Context: an optimization exercise on an open-source flow, tuned for small area, a short achievable clock period and few clock cycles. The choices shown serve that exercise and are no tape-out recipe. At most, simulation tests tie the RTL to the original design; equivalence was not proved. Some runs may be left out. An edit can pass the tests and still lose a function that they never use. Only the layout flow was run in run 8; the RTL was not checked for function there. Power is estimated from default activity; no workload was simulated.

Fig. 1: run 1, IR drop map
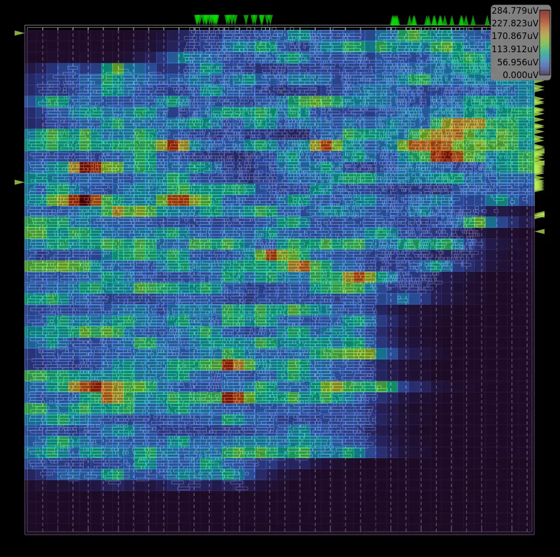
Fig. 2: run 1, worst path highlighted
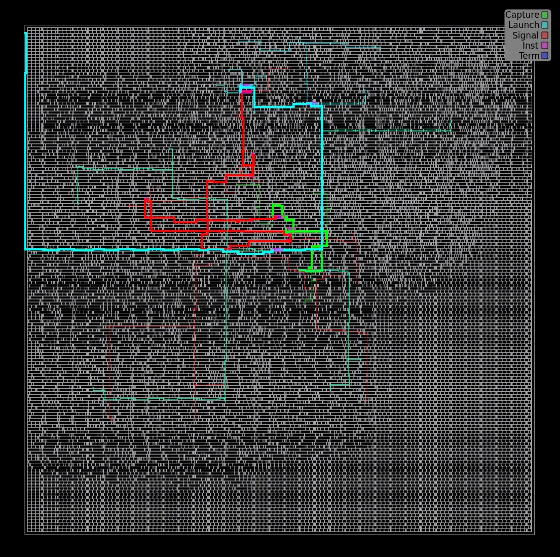
Fig. 3: run 1, gate-type map
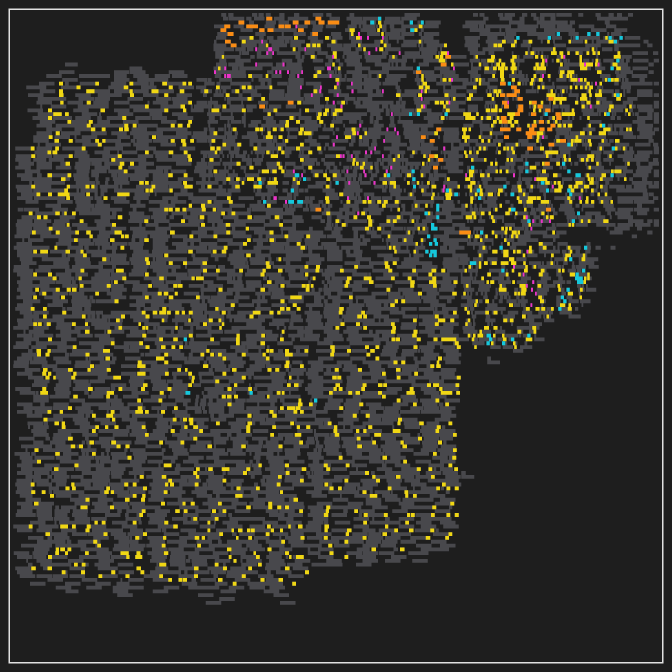
==> design.v <==
`default_nettype none
`timescale 1ns/1ps
module qoi_skid #(
		parameter	[0:0]	OPT_LOWPOWER = 0,
		parameter	[0:0]	OPT_OUTREG = 1,
		parameter	[0:0]	OPT_PASSTHROUGH = 0,
		parameter		DW = 8,
		parameter	[0:0]	OPT_INITIAL = 1'b1
	) (
		input	wire			i_clk, i_reset,
		input	wire			i_valid,
		output	wire			o_ready,
		input	wire	[DW-1:0]	i_data,
		output	wire			o_valid,
		input	wire			i_ready,
		output	reg	[DW-1:0]	o_data
	);
	wire	[DW-1:0]	w_data;
	generate if (OPT_PASSTHROUGH)
	begin : PASSTHROUGH
		assign	{ o_valid, o_ready } = { i_valid, i_ready };
		always @(*)
		if (!i_valid && OPT_LOWPOWER)
			o_data = 0;
		else
			o_data = i_data;
		assign	w_data = 0;
		/*verilator lint_off UNUSED*/
		wire	unused_passthrough;
		assign	unused_passthrough = &{ 1'b0, i_clk, i_reset };
		/*verilator lint_on UNUSED*/
	end else begin : LOGIC
		reg			r_valid;
		reg	[DW-1:0]	r_data;
		always @(posedge i_clk)
		if (i_reset)
			r_valid <= 0;
		else if ((i_valid && o_ready) && (o_valid && !i_ready))
			r_valid <= 1;
		else if (i_ready)
			r_valid <= 0;
		always @(posedge i_clk)
		if (OPT_LOWPOWER && i_reset)
			r_data <= 0;
		else if (OPT_LOWPOWER && (!o_valid || i_ready))
			r_data <= 0;
		else if ((!OPT_LOWPOWER || !OPT_OUTREG || i_valid) && o_ready)
			r_data <= i_data;
		assign	w_data = r_data;
		assign o_ready = !r_valid;
		if (!OPT_OUTREG)
		begin : NET_OUTPUT
			assign	o_valid = !i_reset && (i_valid || r_valid);
			always @(*)
			if (r_valid)
				o_data = r_data;
			else if (!OPT_LOWPOWER || i_valid)
				o_data = i_data;
			else
				o_data = 0;
		end else begin : REG_OUTPUT
			reg	ro_valid;
			always @(posedge i_clk)
			if (i_reset)
				ro_valid <= 0;
			else if (!o_valid || i_ready)
				ro_valid <= (i_valid || r_valid);
			assign	o_valid = ro_valid;
			always @(posedge i_clk)
			if (OPT_LOWPOWER && i_reset)
				o_data <= 0;
			else if (!o_valid || i_ready)
			begin
				if (r_valid)
					o_data <= r_data;
				else if (!OPT_LOWPOWER || i_valid)
					o_data <= i_data;
				else
					o_data <= 0;
			end
		end
	end endgenerate
	/*verilator lint_off UNUSED*/
	wire	unused;
	assign	unused = &{ 1'b0, w_data };
	/*verilator lint_on UNUSED*/
endmodule
`default_nettype none
module	qoi_compress (
		input	wire	i_clk, i_reset,
		input	wire		s_vid_valid,
		output	wire		s_vid_ready,
		input	wire	[23:0]	s_vid_data,
		input	wire		s_vid_hlast,
		input	wire		s_vid_vlast,
		output	reg		m_valid,
		input	wire		m_ready,
		output	reg	[31:0]	m_data,
		output	reg	[1:0]	m_bytes,
		output	reg		m_last
	);
	wire		skd_valid, skd_ready, skd_hlast, skd_vlast;
	wire	[23:0]	skd_data;
	reg		s1_valid, s1_last;
	reg	[5:0]	s1_rhash, s1_ghash, s1_bhash;
	reg	[23:0]	s1_pixel;
	wire		s1_ready;
	reg		s2_valid, s2_last;
	reg	[5:0]	s2_tbl_index;
	reg	[23:0]	s2_pixel;
	reg	[7:0]	s2_gdiff;
	wire		s2_ready;
	reg		s3_valid, s3_last, s3_tbl_valid, s3_rptvalid;
	reg	[23:0]	s3_pixel, s3_tbl_pixel;
	reg	[5:0]	s3_repeats, s3_tblidx;
	reg	[7:0]	s3_rdiff, s3_gdiff, s3_bdiff, s3_rgdiff, s3_bgdiff;
	wire		s3_continue, s3_ready;
	reg	[63:0]	tbl_valid;
	reg	[23:0]	tbl_pixel	[0:63];
	reg		s4_valid, s4_tblset, s4_rptset, s4_last,
			s4_small, s4_bigdf;
	reg	[5:0]	s4_tblidx, s4_repeats, s4_gdiff;
	reg	[23:0]	s4_pixel;
	reg	[3:0]	s4_rgdiff, s4_bgdiff;
	reg	[1:0]	s4_rdiff, s4_bdiff;
	wire		s4_ready;
	wire		gbl_ready;
	reg		gbl_last;
	qoi_skid #(
		.OPT_OUTREG(1'b0), .DW(2+24)
	) u_skid (
		.i_clk(i_clk), .i_reset(i_reset),
		.i_valid(s_vid_valid), .o_ready(s_vid_ready),
		.i_data({ s_vid_hlast, s_vid_vlast, s_vid_data }),
		.o_valid(skd_valid), .i_ready(skd_ready),
		.o_data({ skd_hlast, skd_vlast, skd_data })
	);
	always @(posedge i_clk)
	if (i_reset)
		s1_valid <= 0;
	else if (skd_valid && skd_ready)
		s1_valid <= skd_valid;
	else if (s1_ready)
		s1_valid <= 0;
	always @(posedge i_clk)
	if (i_reset)
		s1_last <= 0;
	else if (skd_valid && skd_ready)
		s1_last <= skd_hlast && skd_vlast;
	else if (s1_ready)
		s1_last <= 0;
	always @(posedge i_clk)
	if (i_reset)
		s1_pixel <= 0;
	else if (skd_valid && skd_ready)
		s1_pixel <= skd_data;
	else if (s1_ready && s1_last)
		s1_pixel <= 0;
	always @(posedge i_clk)
	if (skd_valid && skd_ready)
	begin
		s1_rhash <= skd_data[21:16] + { skd_data[20:16], 1'b0 };
		s1_ghash <= skd_data[13: 8] + { skd_data[11: 8], 2'b0 };
		s1_bhash <= { skd_data[2:0], 3'h0} - skd_data[ 5: 0];
	end
	always @(posedge i_clk)
	if (i_reset)
		s2_valid <= 0;
	else if (s1_valid && s1_ready)
		s2_valid <= 1'b1;
	else if (s2_ready)
		s2_valid <= 1'b0;
	always @(posedge i_clk)
	if (i_reset)
		s2_pixel <= 0;
	else if (s1_valid && s1_ready)
		s2_pixel <= s1_pixel;
	else if (s2_ready && s2_last)
		s2_pixel <= 0;
	always @(posedge i_clk)
	if (i_reset)
		s2_last <= 1'b0;
	else if (s1_valid && s1_ready)
		s2_last <= s1_last;
	else if (s2_ready)
		s2_last <= 1'b0;
	always @(posedge i_clk)
	if (s1_valid && s1_ready)
	begin
		s2_tbl_index <= s1_rhash + s1_ghash + s1_bhash + 6'h35;
		s2_gdiff <= s1_pixel[15: 8] - s2_pixel[15: 8];
	end
	always @(posedge i_clk)
	if (i_reset)
		s3_valid <= 0;
	else if (s2_valid && s2_ready)
		s3_valid <= 1'b1;
	else if (s3_ready)
		s3_valid <= 1'b0;
	always @(posedge i_clk)
	if (i_reset)
	begin
		s3_repeats   <= 0;
		s3_rptvalid  <= 0;
	end else if (s2_valid && s2_ready)
	begin
		if (!s3_continue)
		begin
			s3_rptvalid <= s3_rptvalid && (s3_pixel == s2_pixel);
			s3_repeats <= 0;
		end else if (!s3_rptvalid)
		begin
			s3_rptvalid  <= 1;
			s3_repeats <= 0;
		end else begin
			s3_rptvalid  <= 1;
			s3_repeats <= s3_repeats + 1;
		end
	end else if (s3_valid && s3_ready && s3_last)
	begin
		s3_repeats   <= 0;
		s3_rptvalid  <= 0;
	end
	always @(posedge i_clk)
	if (s2_valid && s2_ready)
		s3_tbl_valid <= tbl_valid[s2_tbl_index];
	always @(posedge i_clk)
	if (s2_valid && s2_ready)
		s3_tbl_pixel <= tbl_pixel[s2_tbl_index];
	always @(posedge i_clk)
	if (i_reset)
		tbl_valid <= 0;
	else if (s2_valid && s2_ready && s2_last)
		tbl_valid <= 0;
	else if (s2_valid && s2_ready)
		tbl_valid[s2_tbl_index] <= 1'b1;
	always @(posedge i_clk)
	if (s2_valid && s2_ready)
		tbl_pixel[s2_tbl_index] <= s2_pixel;
	always @(posedge i_clk)
	if (i_reset)
		s3_pixel <= 0;
	else if (s2_valid && s2_ready)
		s3_pixel <= s2_pixel;
	else if (s3_ready && s3_last)
		s3_pixel <= 0;
	always @(posedge i_clk)
	if (i_reset)
		s3_last <= 1'b0;
	else if (s2_valid && s2_ready)
		s3_last <= s2_last;
	else if (s3_ready)
		s3_last <= 1'b0;
	always @(posedge i_clk)
	if (s2_valid && s2_ready)
	begin
		s3_tblidx <= s2_tbl_index;
		s3_rdiff <= s2_pixel[23:16] - s3_pixel[23:16];
		s3_gdiff <= s2_gdiff;
		s3_bdiff <= s2_pixel[ 7: 0] - s3_pixel[ 7: 0];
		s3_rgdiff <= (s2_pixel[23:16] - s3_pixel[23:16]) - s2_gdiff;
		s3_bgdiff <= (s2_pixel[ 7: 0] - s3_pixel[ 7: 0]) - s2_gdiff;
	end
	assign	s3_continue = (s3_pixel == s2_pixel) &&(s3_repeats < 6'd61)
					&& !s3_last;
	always @(posedge i_clk)
	if (i_reset)
		s4_valid <= 0;
	else if (s3_valid && s3_ready)
		s4_valid <= (!s3_rptvalid || !s3_continue);
	else if (s4_ready)
		s4_valid <= 1'b0;
	always @(posedge i_clk)
	if (i_reset)
		s4_pixel <= 0;
	else if (s3_valid && s3_ready && (!s3_rptvalid || !s3_continue))
		s4_pixel <= s3_pixel;
	else if (s4_ready && s4_last)
		s4_pixel <= 0;
	always @(posedge i_clk)
	if (i_reset)
		s4_last <= 1'b0;
	else if (s3_valid && s3_ready)
		s4_last <= s3_last;
	else if (s4_ready)
		s4_last <= 1'b0;
	always @(posedge i_clk)
	if (s3_valid && s3_ready)
	begin
		s4_tblset <= (s3_pixel == s3_tbl_pixel) && s3_tbl_valid
						&& (s3_tblidx != s4_tblidx);
		s4_tblidx <= s3_tblidx;
		s4_rptset  <= s3_rptvalid && !s3_continue;
		s4_repeats <= s3_repeats;
		s4_small <= ((&s3_rdiff[7:1]) || (s3_rdiff <= 1))
			&&  ((&s3_gdiff[7:1]) || (s3_gdiff <= 1))
			&&  ((&s3_bdiff[7:1]) || (s3_bdiff <= 1));
		s4_bigdf <= ((&s3_gdiff[7:5]) || (s3_gdiff <= 8'd31))	 
			&& ((&s3_rgdiff[7:3]) || (s3_rgdiff <= 8'd7))	 
			&& ((&s3_bgdiff[7:3]) || (s3_bgdiff <= 8'd7));	 
		s4_rdiff <= s3_rdiff[1:0];
		s4_gdiff <= s3_gdiff[5:0];
		s4_bdiff <= s3_bdiff[1:0];
		s4_rgdiff <= s3_rgdiff[3:0];
		s4_bgdiff <= s3_bgdiff[3:0];
	end
	always @(posedge i_clk)
	if (i_reset)
		m_valid <= 1'b0;
	else if (!m_valid || m_ready)
		m_valid <= s4_valid && s4_ready;
	always @(posedge i_clk)
	if (i_reset)
		m_last <= 1'b0;
	else if (s4_valid && s4_ready)
		m_last <= s4_last;
	else if (m_ready)
		m_last <= 1'b0;
	always @(posedge i_clk)
	if (s4_valid && s4_ready)
	begin
		if (s4_rptset)
		begin
			m_data <= { 2'b11, s4_repeats, 24'h0 };
			m_bytes <= 2'd1;
		end else if (s4_tblset)
		begin
			m_data <= { 2'b00, s4_tblidx, 24'h0 };
			m_bytes <= 2'd1;
		end else if (s4_small)
		begin
			m_data <= { 2'b01, s4_rdiff[1:0], s4_gdiff[1:0],
					s4_bdiff[1:0], 24'h0 };
			m_data[29:28] <= s4_rdiff[1:0] + 2'b10;
			m_data[27:26] <= s4_gdiff[1:0] + 2'b10;
			m_data[25:24] <= s4_bdiff[1:0] + 2'b10;
			m_bytes <= 2'd1;
		end else if (s4_bigdf)
		begin
			m_data <= { 2'b10, s4_gdiff[5:0],
				s4_rgdiff[3:0],
				s4_bgdiff[3:0], 16'h0 };
			m_data[29:24] <= s4_gdiff[5:0] + 6'h20;
			m_data[23:20] <= s4_rgdiff[3:0] + 4'h8;
			m_data[19:16] <= s4_bgdiff[3:0] + 4'h8;
			m_bytes <= 2'd2;
		end else begin
			m_data <= { 8'hfe, s4_pixel };
			m_bytes <= 2'd0;
		end
	end
	assign	skd_ready = skd_valid && (!m_valid || m_ready) && !gbl_last;
	assign	s1_ready = gbl_ready;
	assign	s2_ready = gbl_ready;
	assign	s3_ready = gbl_ready;
	assign	s4_ready = gbl_ready;
	assign	gbl_ready = (skd_valid || gbl_last) && (!m_valid || m_ready);
	always @(posedge i_clk)
	if (i_reset)
		gbl_last <= 1'b0;
	else if (skd_valid && skd_ready)
		gbl_last <= skd_hlast && skd_vlast;
	else if (m_valid && m_ready && m_last)
		gbl_last <= 1'b0;
endmodule
`default_nettype none
module	qoi_encoder #(
		parameter	[0:0]	OPT_TUSER_IS_SOF = 1'b0,
		parameter	[0:0]	OPT_LOWPOWER = 1'b0,
		parameter	[15:0]	LGFRAME=16,
		parameter		DW = 64,
		localparam		DB = DW/8,
		localparam		LGDB = $clog2(DB)
	) (
		input	wire		i_clk, i_reset,
		input	wire			s_valid,
		output	wire			s_ready,
		input	wire	[23:0]		s_data,
		input	wire			s_last, s_user,
		output	reg			o_qvalid,
		input	wire			i_qready,
		output	reg	[DW-1:0]	o_qdata,
		output	reg	[LGDB-1:0]	o_qbytes,
		output	reg			o_qlast
	);
	localparam	[1:0]	S_NO_SYNC = 2'b00,
				S_START   = 2'b01,
				S_SYNCD   = 2'b10;
	wire		s_hlast;
	reg	[1:0]	h_state;
	reg	[LGFRAME-1:0]	h_count, h_width;
	wire		syncd, s_vlast;
	reg	[1:0]	v_state;
	reg	[LGFRAME-1:0]	v_count, v_height;
	wire		e_valid, e_ready;
	wire		enc_valid, enc_ready, enc_last;
	wire	[31:0]	enc_data;
	wire	[1:0]	enc_bytes;
	reg	[3:0]	frm_state;
	reg		frm_valid, frm_last;
	reg	[31:0]	frm_data;
	reg	[1:0]	frm_bytes;
	wire		frm_ready;
	assign	s_hlast = (OPT_TUSER_IS_SOF) ? s_last : s_user;
	always @(posedge i_clk)
	if (i_reset)
		h_state <= S_NO_SYNC;
	else if (s_valid && s_ready && s_hlast)
	case(h_state)
	S_NO_SYNC: h_state <= S_START;
	default: h_state <= S_SYNCD;
	endcase
	always @(posedge i_clk)
	if (i_reset)
		{ h_count, h_width } <= 0;
	else if (s_valid && s_ready)
	begin
		if (s_hlast)
		begin
			h_count <= 0;
			h_width <= h_count + 1;
		end else
			h_count <= h_count + 1;
	end
	generate if (OPT_TUSER_IS_SOF)
	begin : GEN_VLAST
		wire	s_sof;
		reg	r_vlast, r_syncd;
		assign	s_sof = s_user;
		always @(posedge i_clk)
		if (i_reset)
			v_state <= S_NO_SYNC;
		else if (s_valid && s_ready && s_sof)
		case(v_state)
		S_NO_SYNC: v_state <= S_START;
		default: v_state <= S_SYNCD;
		endcase
		always @(posedge i_clk)
		if (i_reset)
			{ v_count, v_height } <= 0;
		else if (s_valid && s_ready)
		begin
			if (s_sof)
			begin
				v_count  <= 0;
				v_height <= v_count;
			end else if (s_hlast)
				v_count <= v_count + 1;
		end
		always @(posedge i_clk)
		if (i_reset)
			r_vlast <= 0;
		else if (s_valid && s_ready && s_hlast)
		begin
			r_vlast <= (v_count + 2 >= v_height);
			if (v_state != S_SYNCD)
				r_vlast <= 1'b0;
			else if (r_vlast && s_hlast)
				r_vlast <= 1'b0;
		end
		assign	s_vlast = r_vlast;
		always @(*)
		begin
			r_syncd = (v_state == S_SYNCD);
			if (v_state == S_START && s_valid && s_sof)
				r_syncd = 1'b1;
			if (h_state != S_SYNCD)
				r_syncd = 1'b0;
		end
		assign	syncd = r_syncd;
	end else begin : GEN_SIZES
		assign	s_vlast = s_last;
		always @(posedge i_clk)
		if (i_reset)
			v_state <= S_START;
		else if (s_valid && s_ready && s_vlast && s_hlast)
		case(v_state)
		S_NO_SYNC: v_state <= S_START;
		default: v_state <= S_SYNCD;
		endcase
		always @(posedge i_clk)
		if (i_reset)
			{ v_count, v_height } <= 0;
		else if (s_valid && s_ready)
		begin
			if (s_hlast && s_vlast)
			begin
				v_count  <= 0;
				v_height <= v_count + 1;
			end else if (s_hlast)
				v_count <= v_count + 1;
		end
		assign	syncd = (h_state == S_SYNCD) && (v_state == S_SYNCD);
	end endgenerate
	assign	e_valid = syncd && s_valid;
	assign	s_ready = !syncd || e_ready;
	qoi_compress
	u_compress (
		.i_clk(i_clk), .i_reset(i_reset),
		.s_vid_valid(e_valid), .s_vid_ready(e_ready),
		.s_vid_data(s_data),
		.s_vid_hlast(s_hlast), .s_vid_vlast(s_vlast),
		.m_valid(enc_valid), .m_ready(enc_ready),
		.m_data( enc_data), .m_bytes(enc_bytes),
		.m_last( enc_last)
	);
	assign	enc_ready = (frm_state == FRM_DATA)&&(!frm_valid || frm_ready);
	localparam [3:0]	FRM_IDLE      = 4'h0,
				FRM_START     = 4'h1,
				FRM_HDRMAGIC  = 4'h2,
				FRM_HDRWIDTH  = 4'h3,
				FRM_HDRHEIGHT = 4'h4,
				FRM_HDRFORMAT = 4'h5,
				FRM_DATA      = 4'h6,
				FRM_TRAILER   = 4'h7,
				FRM_LAST      = 4'h8;
	always @(posedge i_clk)
	if (i_reset || !syncd)
	begin
		frm_state <= FRM_IDLE;
		frm_valid <= 1'b0;
		frm_data  <= "qoif";
		frm_bytes <= 2'b00;
		frm_last  <= 1'b0;
	end else if (!frm_valid || frm_ready)
	case(frm_state)
	FRM_IDLE: begin
		if (syncd && (s_valid || enc_valid))
			frm_state <= FRM_START;
		frm_valid <= 1'b0;
		frm_data  <= "qoif";
		frm_bytes <= 2'b00;
		frm_last  <= 1'b0;
		end
	FRM_START: begin
		frm_state <= FRM_HDRMAGIC;
		frm_valid <= 1'b0;
		frm_data  <= "qoif";
		frm_bytes <= 2'b00;
		frm_last  <= 1'b0;
		end
	FRM_HDRMAGIC: begin
		if (!o_qvalid && !sr_last)
		begin
		frm_state <= FRM_HDRWIDTH;
		frm_valid <= 1'b1;
		frm_data  <= "qoif";
		frm_bytes <= 2'b00;
		frm_last  <= 1'b0;
		end end
	FRM_HDRWIDTH: begin
		frm_state <= FRM_HDRHEIGHT;
		frm_valid <= 1'b1;
		frm_data  <= { {(32-LGFRAME){1'b0}}, h_width };
		frm_bytes <= 2'b00;
		frm_last  <= 1'b0;
		end
	FRM_HDRHEIGHT: begin
		frm_state <= FRM_HDRFORMAT;
		frm_valid <= 1'b1;
		frm_data  <= { {(32-LGFRAME){1'b0}}, v_height };
		frm_bytes <= 2'b00;
		frm_last  <= 1'b0;
		end
	FRM_HDRFORMAT: begin
		frm_state <= FRM_DATA;
		frm_valid <= 1'b1;
		frm_data  <= { 8'd3, 8'd1, 16'h0 };
		frm_bytes <= 2'b10;
		frm_last  <= 1'b0;
		end
	FRM_DATA: begin
		if (enc_valid && enc_last)
			frm_state <= FRM_TRAILER;
		frm_valid <= enc_valid;
		case(enc_bytes)
		2'b00: frm_data  <= enc_data;
		2'b01: frm_data  <= { enc_data[31:24], 24'h0 };
		2'b10: frm_data  <= { enc_data[31:16], 16'h0 };
		2'b11: frm_data  <= { enc_data[31: 8],  8'h0 };
		endcase
		frm_bytes <= enc_bytes;
		frm_last  <= 1'b0;
		end
	FRM_TRAILER: begin
		frm_state <= FRM_LAST;
		frm_valid <= 1'b1;
		frm_data  <= 32'h0;
		frm_bytes <= 2'b00;
		frm_last  <= 1'b0;
		end
	FRM_LAST: begin
		frm_state <= FRM_IDLE;
		frm_valid <= 1'b1;
		frm_data  <= 32'h01;
		frm_bytes <= 2'b00;
		frm_last  <= 1'b1;
		end
	default: begin
		frm_state <= FRM_IDLE;
		frm_valid <= 1'b0;
		frm_data  <= 32'b0;
		frm_bytes <= 2'b0;
		frm_last  <= 1'b0;
		end
	endcase
	/*verilator lint_off WIDTH*/
	assign	frm_ready = ((!o_qvalid || i_qready)&&sr_fill <= DB)||(sr_fill < DB && !sr_last);
	/*verilator lint_on WIDTH*/
	reg	[DW+32-1:0]		sreg, new_data;
	reg	[$clog2(DW+32)-3:0]	sr_fill, new_fill;
	reg				sr_last, fl_last, flush;
	always @(*)
	begin
		new_fill = sr_fill;
		/*verilator lint_off WIDTH*/
		if (frm_valid && frm_ready)
		begin
			if (frm_bytes == 0)
				new_fill = new_fill + 4;
			else
				new_fill = new_fill + frm_bytes;
		end
		fl_last = sr_last && (sr_fill <= DB);
		if (frm_valid && frm_ready && !sr_last
					&& (new_fill <= DB))
			fl_last = frm_last;
		flush = sr_last || frm_last;
		if (sr_fill >= DW/8)
			flush = 1'b1;
		if (frm_valid && frm_ready && (new_fill >= DB))
			flush = 1'b1;
		new_data = sreg| ({{(DW){1'b0}}, frm_data}
							<< (DW - (sr_fill*8)));
		/*verilator lint_on WIDTH*/
	end
	always @(posedge i_clk)
	if (i_reset)
	begin
		sr_fill <= 0;
		o_qvalid <= 1'b0;
	end else if ((!o_qvalid || i_qready) && flush)
	begin
		o_qvalid <= 1'b1;
		/*verilator lint_off WIDTH*/
		sr_fill <= new_fill - DB;
		/*verilator lint_on WIDTH*/
		if (sr_last && sr_fill <= DB)
			sr_fill <= (frm_valid) ? new_fill : 0;
		else if (fl_last)
			sr_fill <= 0;
	end else begin
		if (i_qready)
			o_qvalid <= 1'b0;
		if (frm_valid && frm_ready)
			sr_fill <= new_fill;
	end
	always @(posedge i_clk)
	if (i_reset)
		sreg <= 0;
	else if ((!o_qvalid || i_qready) && flush)
	begin
		if (sr_last && sr_fill <= DB)
			sreg <= (frm_valid) ? { frm_data, {(DW){1'b0}} } : {(DW+32){1'b0}};
		else if (fl_last)
			sreg <= 0;
		else if (frm_valid)
			sreg <= { new_data[31:0], {(DW){1'b0}} };
		else
			sreg <= { sreg[31:0], {(DW){1'b0}} };
	end else if (frm_valid && frm_ready)
		sreg <= new_data;
	always @(posedge i_clk)
	if ((!o_qvalid || i_qready)&&(!OPT_LOWPOWER || flush))
		o_qdata <= new_data[DW+31:32];
	always @(posedge i_clk)
	if ((!o_qvalid || i_qready)&&(!OPT_LOWPOWER || flush))
	begin
		/*verilator lint_off WIDTH*/
		if (sr_last && sr_fill <= DB)
			o_qbytes <= sr_fill[LGDB-1:0];
		else if (new_fill >= DB)
			o_qbytes <= 0;
		else
			o_qbytes <= new_fill;
		/*verilator lint_on WIDTH*/
	end
	always @(posedge i_clk)
	if (i_reset || !syncd)
		sr_last <= 1'b0;
	else if ((!o_qvalid || i_qready) && flush)
		sr_last <= (sr_last && sr_fill > DB)
			|| (frm_valid && frm_ready && frm_last && !fl_last);
	else if (frm_valid && frm_ready)
		sr_last <= frm_last;
	always @(posedge i_clk)
	if (!o_qvalid || i_qready)
		o_qlast <= fl_last;
endmodule
==> run.sh <==
#!/bin/bash
# synth_recipe.tcl (not shown) runs the flow's synth.tcl, then flattens the netlist and writes it again
# the make line also repeats each setting of config.mk as NAME=value (left out here)
make -C /OpenROAD-flow-scripts/flow DESIGN_CONFIG=/design/flow/config.mk WORK_HOME=/design/flow/orfs CLKGATE_MAP_FILE= SYNTH_SCRIPT=/design/flow/synth_recipe.tcl finish
==> config.mk <==
export PLATFORM = sky130hd
export DESIGN_NAME = qoi_encoder
export DESIGN_NICKNAME = qoi_encoder
export VERILOG_FILES = /design/flow/design.v
export SDC_FILE = /design/flow/constraint.sdc
export NUM_CORES = 4
export LEC_CHECK = 0
export CAP_MARGIN = 20
export CORE_MARGIN = 2
export CORE_UTILIZATION = 40
export SLEW_MARGIN = 20
==> constraint.sdc <==
create_clock -name core_clock -period 5.5 [get_ports {i_clk}]
set_input_delay 1.1000 -clock core_clock [delete_from_list [all_inputs] [get_ports {i_clk}]]
set_output_delay 1.1000 -clock core_clock [all_outputs]
set_load 0.01 [all_outputs]
==> notes.md, run 1 <==
outcome=timing/DRC/antenna clean; Netlist Area Pre-Place=84800 sq um; Crit Reg-Reg Startpoint=u_compress.s2_tbl_index[1]; clk sinks=2191; sequential area share after synthesis=72.6%; Synth Flop Type=edfxtp_1; DP Cell Count=8735; Post-DRT Antenna Nets=0; worst hold path class=reg -> reg; Max-Cap Viols=0; clock root cell=clkbuf_16; Post-synth EDFFs=1775; worst-path fanout max=33; Hold EP=u_compress.s4_bgdiff[2]; Worst Setup SP=u_compress.s2_tbl_index[1]; Critical R2R Capture=u_compress.s3_tbl_pixel[0]; CTS tree=yes; setup violation total in the final timing report=0; fin. max-slew vios=0; Mapped Cells=5973; Period Utilization, post-route=80.8%; Hold Startpoint=u_compress.s3_bgdiff[2]; Worst Reg-to-Reg Cells=7; Filler cells=18.5k; Clock Latency Late Sink=890 ps; Worst EP required=6020 ps; CTS clk-pin slew, worst paths=60 ps; TritonRoute pass-1 iters=6; vias per inst=5.95; Iter 0 DRT Violations=6889; DR DRC count=0
Testbench counts for the RTL of run 1, summed over its fixed seeds: cycles 35,586.
Notes on Fig. 1 above:
PD cells: 362 nW/um^2
Switching Power: 8.05 mW
Power, Total: 35.2 mW

Notes on Fig. 2 above:
final non-filler cell total: 9128
setup ws final: 1060 ps
sum of negative setup slack: 0 ps

Notes on Fig. 3 above:
Key: cyan = AND and OR gates [cells 103]; orange = multiplexers [cells 74]; magenta = inverters [cells 110]; yellow = inverting AOI/OAI gates [cells 1609, where all over the die]
commonest non-fill, non-tap cell in the layout: edfxtp_1
fraction of area in multi-input gates: 22.2%

-- run 1: metrics by stage --
step	power [mW]	cell area [sq um]	worst slack [ps]	hold slack, ps
floorplan	20.0	84800	350	400
global route	36.2	97200	788	433
global placement	20.9	90200	534	405
CTS	35.3	97200	1150	420
finish	35.2	97200	1060	411
detailed placement	20.9	90200	486	405
-- run 1: registers in the layout, summed over array words and instances, names as in the netlist, 24 cells and up --
name and cells:
u_compress.m_data 32, u_compress.s3_tbl_pixel 24, o_qdata 64, u_compress.s1_pixel 24
u_compress.s2_pixel 24, u_compress.tbl_pixel 1536, u_compress.s3_pixel 24, u_compress.tbl_valid 64
u_compress.u_skid.LOGIC.r_data 26, u_compress.s4_pixel 24, frm_data 32, sreg 96
-- run 1: kinds of logic after synthesis --
logic type | synth area share, %
flip-flops | 72.6
multiplexers | 0.928
AND/OR/NAND/NOR | 6.11
adder cells (fa/ha/maj) | 1.32
buffers and inverters | 2.23
AO/OA/AOI/OAI | 15.4
XOR/XNOR | 1.37
-- run 1: cell type report --
class	instances	share of cell area (%)
tap	2821	3.63
clock inverter	112	1.32
antenna	2	0.00515
clock buffer	279	5.82
sequential	2191	63.5
multi-input combinational	3288	22.2
timing repair buffer	325	3.10
inverter	110	0.427
-- run 1: where the power goes --
group / internal (mW) / switching (mW)
clock: 8.21 / 6.37
sequential: 18.1 / 0.140
combinational: 0.852 / 1.53
-- run 1: cell usage in the layout, fill, tap and decap left out, types with 65 or more instances in the layout --
master,netlist,final
ha_1,69,69
a221oi_1,104,104
dfxtp_1,416,391
a22o_1,105,105
inv_1,104,103
nor2_2,1,65
xnor2_1,79,79
o21ai_0,138,138
edfxtp_1,1775,1775
clkdlybuf4s50_1,0,98
a22oi_1,696,696
a21oi_1,299,298
a31oi_1,147,147
clkbuf_16,0,213
nand3_1,86,82
nand2_1,223,222
buf_4,1,200
nor2_1,552,486
-- run 1: critical path, cell delays in order (launching register included) --
cell,delay [ps]
edfxtp_1,790
clkinv_1,570
and3_4,550
buf_4,310
a22oi_1,170
a41oi_1,400
nor4_1,1020
nand3_1,230
-- run 1: per-layer routing --
layer | track usage, % | wire length [um]
met1 | 30.7 | 102000
met2 | 36.2 | 117000
met3 | 4.38 | 22300
met4 | 9.00 | 10500
met5 | 0 | 21
Fig. 4: run 1, wiring by layer
Bar = 100 um.
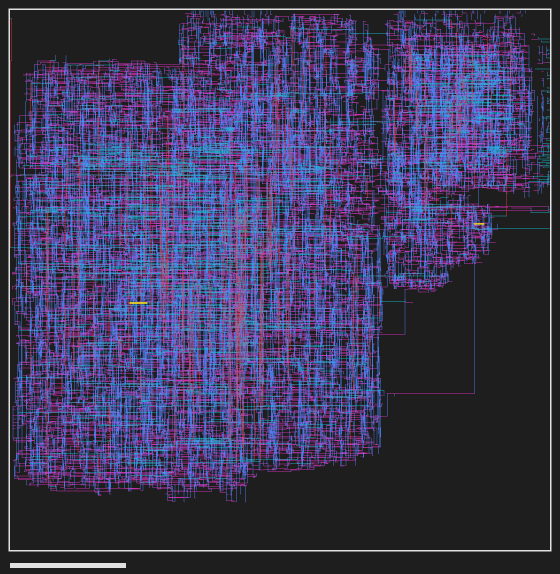

--- run 2 (changed files replaced; the others as in run 1) ---
==> design.v <==
`default_nettype none
module	qoi_encoder (
		input	wire		i_clk, i_reset,
		input	wire		s_valid,
		output	wire		s_ready,
		input	wire	[23:0]	s_data,
		input	wire		s_last, s_user,
		output	reg		o_qvalid,
		input	wire		i_qready,
		output	wire	[63:0]	o_qdata,
		output	reg	[2:0]	o_qbytes,
		output	reg		o_qlast
	);
	wire	stall;
	reg		ir_v, ir_h, ir_l;
	reg	[23:0]	ir_px;
	assign	s_ready = !stall;
	always @(posedge i_clk)
	if (i_reset)
		ir_v <= 1'b0;
	else if (!stall)
		ir_v <= s_valid;
	always @(posedge i_clk)
	if (!stall)
	begin
		ir_px <= s_data;
		ir_h  <= s_user;
		ir_l  <= s_user && s_last;
	end
	reg		hseen, h2, vseen;
	reg	[15:0]	wcnt, hcnt;
	wire		syncd = h2 && vseen;
	always @(posedge i_clk)
	if (i_reset)
	begin
		hseen <= 1'b0;
		h2    <= 1'b0;
		vseen <= 1'b0;
		wcnt  <= 16'h0;
		hcnt  <= 16'h0;
	end else if (!stall && ir_v)
	begin
		if (!hseen)
			wcnt <= wcnt + 1'b1;
		if (ir_h)
		begin
			hseen <= 1'b1;
			if (hseen)
				h2 <= 1'b1;
			if (!vseen)
				hcnt <= hcnt + 1'b1;
			if (ir_l)
				vseen <= 1'b1;
		end
	end
	reg		a_v, a_l, a_ep;
	reg	[23:0]	a_px;
	reg	[7:0]	a_dr, a_dg, a_db;
	reg	[5:0]	a_idx;
	wire	[23:0]	prevpx = (a_v && !a_l) ? a_px : 24'h0;
	wire		eq = (ir_px == prevpx);
	wire		in_a = ir_v && syncd;
	wire		mv_a = a_v && (in_a || a_l);
	wire	[5:0]	ir_r6 = ir_px[21:16], ir_g6 = ir_px[13:8], ir_b6 = ir_px[5:0];
	wire	[5:0]	ir_hash = ir_r6 + { ir_r6[4:0], 1'b0 }
				+ ir_g6 + { ir_g6[3:0], 2'b0 }
				+ { ir_b6[2:0], 3'b0 } - ir_b6 + 6'd53;
	always @(posedge i_clk)
	if (i_reset)
		a_v <= 1'b0;
	else if (!stall)
	begin
		if (in_a)
			a_v <= 1'b1;
		else if (a_l)
			a_v <= 1'b0;
	end
	always @(posedge i_clk)
	if (!stall && in_a)
	begin
		a_px  <= ir_px;
		a_l   <= ir_l;
		a_ep  <= eq;
		a_dr  <= ir_px[23:16] - prevpx[23:16];
		a_dg  <= ir_px[15: 8] - prevpx[15: 8];
		a_db  <= ir_px[ 7: 0] - prevpx[ 7: 0];
		a_idx <= ir_hash;
	end
	reg	[17:0]	tbl	[0:63];
	reg	[63:0]	tbl_v;
	always @(posedge i_clk)
	if (!stall && mv_a)
		tbl[a_idx] <= { a_px[23:8], a_px[7:6] };
	always @(posedge i_clk)
	if (i_reset)
		tbl_v <= 64'h0;
	else if (!stall && mv_a)
	begin
		if (a_l)
			tbl_v <= 64'h0;
		else
			tbl_v[a_idx] <= 1'b1;
	end
	reg		b_v, b_l, b_ep, b_en, b_tv, b_small, b_luma;
	reg	[23:0]	b_px;
	reg	[17:0]	b_tpx;
	reg	[5:0]	b_idx, b_dc;
	reg	[13:0]	b_lc;
	wire	[7:0]	a_drg = a_dr - a_dg;
	wire	[7:0]	a_dbg = a_db - a_dg;
	always @(posedge i_clk)
	if (i_reset)
		b_v <= 1'b0;
	else if (!stall)
		b_v <= mv_a;
	always @(posedge i_clk)
	if (!stall && mv_a)
	begin
		b_px  <= a_px;
		b_l   <= a_l;
		b_ep  <= a_ep;
		b_en  <= eq;
		b_idx <= a_idx;
		b_tv  <= tbl_v[a_idx];
		b_tpx <= tbl[a_idx];
		b_small <= ((&a_dr[7:1]) || !(|a_dr[7:1]))
			&& ((&a_dg[7:1]) || !(|a_dg[7:1]))
			&& ((&a_db[7:1]) || !(|a_db[7:1]));
		b_luma <= ((&a_dg[7:5]) || !(|a_dg[7:5]))
			&& ((&a_drg[7:3]) || !(|a_drg[7:3]))
			&& ((&a_dbg[7:3]) || !(|a_dbg[7:3]));
		b_dc <= { !a_dr[1], a_dr[0], !a_dg[1], a_dg[0],
				!a_db[1], a_db[0] };
		b_lc <= { !a_dg[5], a_dg[4:0], !a_drg[3], a_drg[2:0],
				!a_dbg[3], a_dbg[2:0] };
	end
	reg		run_on;
	reg	[5:0]	rep;
	reg		d_v, d_l;
	reg	[31:0]	d_data;
	reg	[2:0]	d_n;
	wire	[5:0]	rep_i = (b_ep && run_on && (rep != 6'd61))
					? (rep + 1'b1) : 6'd0;
	wire		emit_run = b_l || !b_en || (rep_i == 6'd61);
	wire		hit = b_tv && (b_tpx == { b_px[23:8], b_px[7:6] });
	always @(posedge i_clk)
	if (i_reset)
		run_on <= 1'b0;
	else if (!stall && b_v)
		run_on <= b_ep && !b_l;
	always @(posedge i_clk)
	if (!stall && b_v)
		rep <= rep_i;
	always @(posedge i_clk)
	if (i_reset)
		d_v <= 1'b0;
	else if (!stall)
		d_v <= b_v;
	always @(posedge i_clk)
	if (!stall && b_v)
	begin
		d_l <= b_l;
		if (b_ep)
		begin
			d_data <= emit_run ? { 2'b11, rep_i, 24'h0 } : 32'h0;
			d_n    <= emit_run ? 3'd1 : 3'd0;
		end else if (hit)
		begin
			d_data <= { 2'b00, b_idx, 24'h0 };
			d_n    <= 3'd1;
		end else if (b_small)
		begin
			d_data <= { 2'b01, b_dc, 24'h0 };
			d_n    <= 3'd1;
		end else if (b_luma)
		begin
			d_data <= { 2'b10, b_lc, 16'h0 };
			d_n    <= 3'd2;
		end else begin
			d_data <= { 8'hfe, b_px };
			d_n    <= 3'd4;
		end
	end
	localparam	[1:0]	P_IDLE = 2'd0, P_FILE = 2'd1, P_TRL = 2'd2,
				P_DRAIN = 2'd3;
	reg	[1:0]	pst;
	reg	[4:0]	fill;
	reg		acc_ok;
	reg	[7:0]	acc	[0:15];
	assign	stall = d_v && !acc_ok;
	wire		take = o_qvalid && i_qready;
	wire		hdr = (pst == P_IDLE) && (a_v || b_v || d_v);
	wire		app_c = d_v && acc_ok;
	wire		app_t = (pst == P_TRL) && ((fill <= 5'd8) || take);
	wire		lastword = (pst == P_DRAIN) && (fill <= 5'd8);
	wire	[7:0]	ck	[0:3];
	assign	ck[0] = d_data[31:24];
	assign	ck[1] = d_data[23:16];
	assign	ck[2] = d_data[15: 8];
	assign	ck[3] = d_data[ 7: 0];
	reg	[7:0]	hb	[0:15];
	reg	[7:0]	xb	[0:23];
	reg	[7:0]	nb	[0:15];
	reg	[4:0]	fa, fn;
	reg	[1:0]	pn;
	integer	k;
	always @(*)
	begin
		hb[ 0] = 8'h71; hb[ 1] = 8'h6f; hb[ 2] = 8'h69; hb[ 3] = 8'h66;
		hb[ 4] = 8'h00; hb[ 5] = 8'h00;
		hb[ 6] = wcnt[15:8]; hb[ 7] = wcnt[7:0];
		hb[ 8] = 8'h00; hb[ 9] = 8'h00;
		hb[10] = hcnt[15:8]; hb[11] = hcnt[7:0];
		hb[12] = 8'h03; hb[13] = 8'h01;
		hb[14] = 8'h00; hb[15] = 8'h00;
		for (k = 0; k < 24; k = k + 1)
		begin
			xb[k] = (k < 16) ? acc[k[3:0]] : 8'h0;
			if (app_c && (k[4:0] >= fill) && (k[4:0] < fill + 5'd4))
				xb[k] = xb[k] | ck[k[1:0] - fill[1:0]];
			if (app_t && (k[4:0] == fill + 5'd7))
				xb[k] = xb[k] | 8'h01;
		end
		for (k = 0; k < 16; k = k + 1)
		begin
			if (hdr)
				nb[k] = hb[k];
			else if (take)
				nb[k] = xb[k+8];
			else
				nb[k] = xb[k];
		end
		fa = fill;
		if (app_c)
			fa = fa + d_n;
		if (app_t)
			fa = fa + 5'd8;
		pn = pst;
		case (pst)
		P_IDLE:  if (hdr) pn = P_FILE;
		P_FILE:  if (app_c && d_l) pn = P_TRL;
		P_TRL:   if (app_t) pn = P_DRAIN;
		P_DRAIN: if (take && lastword) pn = P_IDLE;
		endcase
		if (hdr)
			fn = 5'd14;
		else if (take && lastword)
			fn = 5'd0;
		else if (take)
			fn = fa - 5'd8;
		else
			fn = fa;
	end
	always @(posedge i_clk)
	for (k = 0; k < 16; k = k + 1)
		acc[k] <= nb[k];
	always @(posedge i_clk)
	if (i_reset)
	begin
		pst      <= P_IDLE;
		fill     <= 5'd0;
		acc_ok   <= 1'b0;
		o_qvalid <= 1'b0;
		o_qlast  <= 1'b0;
		o_qbytes <= 3'd0;
	end else begin
		pst      <= pn;
		fill     <= fn;
		acc_ok   <= (pn == P_FILE) && (fn <= 5'd12);
		o_qvalid <= (fn >= 5'd8) || ((pn == P_DRAIN) && (fn != 5'd0));
		o_qlast  <= (pn == P_DRAIN) && (fn <= 5'd8);
		o_qbytes <= ((pn == P_DRAIN) && (fn <= 5'd8)) ? fn[2:0] : 3'd0;
	end
	assign	o_qdata = { acc[0], acc[1], acc[2], acc[3],
				acc[4], acc[5], acc[6], acc[7] };
endmodule
==> config.mk <==
export PLATFORM = sky130hd
export DESIGN_NAME = qoi_encoder
export DESIGN_NICKNAME = qoi_encoder
export VERILOG_FILES = /design/flow/design.v
export SDC_FILE = /design/flow/constraint.sdc
export NUM_CORES = 4
export LEC_CHECK = 0
export ABC_CLOCK_PERIOD_IN_PS = 3000
export CAP_MARGIN = 20
export CORE_MARGIN = 2
export CORE_UTILIZATION = 60
export SETUP_SLACK_MARGIN = 2.5
export SLEW_MARGIN = 20
Fig. 5: run 2, wiring by layer
Bar = 100 um.
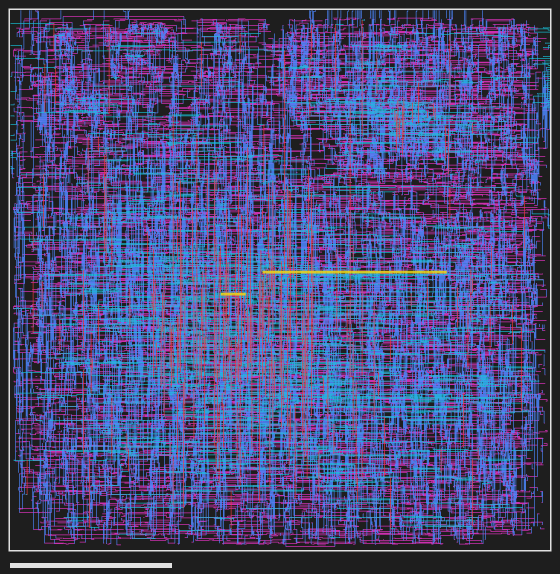
Key: magenta = met1 [wire length 79.2 mm]; blue = met2 [wire length 90.0 mm]; cyan = met3 [wire length 24.6 mm]; red = met4 [wire length 7970 um]; yellow = met5 [wire length 126 um]

Fig. 6: run 2, worst path highlighted
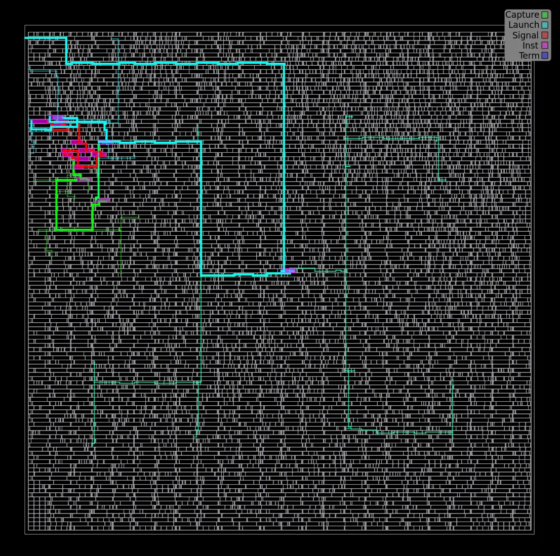
Post-Route Utilization: 71.1%
post-layout min period: 3480 ps

Fig. 7: run 2, gate-type map
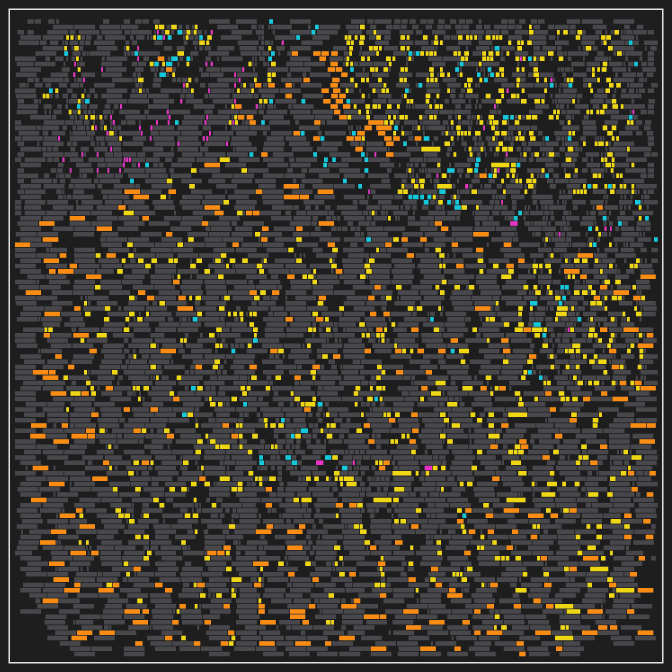
Key: cyan = AND and OR gates [cells 123]; orange = multiplexers [cells 348, where all over the die]; magenta = inverters [cells 77, where a horizontal strip, top]; yellow = inverting AOI/OAI gates [cells 936, where all over the die]

==> run 2 against run 1 <==
Design area is 21% lower. Register-to-register slack gained 970 ps. Worst hold slack better by 33 ps. Cell count decreased by 32%. Routed wire length down 20%. Via count is 21% lower. Maximum frequency increased by 28%.
==> notes.md, run 2 <==
CTS tree=yes; Netlist Area Pre-Place=65200 sq um; worst-path fanout max=4; Iter 0 DRT Violations=6642; Synth Area in Compound Gates=11.4%; sequential power share=52.6%; sum of negative setup slack=0 ps; Worst Setup SP=ir_px[19]; Filler cells=7112; commonest non-fill, non-tap cells in the layout=1365 x edfxtp_1, 283 x nor2_1, 224 x dfxtp_1, 215 x buf_4, 212 x a21oi_1; TritonRoute pass-1 iters=8; worst hold path class=reg -> reg; Mapped Cells=4406; Clock Power Share=42.0%; Largest regs=tbl: 1152 flops, acc: 128 flops, tbl_v: 64 flops; cell mode on critical path=fa_1; setup violation total in the final timing report=0; Crit Reg-Reg Startpoint=ir_px[19]; Biggest register=tbl; DR DRC count=0; Period Utilization, post-route=63.2%; Switching Power=5.45 mW; P_int=20.0 mW; Post-synth EDFFs=1365; Post-DRT Antenna Nets=0; Critical Path Slowest Stage Cell=fa_1; outcome=timing/DRC/antenna clean; WHS=444 ps; post-synthesis xor/xnor area fraction=1.22%; slowest stage delay, CP=510 ps; Clock Latency Late Sink=790 ps
Testbench counts for the RTL of run 2, summed over its fixed seeds: cycles 35,502.
## run 2: per-stage QoR
step	util (%)	area [sq um]	power, mW	worst slack, ps	std cells
after global placement	63.6	68400	15.0	1460	5794
final	71.1	76400	25.5	2020	6237
after global routing	71.1	76400	26.1	1910	6236
after floorplan	-	65500	14.3	2090	4406
after CTS	69.6	74800	25.5	2030	6150
after detailed placement	63.6	68400	15.0	1460	5794
## run 2: area by class of cell
class	instances	area [sq um]	share of cell area [%]
timing repair buffer	395	4220	5.52
sequential	1594	45600	59.6
antenna	1	2.50	0.00327
clock buffer	208	4370	5.72
tap	1403	1760	2.30
inverter	77	313	0.409
multi-input combinational	2474	19400	25.4
clock inverter	85	728	0.953
## run 2: worst max-delay path: cells and delay by family, from the launching register on
kind	cells	cell delay, ps
fa+ha+maj	5	2130
xor+xnor	4	540
buf+inv	2	100
flops	1	480
## run 2: power groups by stage
stage / Sequential (mW) / Clock [mW] / Combinational [mW]
after global placement: 13.7 / 0 / 1.30
after global routing: 13.4 / 11.2 / 1.49
after CTS: 13.4 / 10.8 / 1.34
final: 13.4 / 10.7 / 1.37
after floorplan: 13.7 / 0 / 0.632
after detailed placement: 13.7 / 0 / 1.32
## run 2: cell families (layout without fill, tap and decap cells)
logic type,Yosys count,in the layout
buffers and inverters,342,765
muxes,348,348
other,0,1
adders and majority gates,75,75
xor gates and xnor gates,91,91
AOI/OAI and AO/OA,1066,1067
and+or+nand+nor,890,893
DFF,1594,1594
## run 2: routing by layer
layer | wire length [um] | GRT usage (%) | vias to the layer above
met4 | 7970 | 13.4 | 4
met2 | 90000 | 52.8 | 2818
met1 | 79200 | 51.4 | 21600
met5 | 126 | 0.738 | -
li1 | - | - | 18000
met3 | 24600 | 8.80 | 452
## run 2: final timing paths
path	endpoint	slack, ps	depth (start not counted)
min	b_dc[0]	440	0
max reg2reg	a_idx[5]	2020	11
max	a_idx[5]	2020	11
min reg2reg	b_dc[0]	440	0
## run 2: timing repair
action / in CTS / in global routing
pin swaps: 19 / 49
setup endpoints to repair: 1269 / 304
setup buffers: 54 / 75
gates resized for setup: 127 / 141
cloned: 9 / 11
Fig. 8: run 2, sizing map
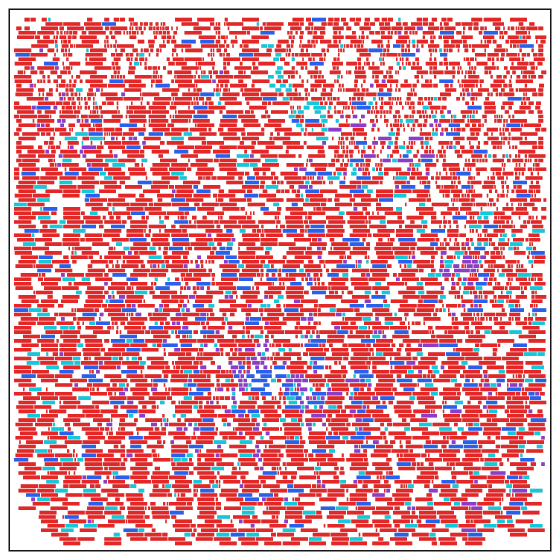

## Run 3: what changed since run 2
--- a/config.mk
+++ b/config.mk
@@ -6,8 +6,8 @@
 export NUM_CORES = 4
 export LEC_CHECK = 0
-export ABC_CLOCK_PERIOD_IN_PS = 3000
+export ABC_CLOCK_PERIOD_IN_PS = 2300
 export CAP_MARGIN = 20
 export CORE_MARGIN = 2
 export CORE_UTILIZATION = 60
-export SETUP_SLACK_MARGIN = 2.5
+export SETUP_SLACK_MARGIN = 3.2
 export SLEW_MARGIN = 20
Fig. 9: run 3, sizing map
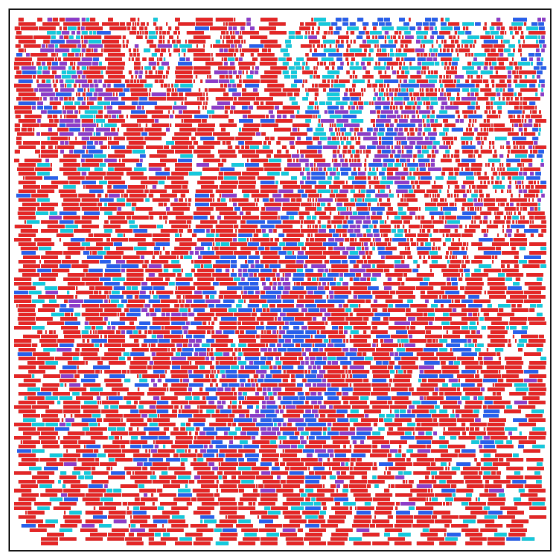
Key: cyan = drive 2 [cells 689]; purple = drive 3 to 4 [cells 679]; red = drive 1 or less [cells 3267]; blue = drive 6 and up [cells 587]
Layout area overhead: 31.0%
Non-CTS buffers: 784
setup ws final: 1880 ps
post-route cell area: 85400 sq um

Fig. 10: run 3, worst path highlighted
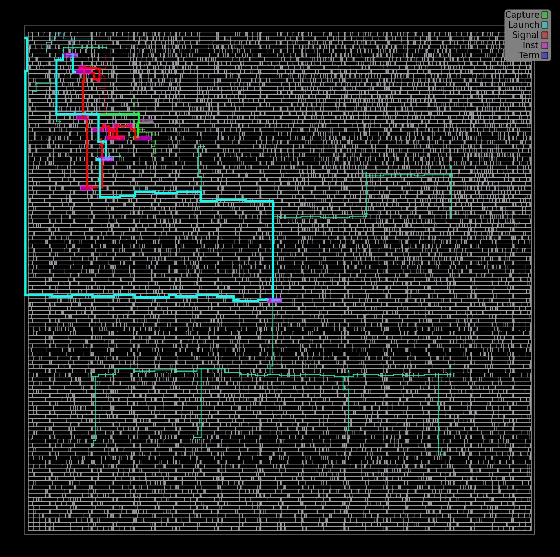
post-layout min period: 3620 ps
Post-Route Utilization: 79.5%
final non-filler cell total: 6632

Fig. 11: run 3, cells colored by class
Bar = 100 um.
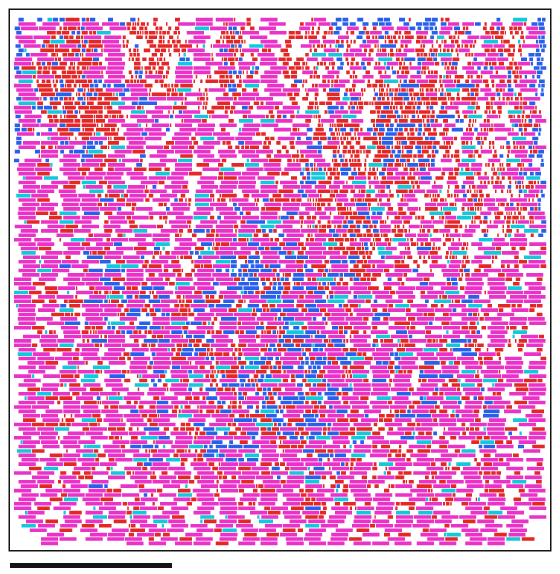
Key: cyan = clock drivers and dummy loads [cells 286, share of their area 6.1%]; red = all other logic [cells 2558, share of their area 28%]; magenta = flip-flops [cells 1594, share of their area 55%]; blue = other buffers and delay cells [cells 784, share of their area 11%]

==> run 3 against run 2 <==
Still clean on timing, DRC and antenna. Clock skew rose by 18 ps. Register-to-register slack got worse by 140 ps. Utilization rose by 8.4 points. Count of clock-buffer cells in the layout fell by 2. Sequential power barely moved. Critical endpoint unchanged. Highest routed layer unchanged.
==> notes.md, run 3 <==
outcome=timing/DRC/antenna clean; fin. max-slew vios=0; Worst Reg-to-Reg Cells=11; max reg flops=1152; Crit Reg-Reg Startpoint=ir_px[1]; CP delay by family, top=adder cells; hold path cells=0; Post-DRT Antenna Nets=0; commonest non-fill, non-tap cells in the layout=1365 x edfxtp_1, 353 x buf_4, 262 x nor2_1, 183 x clkbuf_16, 168 x dfxtp_1; setup violation total in the final timing report=0; TritonRoute pass-1 iters=8; clk sinks=1594; Mapped Cells=4406; sum of negative setup slack=0 ps; slowest stage delay, CP=610 ps; Post-synth EDFFs=1365; Hold Startpoint=a_ep; Critical R2R Capture=a_idx[5]; CTS tree=yes; PD cells=307 nW/um^2; Period Utilization, post-route=65.8%; crit-path cells=inv_1, ha_1, fa_1, fa_1, fa_1, inv_2, ha_4, xnor2_2, xnor2_1, xnor2_1, xnor2_1; DR DRC count=0; Max-Cap Viols=0; vias per inst=7.05; Power, Total=26.2 mW; pre-CTS setup slack=1860 ps; worst hold path class=reg -> reg
## run 3: stage by stage
stage | utilization [%] | cell area [sq um] | cells | hold slack, ps
finish | 79.5 | 85400 | 6632 | 416
global route | 79.4 | 85400 | 6625 | 424
CTS | 75.8 | 81500 | 6437 | 418
detailed placement | 63.6 | 68300 | 5748 | 405
global placement | 63.5 | 68300 | 5747 | 406
floorplan | - | 65800 | 4406 | 400
## run 3: final cells by class
type / instances / area, sq um
multi-input cells: 2481 / 22900
well taps: 1403 / 1760
clock buffers: 206 / 4370
diodes: 7 / 17.5
inverters: 77 / 354
repair buffers: 784 / 9610
clock inverters: 80 / 718
flip-flops and latches: 1594 / 45700
fillers: 5781 / 22100
## run 3: repair_timing
action | in CTS | in global routing
setup buffers | 361 | 162
gates cloned | 42 | 26
endpoints found under the setup margin | 1690 | 1577
gates resized for setup | 1130 | 415
pin swaps | 271 | 277
## run 3: cell families (layout without fill, tap and decap cells)
kind of cell | Yosys count | in the layout | share of synthesized area (%)
AOI/OAI and AO/OA | 1066 | 1068 | 11.4
and+or+nand+nor | 890 | 898 | 6.34
other | 0 | 7 | 0
DFF | 1594 | 1594 | 69.9
xor gates and xnor gates | 91 | 92 | 1.22
adders and majority gates | 75 | 75 | 1.66
muxes | 348 | 348 | 7.23
buffers and inverters | 342 | 1147 | 2.25
## run 3: worst max-delay path by stage
stage                     slack [ps]  cells after the start  startpoint    endpoint
after floorplan                 2090                     11   ir_px[12]    a_idx[5]
final                           1880                     11    ir_px[1]    a_idx[5]
after detailed placement        1860                      8     fill[3]  acc[10][7]
after CTS                       2020                     11   ir_px[10]    a_idx[5]
after global placement          1870                      8     fill[3]  acc[10][1]
after global routing            1800                     11   ir_px[10]    a_idx[5]
## run 3: layer usage
layer  share of wire [%]  wire length, um  up-vias  global-route usage [%]
met2                  43            99200     3921                    56.2
met3                  14            32400      860                    10.8
met5               0.054              124        -                       0
met4                 6.4            14700       12                    19.3
li1                    -                -    18800                       -
met1                  36            82800    23100                    54.7
## run 3: report_power, final
part           switching, mW  leakage (nW)  total (mW)  internal (mW)
sequential             0.250          14.2        13.5           13.3
clock                   4.60          2.48        10.8           6.19
combinational          0.869          12.5        1.92           1.05
Fig. 12: run 3, wiring by layer
Bar = 100 um.
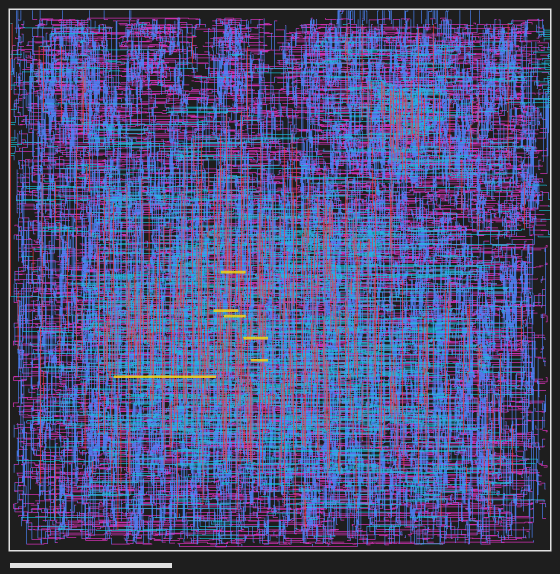

## Run 4: what changed since run 3
--- a/config.mk
+++ b/config.mk
@@ -6,8 +6,6 @@
 export NUM_CORES = 4
 export LEC_CHECK = 0
-export ABC_CLOCK_PERIOD_IN_PS = 2300
 export CAP_MARGIN = 20
 export CORE_MARGIN = 2
-export CORE_UTILIZATION = 60
-export SETUP_SLACK_MARGIN = 3.2
+export CORE_UTILIZATION = 40
 export SLEW_MARGIN = 20
Fig. 13: run 4, wiring by layer
Bar = 100 um.
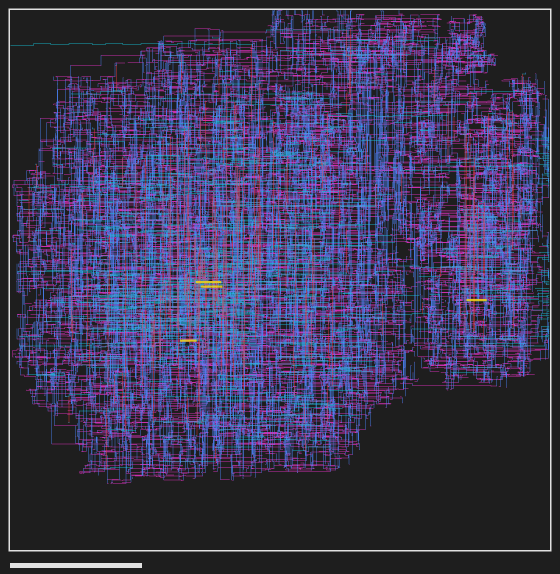
Key: magenta = met1 [wire length 81.1 mm]; red = met4 [wire length 8200 um]; cyan = met3 [wire length 18200 um]; blue = met2 [wire length 92.1 mm]; yellow = met5 [wire length 57.3 um]
Post-Route WL: 200 mm
vias: 41.3k
wire per inst: 28.9 um
Global Route Usage Sum: 23.5%

Fig. 14: run 4, IR drop map
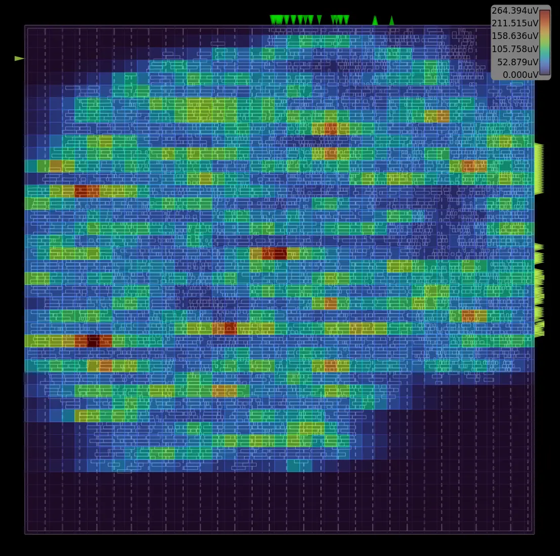
Switching Power: 5.59 mW
P_int: 20.1 mW
Power, Total: 25.6 mW
PD cells: 343 nW/um^2

Fig. 15: run 4, cells colored by class
Bar = 100 um.
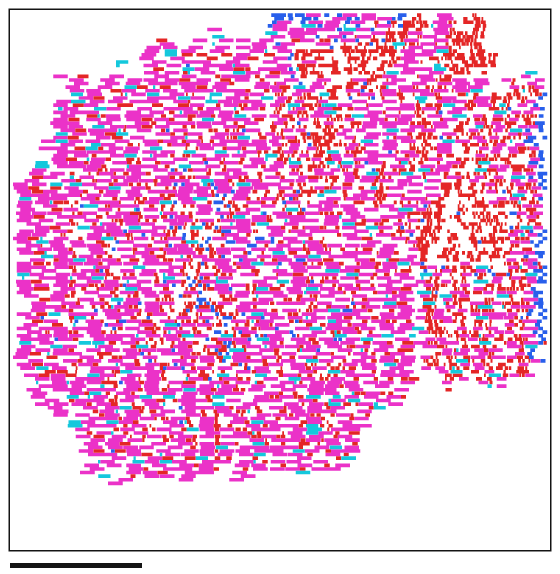
Key: magenta = flip-flops [cells 1594, share of their area 63%]; red = all other logic [cells 2547, share of their area 26%]; blue = other buffers and delay cells [cells 277, share of their area 3.4%]; cyan = clock drivers and dummy loads [cells 302, share of their area 7.3%]

==> run 4 against run 3 <==
Sequential share of layout area is 7.5 points higher. Largest cell class unchanged. Largest power group unchanged. Die area is 49% higher. Combinational power is 31% lower. Synthesized cell count stayed put. Non-clock buffer count is 507 lower. Sequential power hardly changed. Clock power hardly changed. Routed wire length is 13% lower. Setup slack worse by 370 ps. Still clean on timing, DRC and antenna. Worst hold slack better by 2.0 ps. Maximum frequency is 9.2% lower.
==> notes.md, run 4 <==
outcome=timing/DRC/antenna clean; max reg flops=1152; hold path cells=0; Netlist Area Pre-Place=65200 sq um; area occupied by multi-input gates=18500 sq um; post-layout min period=3990 ps; Synth Flop Type=edfxtp_1; sequential area share after synthesis=69.9%; PostCTS Resize Cnt=0; fin. max-slew vios=0; Placed Area=69500 sq um; Period Utilization, post-route=72.5%; post-route cell area=74800 sq um; Mapped Cells=4406; Critical R2R Capture=b_tpx[10]; slowest stage delay, CP=640 ps; clock root cell=clkbuf_16; worst path bufs/invs=3; commonest non-fill, non-tap cell in the layout=edfxtp_1; setup violation total in the final timing report=0; Crit Reg-Reg Startpoint=a_idx[0]; CTS clk-pin slew, worst paths=60 ps; Hold Startpoint=a_ep; DR DRC count=0; Post-synth EDFFs=1365; worst hold path class=reg -> reg; Post-DRT Antenna Nets=0; vias per inst=5.99; cell mode on critical path=buf_4; worst-path fanout max=42
[run 4: cell counts after synthesis]
Identical to the previous run, type by type.
[run 4: per-layer routing]
metal  routed length (um)  share of wire, %  global-route usage (%)  vias up
met5                   57             0.029                       0        -
met2                92100                46                    36.8     2201
met1                81100                41                    32.0    20900
met3                18200               9.1                    4.81      393
li1                     -                 -                       -    17700
met4                 8200               4.1                    9.39        8
[run 4: power breakdown]
part / switching [mW] / leakage [nW] / total, mW / internal (mW)
Clock: 4.75 / 2.55 / 10.9 / 6.16
Combinational: 0.651 / 7.77 / 1.32 / 0.670
Sequential: 0.184 / 14.2 / 13.4 / 13.2
Total: 5.59 / 24.5 / 25.6 / 20.1
[run 4: final cells by class]
| cell class | count | area share, % |
|---|---|---|
| inverter | 77 | 0.390 |
| clock inverter | 83 | 1.09 |
| tap | 2175 | 3.64 |
| timing repair buffer | 277 | 3.25 |
| clock buffer | 219 | 5.92 |
| multi-input combinational | 2470 | 24.8 |
| sequential | 1594 | 61.0 |
| antenna | 2 | 0.00669 |
[run 4: worst max-delay path by stage]
stage                     startpoint  cells after the start         end  slack, ps
after floorplan                  d_v                      7  tbl[11][0]        830
after global placement       fill[3]                      7  acc[10][1]       1550
after detailed placement     fill[3]                      7  acc[11][3]       1650
after CTS                    fill[3]                      7  acc[11][3]       1640
after global routing         fill[3]                      7  acc[11][3]       1280
final                       a_idx[0]                      9   b_tpx[10]       1510
[run 4: logic make-up after synthesis]
family                   after synthesis  share of synthesized area, %
flip-flops                          1594                          69.9
adder cells (fa/ha/maj)               75                          1.66
multiplexers                         348                          7.23
AO/OA/AOI/OAI                       1066                          11.4
XOR/XNOR                              91                          1.22
buffers and inverters                342                          2.25
AND/OR/NAND/NOR                      890                          6.34
[run 4: worst register-to-register path: cells and delay by family, from the launching register on]
family / cells / cell delay [ps]
AO/OA/AOI/OAI: 2 / 840
flip-flops: 1 / 480
AND/OR/NAND/NOR: 4 / 1210
buffers and inverters: 3 / 1180
[run 4: per-stage QoR]
stage	hold WS, ps	cells	setup slack (ps)	power (mW)	utilization, %
floorplan	400	4406	833	14.3	-
global placement	406	6592	1550	15.0	42.8
detailed placement	405	6593	1650	15.0	42.8
CTS	418	6895	1640	25.8	46.0
global route	440	6895	1280	26.4	46.0
finish	418	6897	1510	25.6	46.0
Fig. 16: run 4, gate-type map
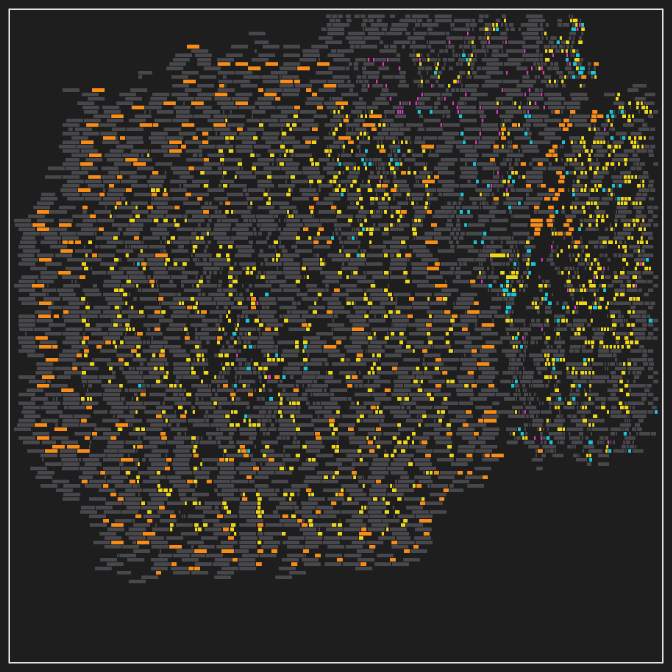

## Run 5: files that changed since run 4, shown whole
==> design.v <==
`default_nettype none
module	qoi_encoder (
		input	wire		i_clk, i_reset,
		input	wire		s_valid,
		output	wire		s_ready,
		input	wire	[23:0]	s_data,
		input	wire		s_last, s_user,
		output	reg		o_qvalid,
		input	wire		i_qready,
		output	wire	[63:0]	o_qdata,
		output	reg	[2:0]	o_qbytes,
		output	reg		o_qlast
	);
	reg	r_ready;
	wire	stall = !r_ready;
	assign	s_ready = r_ready;
	reg		ir_v, ir_h, ir_l;
	reg	[23:0]	ir_px;
	reg	[5:0]	ir_hx, ir_hy;
	always @(posedge i_clk)
	if (i_reset)
		ir_v <= 1'b0;
	else if (!stall)
		ir_v <= s_valid;
	always @(posedge i_clk)
	if (!stall)
	begin
		ir_px <= s_data;
		ir_h  <= s_user;
		ir_l  <= s_user && s_last;
		ir_hx <= s_data[21:16] + { s_data[20:16], 1'b0 }
			+ s_data[13:8] + { s_data[11:8], 2'b0 };
		ir_hy <= { s_data[2:0], 3'b0 } - s_data[5:0] + 6'd53;
	end
	reg		hseen, h2, vseen;
	reg	[15:0]	wcnt, hcnt;
	wire		syncd = h2 && vseen;
	always @(posedge i_clk)
	if (i_reset)
	begin
		hseen <= 1'b0;
		h2    <= 1'b0;
		vseen <= 1'b0;
		wcnt  <= 16'h0;
		hcnt  <= 16'h0;
	end else if (!stall && ir_v)
	begin
		if (!hseen)
			wcnt <= wcnt + 1'b1;
		if (ir_h)
		begin
			hseen <= 1'b1;
			if (hseen)
				h2 <= 1'b1;
			if (!vseen)
				hcnt <= hcnt + 1'b1;
			if (ir_l)
				vseen <= 1'b1;
		end
	end
	reg		a_v, a_l, a_ep;
	reg	[23:0]	a_px;
	reg	[7:0]	a_dr, a_dg, a_db;
	reg	[7:0]	a_hi, a_lo;	 
	wire	[23:0]	prevpx = (a_v && !a_l) ? a_px : 24'h0;
	wire		eq = (ir_px == prevpx);
	wire		in_a = ir_v && syncd;
	wire		mv_a = a_v && (in_a || a_l);
	wire	[5:0]	ir_idx = ir_hx + ir_hy;
	always @(posedge i_clk)
	if (i_reset)
		a_v <= 1'b0;
	else if (!stall)
	begin
		if (in_a)
			a_v <= 1'b1;
		else if (a_l)
			a_v <= 1'b0;
	end
	always @(posedge i_clk)
	if (!stall && in_a)
	begin
		a_px  <= ir_px;
		a_l   <= ir_l;
		a_ep  <= eq;
		a_dr  <= ir_px[23:16] - prevpx[23:16];
		a_dg  <= ir_px[15: 8] - prevpx[15: 8];
		a_db  <= ir_px[ 7: 0] - prevpx[ 7: 0];
		a_hi  <= 8'h1 << ir_idx[5:3];
		a_lo  <= 8'h1 << ir_idx[2:0];
	end
	reg	[17:0]	tbl	[0:63];
	reg	[63:0]	tbl_v;
	reg	[17:0]	rd_px;
	reg		rd_v;
	reg	[5:0]	a_idx;
	integer	j, m;
	always @(*)
	begin
		rd_px = 18'h0;
		rd_v  = 1'b0;
		for (j = 0; j < 8; j = j + 1)
		for (m = 0; m < 8; m = m + 1)
		if (a_hi[j] && a_lo[m])
		begin
			rd_px = rd_px | tbl[j*8+m];
			rd_v  = rd_v  | tbl_v[j*8+m];
		end
		a_idx = 6'h0;
		for (j = 0; j < 8; j = j + 1)
		begin
			if (a_hi[j])
				a_idx[5:3] = a_idx[5:3] | j[2:0];
			if (a_lo[j])
				a_idx[2:0] = a_idx[2:0] | j[2:0];
		end
	end
	reg		b_v, b_l, b_ep, b_en, b_tv, b_small, b_luma;
	reg	[23:0]	b_px;
	reg	[17:0]	b_tpx;
	reg	[5:0]	b_idx, b_dc;
	reg	[13:0]	b_lc;
	wire	[7:0]	a_drg = a_dr - a_dg;
	wire	[7:0]	a_dbg = a_db - a_dg;
	always @(posedge i_clk)
	if (i_reset)
		b_v <= 1'b0;
	else if (!stall)
		b_v <= mv_a;
	always @(posedge i_clk)
	if (!stall && mv_a)
	begin
		b_px  <= a_px;
		b_l   <= a_l;
		b_ep  <= a_ep;
		b_en  <= eq;
		b_idx <= a_idx;
		b_tv  <= rd_v && !(b_v && (b_l || (b_idx == a_idx)));
		b_tpx <= rd_px;
		b_small <= ((&a_dr[7:1]) || !(|a_dr[7:1]))
			&& ((&a_dg[7:1]) || !(|a_dg[7:1]))
			&& ((&a_db[7:1]) || !(|a_db[7:1]));
		b_luma <= ((&a_dg[7:5]) || !(|a_dg[7:5]))
			&& ((&a_drg[7:3]) || !(|a_drg[7:3]))
			&& ((&a_dbg[7:3]) || !(|a_dbg[7:3]));
		b_dc <= { !a_dr[1], a_dr[0], !a_dg[1], a_dg[0],
				!a_db[1], a_db[0] };
		b_lc <= { !a_dg[5], a_dg[4:0], !a_drg[3], a_drg[2:0],
				!a_dbg[3], a_dbg[2:0] };
	end
	always @(posedge i_clk)
	if (!stall && b_v)
		tbl[b_idx] <= { b_px[23:8], b_px[7:6] };
	always @(posedge i_clk)
	if (i_reset)
		tbl_v <= 64'h0;
	else if (!stall && b_v)
	begin
		if (b_l)
			tbl_v <= 64'h0;
		else
			tbl_v[b_idx] <= 1'b1;
	end
	reg		run_on;
	reg	[5:0]	rep;
	reg	[1:0]	boff;	 
	reg		d_v, d_l;
	reg	[31:0]	d_data;	 
	reg	[2:0]	d_n;
	reg	[31:0]	ck;
	reg	[2:0]	cn;
	reg	[31:0]	ckr;
	wire	[5:0]	rep_i = (b_ep && run_on && (rep != 6'd61))
					? (rep + 1'b1) : 6'd0;
	wire		emit_run = b_l || !b_en || (rep_i == 6'd61);
	wire		hit = b_tv && (b_tpx == { b_px[23:8], b_px[7:6] });
	always @(*)
	begin
		if (b_ep)
		begin
			ck = emit_run ? { 2'b11, rep_i, 24'h0 } : 32'h0;
			cn = emit_run ? 3'd1 : 3'd0;
		end else if (hit)
		begin
			ck = { 2'b00, b_idx, 24'h0 };
			cn = 3'd1;
		end else if (b_small)
		begin
			ck = { 2'b01, b_dc, 24'h0 };
			cn = 3'd1;
		end else if (b_luma)
		begin
			ck = { 2'b10, b_lc, 16'h0 };
			cn = 3'd2;
		end else begin
			ck = { 8'hfe, b_px };
			cn = 3'd4;
		end
		case (boff)
		2'd0: ckr = ck;
		2'd1: ckr = { ck[7:0], ck[31:8] };
		2'd2: ckr = { ck[15:0], ck[31:16] };
		2'd3: ckr = { ck[23:0], ck[31:24] };
		endcase
	end
	always @(posedge i_clk)
	if (i_reset)
		run_on <= 1'b0;
	else if (!stall && b_v)
		run_on <= b_ep && !b_l;
	always @(posedge i_clk)
	if (!stall && b_v)
		rep <= rep_i;
	always @(posedge i_clk)
	if (i_reset)
		boff <= 2'd2;
	else if (!stall && b_v)
		boff <= b_l ? 2'd2 : (boff + cn[1:0]);
	always @(posedge i_clk)
	if (i_reset)
		d_v <= 1'b0;
	else if (!stall)
		d_v <= b_v;
	always @(posedge i_clk)
	if (!stall && b_v)
	begin
		d_l    <= b_l;
		d_data <= ckr;
		d_n    <= cn;
	end
	localparam	[1:0]	P_IDLE = 2'd0, P_FILE = 2'd1, P_TRL = 2'd2,
				P_DRAIN = 2'd3;
	reg	[1:0]	pst;
	reg	[4:0]	fill;
	reg		acc_ok;
	reg	[7:0]	acc	[0:15];
	wire		take = o_qvalid && i_qready;
	wire		hdr = (pst == P_IDLE) && (a_v || b_v || d_v);
	wire		app_c = d_v && acc_ok;
	wire		app_t = (pst == P_TRL) && ((fill <= 5'd8) || take);
	wire		lastword = (pst == P_DRAIN) && (fill <= 5'd8);
	wire	[7:0]	lane	[0:3];
	assign	lane[0] = d_data[31:24];
	assign	lane[1] = d_data[23:16];
	assign	lane[2] = d_data[15: 8];
	assign	lane[3] = d_data[ 7: 0];
	reg	[7:0]	hb	[0:15];
	reg	[7:0]	xb	[0:23];
	reg	[7:0]	nb	[0:15];
	reg	[4:0]	fa, fn;
	reg	[1:0]	pn;
	integer	k;
	always @(*)
	begin
		hb[ 0] = 8'h71; hb[ 1] = 8'h6f; hb[ 2] = 8'h69; hb[ 3] = 8'h66;
		hb[ 4] = 8'h00; hb[ 5] = 8'h00;
		hb[ 6] = wcnt[15:8]; hb[ 7] = wcnt[7:0];
		hb[ 8] = 8'h00; hb[ 9] = 8'h00;
		hb[10] = hcnt[15:8]; hb[11] = hcnt[7:0];
		hb[12] = 8'h03; hb[13] = 8'h01;
		hb[14] = 8'h00; hb[15] = 8'h00;
		for (k = 0; k < 24; k = k + 1)
		begin
			xb[k] = (k < 16) ? acc[k[3:0]] : 8'h0;
			if (app_c && (k[4:0] >= fill) && (k[4:0] < fill + 5'd4))
				xb[k] = xb[k] | lane[k[1:0]];
			if (app_t && (k[4:0] == fill + 5'd7))
				xb[k] = xb[k] | 8'h01;
		end
		for (k = 0; k < 16; k = k + 1)
		begin
			if (hdr)
				nb[k] = hb[k];
			else if (take)
				nb[k] = xb[k+8];
			else
				nb[k] = xb[k];
		end
		fa = fill;
		if (app_c)
			fa = fa + d_n;
		if (app_t)
			fa = fa + 5'd8;
		pn = pst;
		case (pst)
		P_IDLE:  if (hdr) pn = P_FILE;
		P_FILE:  if (app_c && d_l) pn = P_TRL;
		P_TRL:   if (app_t) pn = P_DRAIN;
		P_DRAIN: if (take && lastword) pn = P_IDLE;
		endcase
		if (hdr)
			fn = 5'd14;
		else if (take && lastword)
			fn = 5'd0;
		else if (take)
			fn = fa - 5'd8;
		else
			fn = fa;
	end
	always @(posedge i_clk)
	for (k = 0; k < 16; k = k + 1)
		acc[k] <= nb[k];
	always @(posedge i_clk)
	if (i_reset)
	begin
		pst      <= P_IDLE;
		fill     <= 5'd0;
		acc_ok   <= 1'b0;
		o_qvalid <= 1'b0;
		o_qlast  <= 1'b0;
		o_qbytes <= 3'd0;
		r_ready  <= 1'b1;
	end else begin
		pst      <= pn;
		fill     <= fn;
		acc_ok   <= (pn == P_FILE) && (fn <= 5'd12);
		o_qvalid <= (fn >= 5'd8) || ((pn == P_DRAIN) && (fn != 5'd0));
		o_qlast  <= (pn == P_DRAIN) && (fn <= 5'd8);
		o_qbytes <= ((pn == P_DRAIN) && (fn <= 5'd8)) ? fn[2:0] : 3'd0;
		r_ready  <= !((stall ? d_v : b_v)
				&& !((pn == P_FILE) && (fn <= 5'd12)));
	end
	assign	o_qdata = { acc[0], acc[1], acc[2], acc[3],
				acc[4], acc[5], acc[6], acc[7] };
endmodule
==> config.mk <==
export PLATFORM = sky130hd
export DESIGN_NAME = qoi_encoder
export DESIGN_NICKNAME = qoi_encoder
export VERILOG_FILES = /design/flow/design.v
export SDC_FILE = /design/flow/constraint.sdc
export NUM_CORES = 4
export LEC_CHECK = 0
export ABC_CLOCK_PERIOD_IN_PS = 2500
export CAP_MARGIN = 20
export CORE_MARGIN = 2
export CORE_UTILIZATION = 40
export SETUP_SLACK_MARGIN = 3.0
export SLEW_MARGIN = 20
Fig. 17: run 5, gate-type map
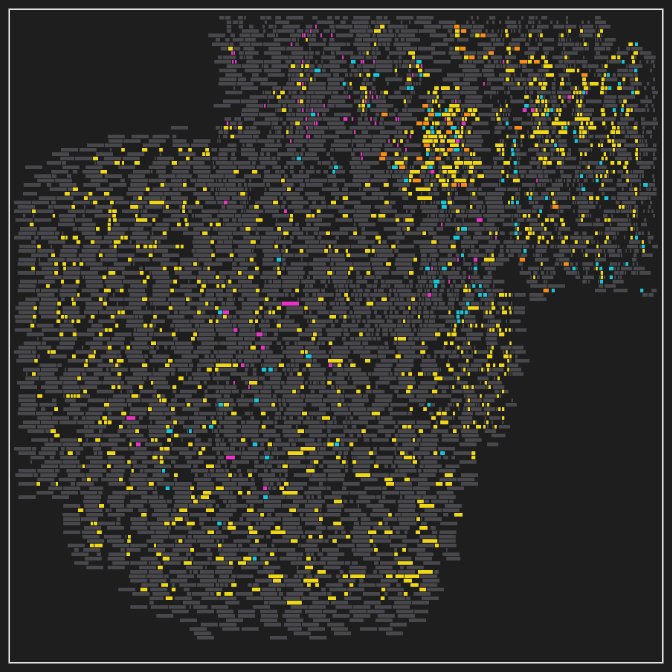
Key: orange = multiplexers [cells 34]; yellow = inverting AOI/OAI gates [cells 988, where all over the die]; magenta = inverters [cells 88, where top middle]; cyan = AND and OR gates [cells 116]

Fig. 18: run 5, IR drop map
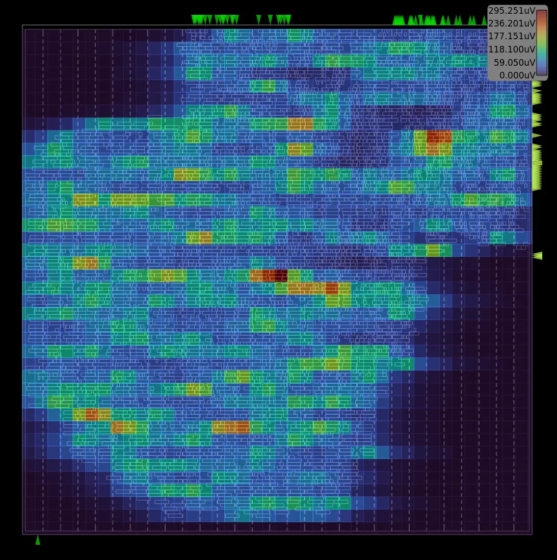
Power, Total: 26.0 mW
P_int: 20.1 mW
PD cells: 323 nW/um^2

==> run 5 against run 4 <==
Sequential cell count up 24. Combinational power about the same. Critical path type unchanged. Synthesized area down 2.2%. Worst hold slack better by 13 ps. Non-clock buffer count up 381. First-iteration DRC count up 66%. Highest routed layer unchanged. Utilization up 4.7 points. Largest cell class unchanged. Design area up 7.6%. Critical endpoint is now d_data[28]. Register-to-register slack better by 1100 ps. Synthesized cell count down 0.73%. Count of clock-buffer cells in the layout down 1. Clock power about the same.
==> notes.md, run 5 <==
Critical Path Slowest Stage Cell=edfxtp_1; Post-synth EDFFs=1386; worst-path fanout max=7; Worst EP required=6040 ps; Post-Route WL=260 mm; Netlist Area Pre-Place=63800 sq um; Global Route Usage Sum=30.7%; max reg flops=1152; wire per inst=36.2 um; outcome=timing/DRC/antenna clean; DR DRC count=0; clock root cell=clkbuf_16; slowest stage delay, CP=570 ps; Max Used Layer=met5; fin. max-slew vios=0; crit-path cells=xor2_2, nor4_4, buf_4, nand3_4, or2_4, nand2_8, clkinvlp_4, buf_4, a21oi_2, o21bai_4, o21ai_2; worst path bufs/invs=3; Clock Latency Late Sink=850 ps; Post-Synth Simple-Gate Area=7.10%; clk sinks=1618; worst hold path class=reg -> reg; Iter 0 DRT Violations=9761; wl on met1=90.6 mm; CTS clk-pin slew, worst paths=60 ps; Post-DRT Antenna Nets=0; TritonRoute pass-1 iters=10
Testbench counts for the RTL of run 5, summed over its fixed seeds: cycles 35,502.
Fig. 19: run 5, cells colored by class
Bar = 100 um.
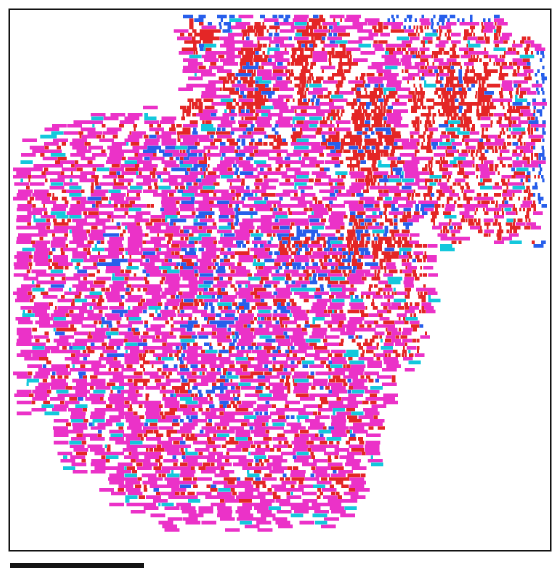
Key: cyan = clock drivers and dummy loads [cells 302, share of their area 6.8%]; red = all other logic [cells 2530, share of their area 25%]; magenta = flip-flops [cells 1618, share of their area 60%]; blue = other buffers and delay cells [cells 658, share of their area 8.3%]

-- run 5: report_power, final --
| part | total, mW | internal, mW | leakage, nW | switching, mW |
|---|---|---|---|---|
| clock network | 11.1 | 6.23 | 2.59 | 4.89 |
| registers | 13.5 | 13.4 | 14.4 | 0.135 |
| logic | 1.32 | 0.515 | 10.3 | 0.801 |
| total | 26.0 | 20.1 | 27.2 | 5.83 |
-- run 5: final cells by class --
type	instances	area, sq um
multi-input cells	2442	19300
repair inverters	3	22.5
clock inverters	84	779
repair buffers	658	6430
flip-flops and latches	1618	46300
inverters	85	445
fillers	12900	77900
well taps	2072	2590
clock buffers	218	4520
diodes	7	17.5
-- run 5: per-layer routing --
layer  vias up  track usage [%]
met5         -             1.01
met4        28             19.7
met3      1056             11.2
met2      4341             43.5
met1     23600             39.6
li1      18700                -
-- run 5: per-stage QoR --
stage	hold slack (ps)	std cells	worst slack, ps	utilization (%)	instance area [sq um]
3_5_place_dp	415	6519	1790	43.2	68500
6_report	431	7187	2600	50.8	80400
3_3_place_gp	419	6516	1440	43.2	68400
2_1_floorplan	400	4374	2450	-	64100
5_1_grt	451	7180	2630	50.8	80400
4_1_cts	427	7062	2730	49.3	78100
-- run 5: cell families after synthesis --
group           Yosys count
mux                      34
compound gates         1254
fa+ha+maj                82
simple gates            958
xor+xnor                110
buf+inv                 318
flops                  1618
-- run 5: repair_timing --
| action | in CTS | in global routing |
|---|---|---|
| endpoints found under the setup margin | 1381 | 795 |
| buffers inserted | 224 | 112 |
| gates cloned | 17 | 6 |
| pin swaps | 147 | 167 |
| hold endpoints to repair | 0 | 0 |
| gates resized for setup | 869 | 280 |
-- run 5: path summary, 6_finish.rpt --
path            start    endpoint  slack, ps  depth (start not counted)
max          b_tpx[5]  d_data[28]       2600                         11
min reg2reg      a_ep        b_ep        430                          0
min              a_ep        b_ep        430                          0
max reg2reg  b_tpx[5]  d_data[28]       2600                         11
Fig. 20: run 5, worst path highlighted
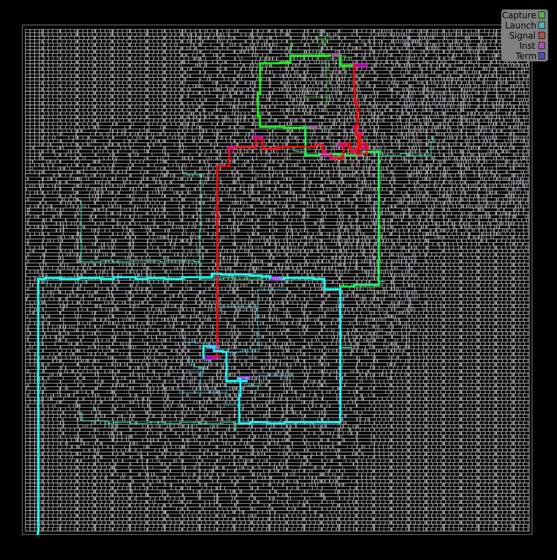

## Run 6: what changed since run 5
--- a/config.mk
+++ b/config.mk
@@ -10,4 +10,6 @@
 export CORE_MARGIN = 2
 export CORE_UTILIZATION = 40
+export CTS_CLUSTER_DIAMETER = 70
+export CTS_CLUSTER_SIZE = 24
 export SETUP_SLACK_MARGIN = 3.0
 export SLEW_MARGIN = 20
Fig. 21: run 6, worst path highlighted
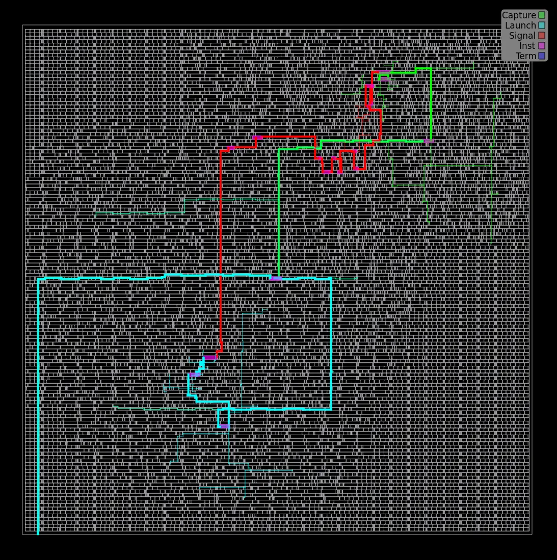
final non-filler cell total: 7043
post-layout min period: 2860 ps
setup ws final: 2640 ps
Post-Route Utilization: 49.6%

Fig. 22: run 6, sizing map
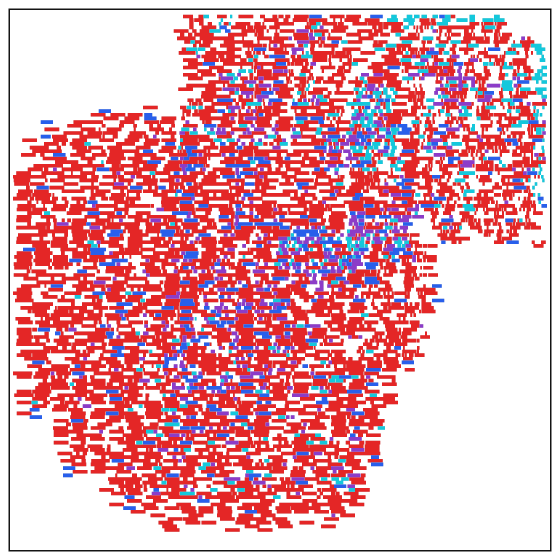
Key: purple = drive 3 to 4 [cells 562]; blue = drive 6 and up [cells 356]; red = drive 1 or less [cells 3616]; cyan = drive 2 [cells 433]
Layout area overhead: 23.2%
post-route cell area: 78600 sq um
Non-CTS buffers: 631

Fig. 23: run 6, cells colored by class
Bar = 100 um.
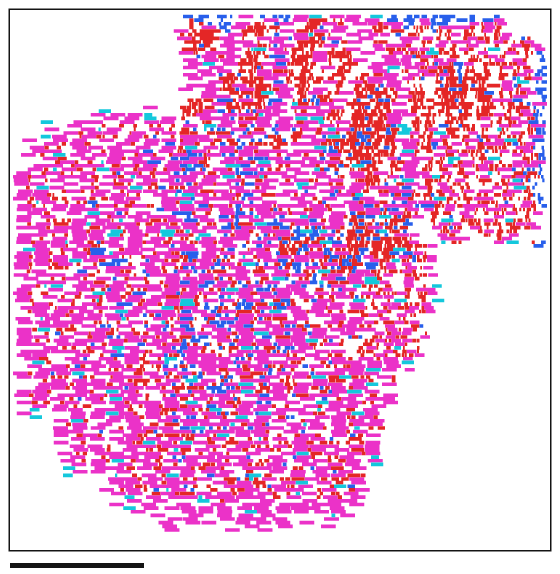
Key: red = all other logic [cells 2530, share of their area 26%]; magenta = flip-flops [cells 1618, share of their area 61%]; cyan = clock drivers and dummy loads [cells 188, share of their area 4.7%]; blue = other buffers and delay cells [cells 631, share of their area 8.5%]

==> run 6 against run 5 <==
Highest routed layer unchanged. Synthesized area is the same. Utilization decreased by 1.2 points. First-iteration DRC count decreased by 5.2%. Setup slack gained 43 ps. Worst hold slack improved by 7.9 ps. Largest power group unchanged. Routed wire length fell by 1.7%. Clock power is 22% lower. Sequential cell count stayed put. Synthesized cell count unchanged.
==> notes.md, run 6 <==
outcome=timing/DRC/antenna clean; clock root cell=clkbuf_16; CTS tree=yes; clk sinks=1618; sum of negative setup slack=0 ps; sequential power share=57.4%; share of post-route cells with drive strength above 1=27.2%; Switching Power=5.59 mW; max reg flops=1152; GR Overflow Total=0; commonest non-fill, non-tap cells in the layout=1386 x edfxtp_1, 339 x buf_4, 289 x nor2_1, 249 x a22oi_1, 190 x nand2_1; syn_nets=4486; Post-Route WL=256 mm; sequential area share after synthesis=72.5%; vias=46.8k; VDD IR max=0.288 mV; slowest stage delay, CP=580 ps; Netlist Area Pre-Place=63800 sq um; wire per inst=36.3 um; setup violation total in the final timing report=0; commonest non-fill, non-tap cell in the layout=edfxtp_1; Worst EP required=6030 ps; Post-synth EDFFs=1386; Critical Path Slowest Stage Cell=edfxtp_1; Synth Area per Inst=14.6 sq um; Clock Latency Late Sink=780 ps; DR DRC count=0; Clock Power Share=36.9%; Max-Cap Viols=0; worst-path fanout max=7; worst hold path class=reg -> reg; fin. max-slew vios=0; switching share of total power=23.8%; Filler cells=13.1k; vias per inst=6.65; CTS clk-pin slew, worst paths=90 ps; PD cells=300 nW/um^2; crit-path cells=xor2_2, nor4_4, buf_4, nand3_4, or2_4, nand2_4, clkinvlp_4, buf_6, a21oi_2, o21bai_4, o21ai_2; Biggest register=tbl; Iter 0 DRT Violations=9253; Post-DRT Antenna Nets=0; Combinational Power Share=5.7%; Mapped Cells=4374; Die Height=403 um; Global Route Usage Sum=30.3%; startpoint type of the worst setup path=flip-flop; Period Utilization, post-route=51.9%; Synth Flop Type=edfxtp_1; P_int=17.9 mW
run 6: cell counts after synthesis:
Identical to the previous run, type by type.
run 6: worst paths after layout:
kind / start / endpoint / slack, ps / depth (start not counted)
max: b_tpx[5] / d_data[29] / 2640 / 11
min: a_ep / b_ep / 440 / 0
max reg2reg: b_tpx[5] / d_data[29] / 2640 / 11
min reg2reg: a_ep / b_ep / 440 / 0
run 6: layout make-up:
type / instances / area (sq um) / area share (%)
flip-flops and latches: 1618 / 46300 / 59.0
multi-input cells: 2442 / 19100 / 24.3
repair buffers: 631 / 6460 / 8.22
clock buffers: 111 / 2620 / 3.33
well taps: 2072 / 2590 / 3.30
clock inverters: 77 / 990 / 1.26
inverters: 85 / 450 / 0.573
repair inverters: 3 / 22.5 / 0.0287
diodes: 4 / 10.0 / 0.0127
run 6: what timing repair did:
item | 4_1_cts | 5_1_grt
pin swaps | 144 | 148
endpoints found under the setup margin | 1393 | 891
setup buffers | 214 | 98
hold buffers | 0 | 0
resized for setup | 805 | 281
cloned | 18 | 2
run 6: metrics by stage:
step                      std cells  hold WS [ps]  worst slack (ps)  util (%)  power (mW)
after floorplan                4374           400              2450         -        14.4
final                          7043           439              2640      49.6        23.5
after global routing           7039           459              2630      49.6        24.1
after global placement         6516           419              1440      43.2        15.0
after detailed placement       6519           415              1790      43.2        15.0
after CTS                      6939           439              2570      48.3        23.4
run 6: logic make-up after synthesis:
| kind of cell | after synthesis | synth area share [%] |
|---|---|---|
| buf+inv | 318 | 1.94 |
| flops | 1618 | 72.5 |
| xor+xnor | 110 | 1.54 |
| mux | 34 | 0.577 |
| compound gates | 1254 | 14.5 |
| fa+ha+maj | 82 | 1.80 |
| simple gates | 958 | 7.10 |
run 6: power by group through the flow:
stage | clock network (mW) | registers, mW | logic (mW)
floorplan | 0 | 13.8 | 0.676
global placement | 0 | 13.8 | 1.19
detailed placement | 0 | 13.8 | 1.19
CTS | 8.69 | 13.5 | 1.23
global route | 9.11 | 13.5 | 1.45
finish | 8.69 | 13.5 | 1.34
run 6: routing by layer:
layer	routed length [um]	GRT usage, %	vias up
met5	107	0	-
met1	89800	39.3	23200
met3	39400	10.7	943
met2	107000	43.5	4163
li1	-	-	18500
met4	19000	18.2	12
run 6: worst max-delay path: cells and delay by family, from the launching register on:
kind / cells / cell delay, ps
compound gates: 3 / 360
xor+xnor: 1 / 240
simple gates: 4 / 820
buf+inv: 3 / 600
flops: 1 / 580
Fig. 24: run 6, IR drop map
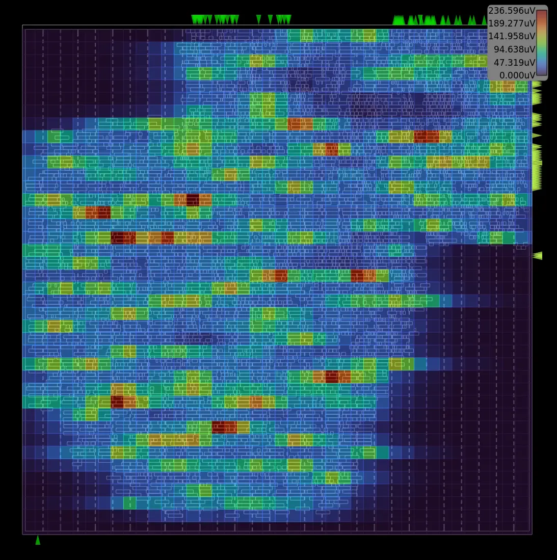

## Run 7: what changed since run 6
--- a/config.mk
+++ b/config.mk
@@ -12,4 +12,4 @@
 export CTS_CLUSTER_DIAMETER = 70
 export CTS_CLUSTER_SIZE = 24
-export SETUP_SLACK_MARGIN = 3.0
+export SETUP_SLACK_MARGIN = 2.6
 export SLEW_MARGIN = 20
Fig. 25: run 7, IR drop map
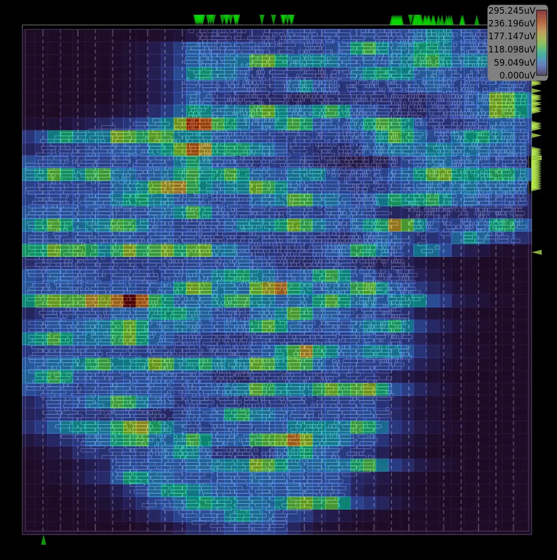
Power, Total: 23.3 mW
Switching Power: 5.54 mW
PD cells: 312 nW/um^2
P_int: 17.8 mW

Fig. 26: run 7, sizing map
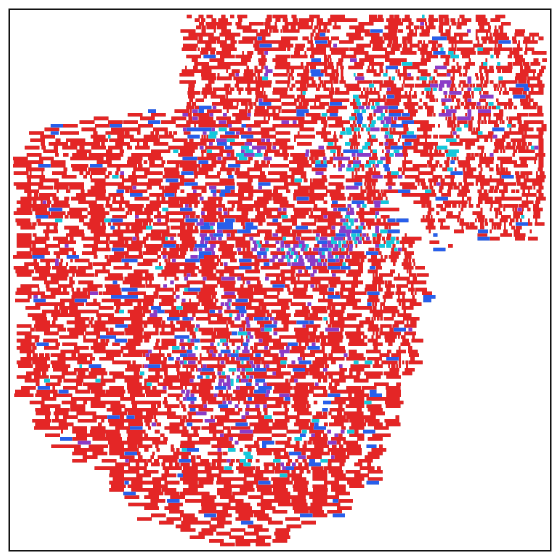
Key: cyan = drive 2 [cells 201]; purple = drive 3 to 4 [cells 395]; red = drive 1 or less [cells 3952]; blue = drive 6 and up [cells 232]

Fig. 27: run 7, wiring by layer
Bar = 100 um.
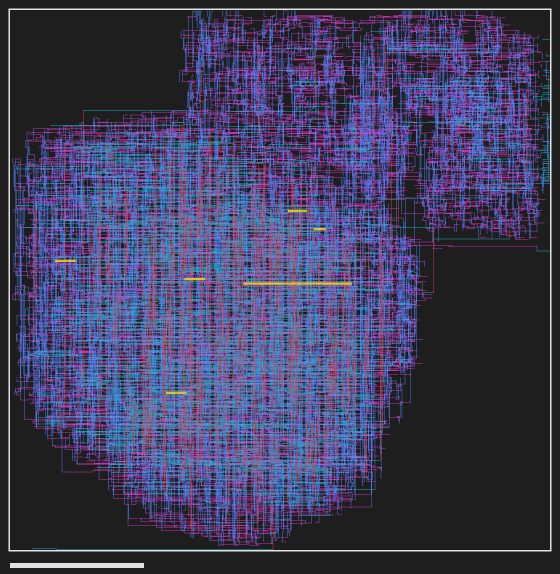
Key: red = met4 [wire length 21.1 mm]; cyan = met3 [wire length 39.3 mm]; blue = met2 [wire length 106 mm]; magenta = met1 [wire length 88.1 mm]; yellow = met5 [wire length 141 um]

==> run 7 against run 6 <==
Global-route usage grew 0.087 points. Utilization down 2.4 points. Non-clock buffer count decreased by 177. Critical endpoint is now b_tpx[13]. Largest power group unchanged. First-iteration DRC count grew 0.23%. Design area decreased by 4.7%. Sequential power is essentially flat. Register-to-register slack got worse by 540 ps. Via count down 1.9%. Power shrank 0.83%. Combinational power about the same. Still clean. Highest routed layer unchanged. Worst hold slack better by 10 ps.
==> notes.md, run 7 <==
VDD IR max=0.241 mV; worst-path fanout max=16; Hold Startpoint=a_ep; Synth Flop Type=edfxtp_1; Post-synth EDFFs=1386; worst hold path class=reg -> reg; post-route cell area=74900 sq um; DP Cell Count=6515; max reg flops=1152; CP delay by family, top=simple AND/OR/NAND/NOR gates; Die Height=403 um; Period Utilization, post-route=61.8%; sequential area share after synthesis=72.5%; syn_nets=4486; outcome=timing/DRC/antenna clean; clock root cell=clkbuf_16; share of post-route cells with drive strength above 1=17.3%; Layout area overhead=17.4%; cell mode on critical path=buf_4; vias=45.9k; TritonRoute pass-1 iters=11; Post-Route WL=255 mm; GRT Max-Usage Layer=met2; Iter 0 DRT Violations=9274; setup violation total in the final timing report=0; GR Overflow Total=0; pre-CTS setup slack=1650 ps; CTS clk-pin slew, worst paths=90 ps; Worst Setup SP=a_lo[0]; commonest non-fill, non-tap cells in the layout=1386 x edfxtp_1, 308 x nor2_1, 277 x buf_4, 259 x a22oi_1, 224 x dfxtp_1; crit-path cells=inv_4, buf_12, nor2_1, buf_4, a22o_1, a221oi_2, nand4_1, nor4_4, buf_4, nand3_2; final non-filler cell total=6855; DR DRC count=0; setup ws final=2100 ps
run 7: per-layer routing:
layer,up-vias,routed length [um]
li1,18100,-
met4,12,21100
met3,982,39300
met2,4199,106000
met5,-,140
met1,22600,88100
run 7: layout make-up:
type / instances / area, sq um
inverters: 85 / 378
multi-input cells: 2440 / 17600
clock inverters: 68 / 860
repair buffers: 454 / 4420
repair inverters: 2 / 15.0
clock buffers: 113 / 2670
fillers: 13600 / 83500
flip-flops and latches: 1618 / 46300
well taps: 2072 / 2590
diodes: 3 / 7.51
run 7: report_power, final:
| group | leakage [nW] | total (mW) | switching, mW | internal [mW] |
|---|---|---|---|---|
| Combinational | 8.55 | 1.33 | 0.785 | 0.545 |
| Sequential | 14.3 | 13.5 | 0.142 | 13.4 |
| Clock | 1.69 | 8.52 | 4.61 | 3.91 |
| Total | 24.6 | 23.3 | 5.54 | 17.8 |
run 7: path summary, 6_finish.rpt:
kind	to	depth (start not counted)
setup / recovery	b_tpx[13]	10
hold / removal	b_ep	0
setup reg to reg	b_tpx[13]	10
hold reg to reg	b_ep	0
run 7: cells by family after synthesis:
family / Yosys count / share of synthesized area (%)
compound gates: 1254 / 14.5
buf+inv: 318 / 1.94
xor+xnor: 110 / 1.54
fa+ha+maj: 82 / 1.80
mux: 34 / 0.577
simple gates: 958 / 7.10
flops: 1618 / 72.5
run 7: timing repair:
item                       4_1_cts  5_1_grt
gates cloned                     7        4
buffers inserted                57       84
pin swaps                       35       54
setup endpoints to repair     1191      374
resized for setup              135      182
Fig. 28: run 7, worst path highlighted
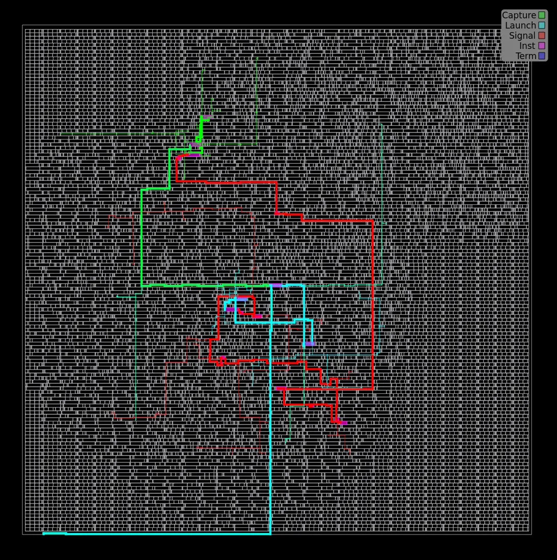

## Run 8: what changed since run 7
--- a/design.v
+++ b/design.v
@@ -12,6 +12,6 @@
 		output	reg		o_qlast
 	);
-	reg	r_ready;
-	wire	stall = !r_ready;
+	reg	r_ready, r_stall;
+	wire	stall = r_stall;
 	assign	s_ready = r_ready;
 	reg		ir_v, ir_h, ir_l;
@@ -62,5 +62,5 @@
 	reg	[23:0]	a_px;
 	reg	[7:0]	a_dr, a_dg, a_db;
-	reg	[7:0]	a_hi, a_lo;	 
+	reg	[63:0]	a_sel;		 
 	wire	[23:0]	prevpx = (a_v && !a_l) ? a_px : 24'h0;
 	wire		eq = (ir_px == prevpx);
@@ -87,6 +87,5 @@
 		a_dg  <= ir_px[15: 8] - prevpx[15: 8];
 		a_db  <= ir_px[ 7: 0] - prevpx[ 7: 0];
-		a_hi  <= 8'h1 << ir_idx[5:3];
-		a_lo  <= 8'h1 << ir_idx[2:0];
+		a_sel <= 64'h1 << ir_idx;
 	end
 	reg	[17:0]	tbl	[0:63];
@@ -95,23 +94,16 @@
 	reg		rd_v;
 	reg	[5:0]	a_idx;
-	integer	j, m;
+	integer	j;
 	always @(*)
 	begin
 		rd_px = 18'h0;
 		rd_v  = 1'b0;
-		for (j = 0; j < 8; j = j + 1)
-		for (m = 0; m < 8; m = m + 1)
-		if (a_hi[j] && a_lo[m])
-		begin
-			rd_px = rd_px | tbl[j*8+m];
-			rd_v  = rd_v  | tbl_v[j*8+m];
-		end
 		a_idx = 6'h0;
-		for (j = 0; j < 8; j = j + 1)
+		for (j = 0; j < 64; j = j + 1)
+		if (a_sel[j])
 		begin
-			if (a_hi[j])
-				a_idx[5:3] = a_idx[5:3] | j[2:0];
-			if (a_lo[j])
-				a_idx[2:0] = a_idx[2:0] | j[2:0];
+			rd_px = rd_px | tbl[j];
+			rd_v  = rd_v  | tbl_v[j];
+			a_idx = a_idx | j[5:0];
 		end
 	end
@@ -164,14 +156,13 @@
 	reg		run_on;
 	reg	[5:0]	rep;
-	reg	[1:0]	boff;	 
 	reg		d_v, d_l;
-	reg	[31:0]	d_data;	 
+	reg	[31:0]	d_data;
 	reg	[2:0]	d_n;
 	reg	[31:0]	ck;
 	reg	[2:0]	cn;
-	reg	[31:0]	ckr;
 	wire	[5:0]	rep_i = (b_ep && run_on && (rep != 6'd61))
 					? (rep + 1'b1) : 6'd0;
-	wire		emit_run = b_l || !b_en || (rep_i == 6'd61);
+	wire		emit_run = b_l || !b_en
+				|| (run_on && (rep == 6'd60));
 	wire		hit = b_tv && (b_tpx == { b_px[23:8], b_px[7:6] });
 	always @(*)
@@ -197,10 +188,4 @@
 			cn = 3'd4;
 		end
-		case (boff)
-		2'd0: ckr = ck;
-		2'd1: ckr = { ck[7:0], ck[31:8] };
-		2'd2: ckr = { ck[15:0], ck[31:16] };
-		2'd3: ckr = { ck[23:0], ck[31:24] };
-		endcase
 	end
 	always @(posedge i_clk)
@@ -214,9 +199,4 @@
 	always @(posedge i_clk)
 	if (i_reset)
-		boff <= 2'd2;
-	else if (!stall && b_v)
-		boff <= b_l ? 2'd2 : (boff + cn[1:0]);
-	always @(posedge i_clk)
-	if (i_reset)
 		d_v <= 1'b0;
 	else if (!stall)
@@ -226,5 +206,5 @@
 	begin
 		d_l    <= b_l;
-		d_data <= ckr;
+		d_data <= ck;
 		d_n    <= cn;
 	end
@@ -240,9 +220,17 @@
 	wire		app_t = (pst == P_TRL) && ((fill <= 5'd8) || take);
 	wire		lastword = (pst == P_DRAIN) && (fill <= 5'd8);
+	reg	[31:0]	ckr;
 	wire	[7:0]	lane	[0:3];
-	assign	lane[0] = d_data[31:24];
-	assign	lane[1] = d_data[23:16];
-	assign	lane[2] = d_data[15: 8];
-	assign	lane[3] = d_data[ 7: 0];
+	always @(*)
+	case (fill[1:0])
+	2'd0: ckr = d_data;
+	2'd1: ckr = { d_data[7:0], d_data[31:8] };
+	2'd2: ckr = { d_data[15:0], d_data[31:16] };
+	2'd3: ckr = { d_data[23:0], d_data[31:24] };
+	endcase
+	assign	lane[0] = ckr[31:24];
+	assign	lane[1] = ckr[23:16];
+	assign	lane[2] = ckr[15: 8];
+	assign	lane[3] = ckr[ 7: 0];
 	reg	[7:0]	hb	[0:15];
 	reg	[7:0]	xb	[0:23];
@@ -311,4 +299,5 @@
 		o_qbytes <= 3'd0;
 		r_ready  <= 1'b1;
+		r_stall  <= 1'b0;
 	end else begin
 		pst      <= pn;
@@ -320,4 +309,6 @@
 		r_ready  <= !((stall ? d_v : b_v)
 				&& !((pn == P_FILE) && (fn <= 5'd12)));
+		r_stall  <= ((stall ? d_v : b_v)
+				&& !((pn == P_FILE) && (fn <= 5'd12)));
 	end
 	assign	o_qdata = { acc[0], acc[1], acc[2], acc[3],
--- a/config.mk
+++ b/config.mk
@@ -12,4 +12,4 @@
 export CTS_CLUSTER_DIAMETER = 70
 export CTS_CLUSTER_SIZE = 24
-export SETUP_SLACK_MARGIN = 2.6
+export SETUP_SLACK_MARGIN = 3.0
 export SLEW_MARGIN = 20
Fig. 29: run 8, worst path highlighted
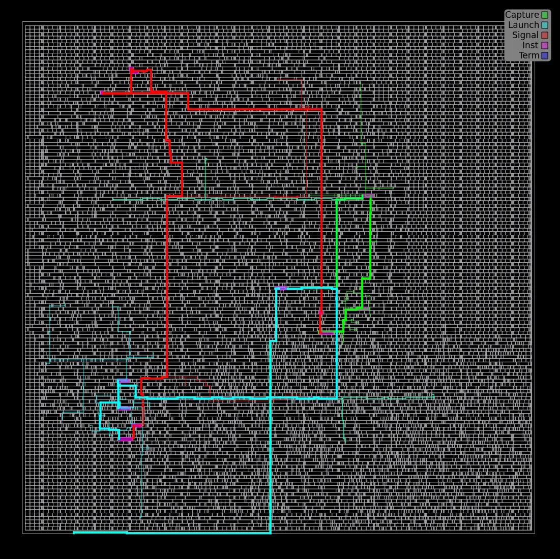
final non-filler cell total: 6869
setup ws final: 2590 ps
Post-Route Utilization: 47.6%
post-layout min period: 2910 ps

Fig. 30: run 8, sizing map
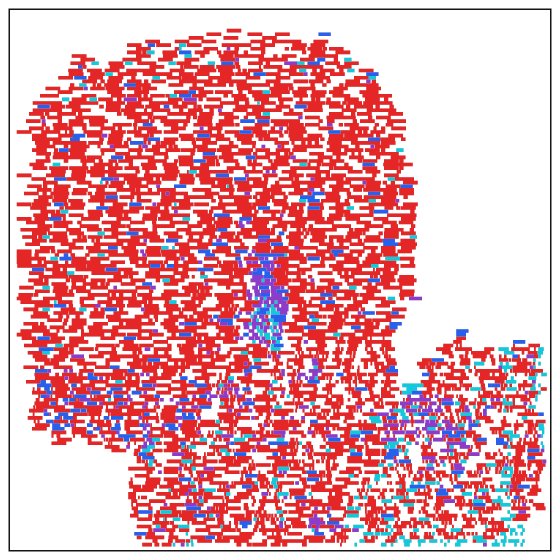
Key: purple = drive 3 to 4 [cells 398]; red = drive 1 or less [cells 3709]; cyan = drive 2 [cells 342]; blue = drive 6 and up [cells 253]

Fig. 31: run 8, cells colored by class
Bar = 100 um.
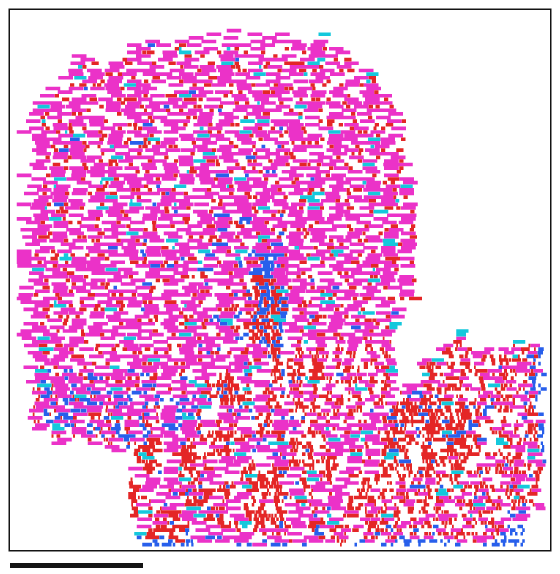
Key: blue = other buffers and delay cells [cells 447, share of their area 6.0%]; magenta = flip-flops [cells 1665, share of their area 65%]; cyan = clock drivers and dummy loads [cells 182, share of their area 4.8%]; red = all other logic [cells 2408, share of their area 24%]

==> run 8 against run 7 <==
Still clean. Global-route usage down 0.90 points. Die area up 1.3%. Maximum frequency up 17%. Critical path depth down 5. Clock power up 2%. Combinational power up 42%. Critical path type unchanged.
==> notes.md, run 8 <==
mux contribution to synthesized area=0.769%; Post-DRT Antenna Nets=0; Combinational Power Share=7.7%; syn_nets=4411; main combinational cell family by area after synthesis=compound AO/OA/AOI/OAI gates; clk sinks=1665; Die Height=406 um; Clock Power Share=35.3%; Synth Flop Type=edfxtp_1; Post-Synth Simple-Gate Area=6.93%; slowest stage delay, CP=760 ps; worst hold path class=reg -> reg; Post-synth EDFFs=1434; Placed Area=69000 sq um; worst-path fanout max=10; worst path bufs/invs=1; post-route cell area=76300 sq um; outcome=timing/DRC/antenna clean; pre-CTS setup slack=1710 ps; Synth Area in Compound Gates=13.3%; Mapped Cells=4299; CTS tree=yes; Critical Path Slowest Stage Cell=or4_1; PD cells=323 nW/um^2; startpoint type of the worst setup path=flip-flop; Period Utilization, post-route=52.9%; Netlist Area Pre-Place=64600 sq um; switching share of total power=24.7%; Clock Latency Late Sink=790 ps; fin. max-slew vios=0; sequential area share after synthesis=73.8%; Biggest register=tbl; vias=44.6k; Largest regs=tbl: 1152 flops, acc: 128 flops; Max-Cap Viols=0; setup violation total in the final timing report=0; Layout area overhead=18.2%; P_int=18.5 mW; DP Cell Count=6495; CTS clk-pin slew, worst paths=100 ps; TritonRoute pass-1 iters=9; post-synthesis xor/xnor area fraction=1.59%; Worst EP required=5970 ps; Switching Power=6.08 mW; wire per inst=36.2 um; commonest non-fill, non-tap cell in the layout=edfxtp_1
-- run 8: changes by cell type in the layout (fill, tap and decap cells not counted), sizes merged, moves of 24 or more --
cell	delta
clkdlybuf4s15	+28
a22o	+128
nor2	-29
clkdlybuf4s50	-72
a221oi	+206
nand4	+38
a22oi	-258
o22ai	-42
nor3	-24
a222oi	-85
buf	+26
xnor2	+24
edfxtp	+48
-- run 8: path summary, 6_finish.rpt --
path	to	from	slack (ps)	cells past startpoint
worst max-delay path	b_tpx[1]	a_sel[1]	2590	5
worst min-delay path	b_ep	a_ep	420	0
worst max register to register	b_tpx[1]	a_sel[1]	2590	5
worst min register to register	b_ep	a_ep	420	0
-- run 8: final cells by class --
cell class / count / area [sq um]
multi-input combinational: 2331 / 17500
timing repair inverter: 3 / 15.0
fill: 13800 / 84100
clock buffer: 108 / 2570
timing repair buffer: 447 / 4410
inverter: 74 / 309
antenna: 7 / 17.5
sequential: 1665 / 47800
clock inverter: 74 / 990
tap: 2160 / 2700
-- run 8: repair_timing --
action                                  4_1_cts  5_1_grt
setup buffers                               121       52
pin swaps                                    84       80
hold buffers                                  0        0
cloned                                        8        4
gates resized for setup                     571      199
endpoints found under the setup margin     1637      502
-- run 8: power by group through the flow --
| stage | sequential (mW) | clock (mW) | combinational [mW] |
|---|---|---|---|
| 2_1_floorplan | 14.3 | 0 | 0.909 |
| 3_3_place_gp | 14.3 | 0 | 1.72 |
| 3_5_place_dp | 14.3 | 0 | 1.74 |
| 4_1_cts | 14.0 | 8.70 | 1.81 |
| 5_1_grt | 14.1 | 9.14 | 2.06 |
| 6_report | 14.0 | 8.68 | 1.89 |
-- run 8: worst register-to-register path: cells and delay by family (launching register included) --
family / cells / cell delay [ps]
AND/OR/NAND/NOR: 2 / 1460
AO/OA/AOI/OAI: 2 / 480
flip-flops: 1 / 450
buffers and inverters: 1 / 200
-- run 8: layer usage --
| metal | vias up | global-route usage [%] | share of wire (%) |
|---|---|---|---|
| met5 | - | 0 | 0.045 |
| met4 | 14 | 15.7 | 6.7 |
| met3 | 765 | 7.78 | 13 |
| met2 | 3498 | 44.5 | 44 |
| met1 | 22600 | 39.0 | 36 |
| li1 | 17700 | - | - |
Fig. 32: run 8, gate-type map
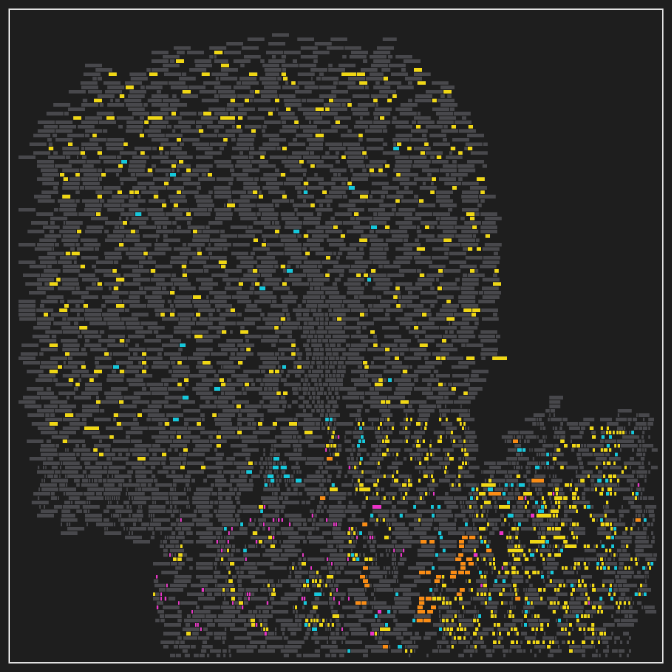

## Run 9: what changed since run 8
--- a/design.v
+++ b/design.v
@@ -63,4 +63,6 @@
 	reg	[7:0]	a_dr, a_dg, a_db;
 	reg	[63:0]	a_sel;		 
+	reg	[5:0]	a_idx;		 
+	reg		a_same;		 
 	wire	[23:0]	prevpx = (a_v && !a_l) ? a_px : 24'h0;
 	wire		eq = (ir_px == prevpx);
@@ -88,4 +90,6 @@
 		a_db  <= ir_px[ 7: 0] - prevpx[ 7: 0];
 		a_sel <= 64'h1 << ir_idx;
+		a_idx <= ir_idx;
+		a_same <= (ir_idx == a_idx);
 	end
 	reg	[17:0]	tbl	[0:63];
@@ -93,5 +97,4 @@
 	reg	[17:0]	rd_px;
 	reg		rd_v;
-	reg	[5:0]	a_idx;
 	integer	j;
 	always @(*)
@@ -99,5 +102,4 @@
 		rd_px = 18'h0;
 		rd_v  = 1'b0;
-		a_idx = 6'h0;
 		for (j = 0; j < 64; j = j + 1)
 		if (a_sel[j])
@@ -105,5 +107,4 @@
 			rd_px = rd_px | tbl[j];
 			rd_v  = rd_v  | tbl_v[j];
-			a_idx = a_idx | j[5:0];
 		end
 	end
@@ -128,5 +129,5 @@
 		b_en  <= eq;
 		b_idx <= a_idx;
-		b_tv  <= rd_v && !(b_v && (b_l || (b_idx == a_idx)));
+		b_tv  <= rd_v && !(b_v && (b_l || a_same));
 		b_tpx <= rd_px;
 		b_small <= ((&a_dr[7:1]) || !(|a_dr[7:1]))
Fig. 33: run 9, gate-type map
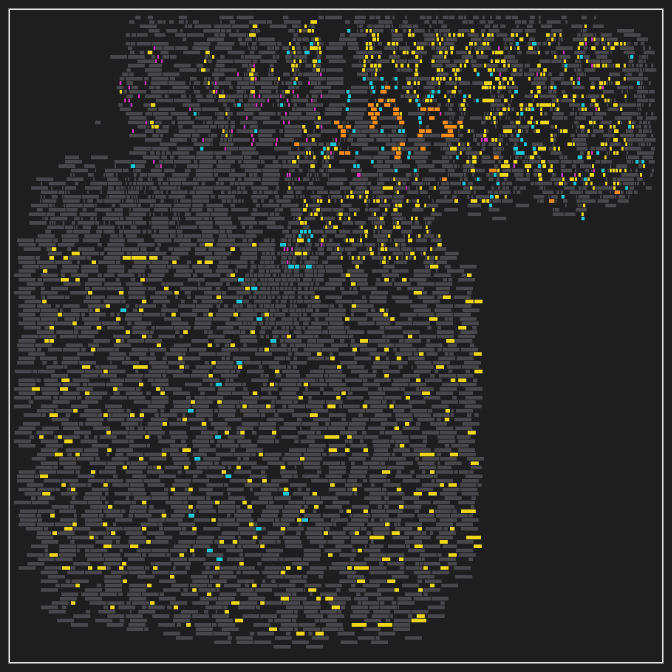
Key: cyan = AND and OR gates [cells 119]; magenta = inverters [cells 81, where a horizontal strip, top]; yellow = inverting AOI/OAI gates [cells 780, where all over the die]; orange = multiplexers [cells 46, where top middle]

Fig. 34: run 9, worst path highlighted
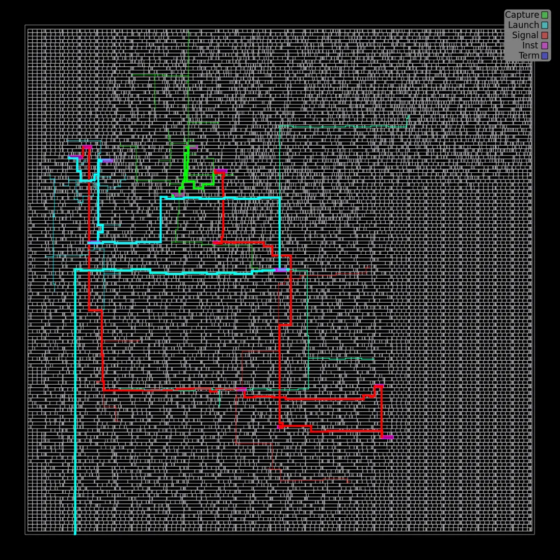
setup ws final: 2770 ps
Post-Route Utilization: 47.6%

==> run 9 against run 8 <==
Largest power group unchanged. Critical path depth increased by 1. Critical path type unchanged. Sequential share of layout area increased by 0.11 points. Non-clock buffer count increased by 46. Still clean on timing, DRC and antenna.
==> notes.md, run 9 <==
outcome=timing/DRC/antenna clean; Max-Cap Viols=0; GR Overflow Total=0; Iter 0 DRT Violations=7737; Largest regs=tbl: 1152 flops, acc: 128 flops; Max Used Layer=met5; clk sinks=1672; VDD IR max=0.272 mV; P_int=18.7 mW; share of post-route cells with drive strength above 1=20.9%; wire per inst=35.7 um; setup violation total in the final timing report=0; DR DRC count=0; wl on met1=88.1 mm; Global Route Usage Sum=28.8%; R2R setup slack=2770 ps; Die Height=406 um; Post-DRT Antenna Nets=0; cts hold-fix bufs=0; Post-synth EDFFs=1441; syn_nets=4371; Clock Power Share=33.5%; Period Utilization, post-route=49.6%; TritonRoute pass-1 iters=6; sum of negative setup slack=0 ps; Mapped Cells=4259; commonest non-fill, non-tap cell in the layout=edfxtp_1; CTS tree=yes
Testbench counts for the RTL of run 9, summed over its fixed seeds: cycles 35,502.
Fig. 35: run 9, sizing map
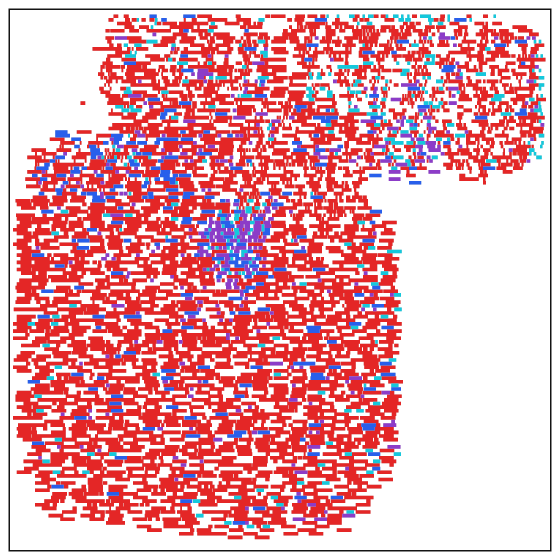
Key: red = drive 1 or less [cells 3711]; purple = drive 3 to 4 [cells 399]; blue = drive 6 and up [cells 270]; cyan = drive 2 [cells 310]
Non-CTS buffers: 493
post-route cell area: 76500 sq um
Layout area overhead: 18.4%

[run 9: final cells by class]
type,count,area (sq um),area share (%)
multi-input cells,2277,17300,22.6
inverters,81,312,0.407
clock inverters,61,737,0.964
diodes,3,7.51,0.00981
well taps,2160,2700,3.53
repair buffers,493,4980,6.51
clock buffers,106,2530,3.31
flip-flops and latches,1672,47900,62.7
[run 9: power by group through the flow]
stage | Combinational [mW] | Clock, mW | Sequential, mW
CTS | 2.07 | 8.27 | 14.2
finish | 2.21 | 8.24 | 14.2
detailed placement | 1.96 | 0 | 14.4
floorplan | 1.13 | 0 | 14.5
global placement | 1.94 | 0 | 14.4
global route | 2.43 | 8.67 | 14.2
[run 9: routing by layer]
metal | vias up | GRT usage [%]
met5 | - | 0
met4 | 18 | 15.1
met3 | 711 | 8.49
met2 | 3411 | 43.0
met1 | 22300 | 38.0
li1 | 17600 | -
[run 9: kinds of logic (layout without fill, tap and decap cells)]
logic type	after synthesis	count (layout)	synth area share, %
adders and majority gates	82	82	1.77
AOI/OAI and AO/OA	1148	1148	13.4
buffers and inverters	312	741	1.87
other	0	3	0
muxes	46	46	0.778
DFF	1672	1672	74.1
and+or+nand+nor	892	894	6.59
xor gates and xnor gates	107	107	1.47
[run 9: worst max-delay path, stage by stage, from the launching register on]
cell      delay (ps)
edfxtp_1         430
buf_12           200
buf_12           170
a22o_4           250
a221oi_4         280
nand4_1          500
or4_4            620
[run 9: path summary, 6_finish.rpt]
kind         startpoint  endpoint
max reg2reg    a_sel[8]  b_tpx[4]
min reg2reg        a_ep      b_ep
max            a_sel[8]  b_tpx[4]
min                a_ep      b_ep
[run 9: per-stage QoR]
| step | worst slack (ps) | cells | cell area, sq um |
|---|---|---|---|
| 4_1_cts | 2840 | 6755 | 74900 |
| 3_3_place_gp | 1780 | 6453 | 68900 |
| 2_1_floorplan | 1920 | 4259 | 64700 |
| 3_5_place_dp | 1810 | 6453 | 69000 |
| 5_1_grt | 2820 | 6851 | 76500 |
| 6_report | 2770 | 6853 | 76500 |
[run 9: repair_timing]
action | 4_1_cts | 5_1_grt
buffers inserted | 133 | 87
pin swaps | 89 | 72
gates resized for setup | 557 | 202
hold endpoints to repair | 0 | 0
gates cloned | 2 | 8
setup endpoints to repair | 1602 | 665

## Gallery

Gate-type map.
shot_01.png
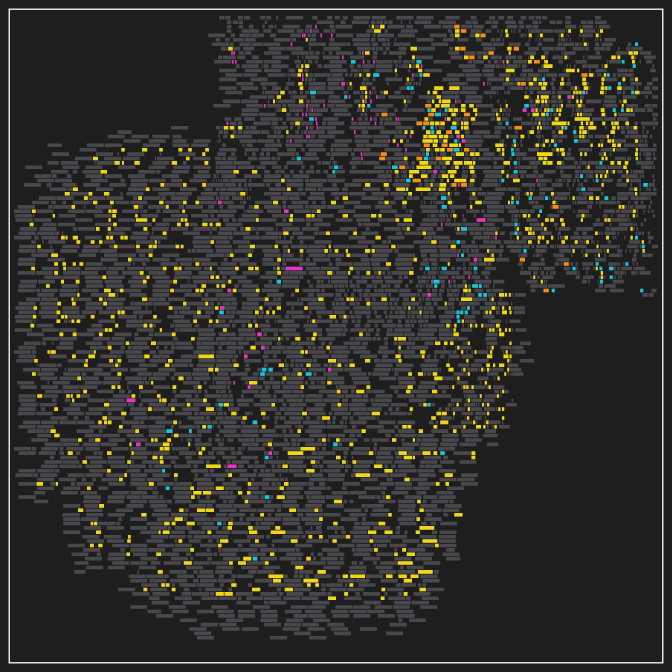
shot_02.png
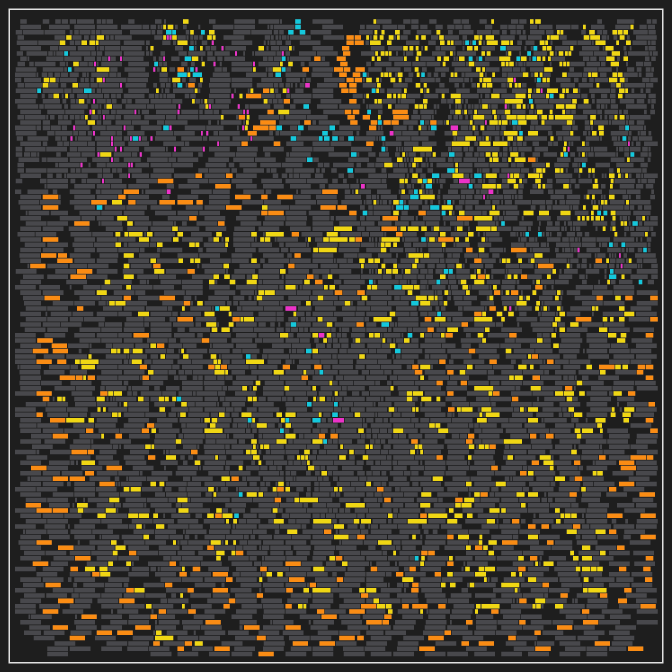
run 3: shot_02.png
run 6: shot_01.png


==> screenshots <==
Cells colored by class.
Bar = 100 um.
Plate I
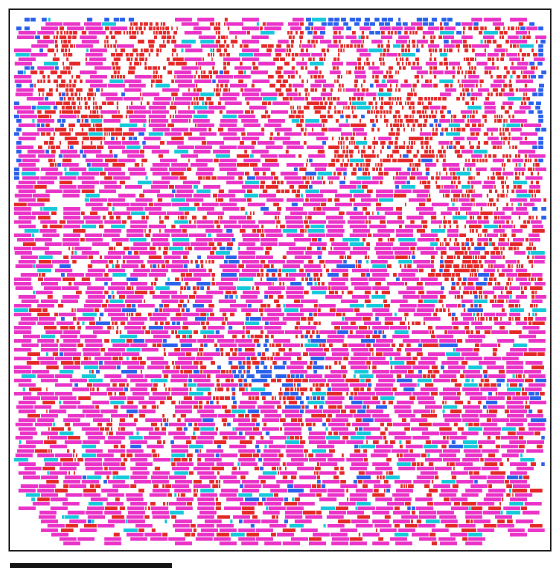
Plate II
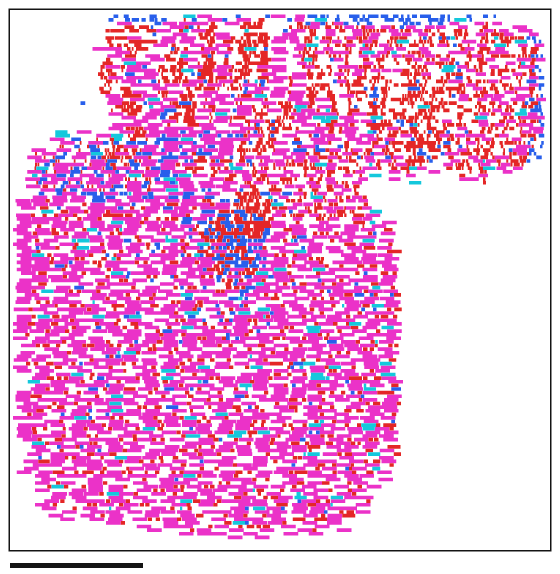
Plate III
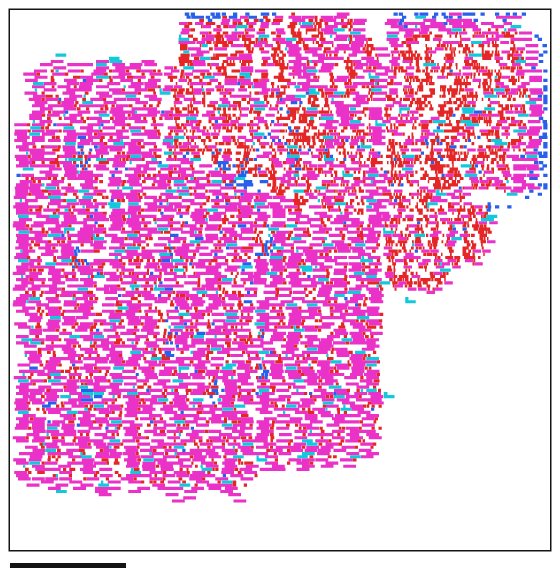
Plate III: run 1
Plate I: run 2
Plate II: run 9
- largest die: Plate III
- highest utilization: Plate I

port drivers added, routing unchanged:
How much do the figures lean on ideal ports? The routed layouts below were timed once more, with nothing changed but the port constraints.
Step 1 sets driving cells, clkbuf_16 on the clock port and buf_2 on the other inputs (assumed; they add their load-dependent delay and slew).
Step 2, shift: input delay + t, output delay - t, t = (earliest + latest rising clock arrival at the registers) / 2. This alone moves slack from input paths to output paths.
a / b / c = no drivers / after step 1 / after step 2; a / b = the first two.
run | t (ns) | setup WS [ns] | worst hold slack (ns) | worst slew at a driven data input, ns
run 1 | 0.918 | 1.058 / 1.058 / 0.319 | 0.411 / 0.411 / 0.411 | 0.08
run 2 | 0.855 | 2.024 / 2.024 / 1.788 | 0.444 / 0.444 / 0.444 | 0.04
run 3 | 0.850 | 1.880 / 1.880 / 1.880 | 0.416 / 0.416 / 0.416 | 0.04
run 4 | 0.876 | 1.512 / 1.512 / 1.512 | 0.418 / 0.418 / 0.418 | 0.09
run 5 | 0.907 | 2.601 / 2.601 / 2.176 | 0.431 / 0.424 / 0.431 | 0.06
run 6 | 0.839 | 2.645 / 2.645 / 2.229 | 0.439 / 0.439 / 0.439 | 0.05
run 7 | 0.832 | 2.102 / 2.102 / 1.930 | 0.449 / 0.449 / 0.449 | 0.06
run 8 | 0.834 | 2.591 / 2.591 / 2.237 | 0.423 / 0.423 / 0.423 | 0.06
run 9 | 0.841 | 2.772 / 2.772 / 2.248 | 0.437 / 0.437 / 0.437 | 0.08
After both steps every run listed still meets setup and hold. For run 1, which loses most, drivers alone change the setup slack by 0.000 ns; drivers and shift together by -0.739 ns.
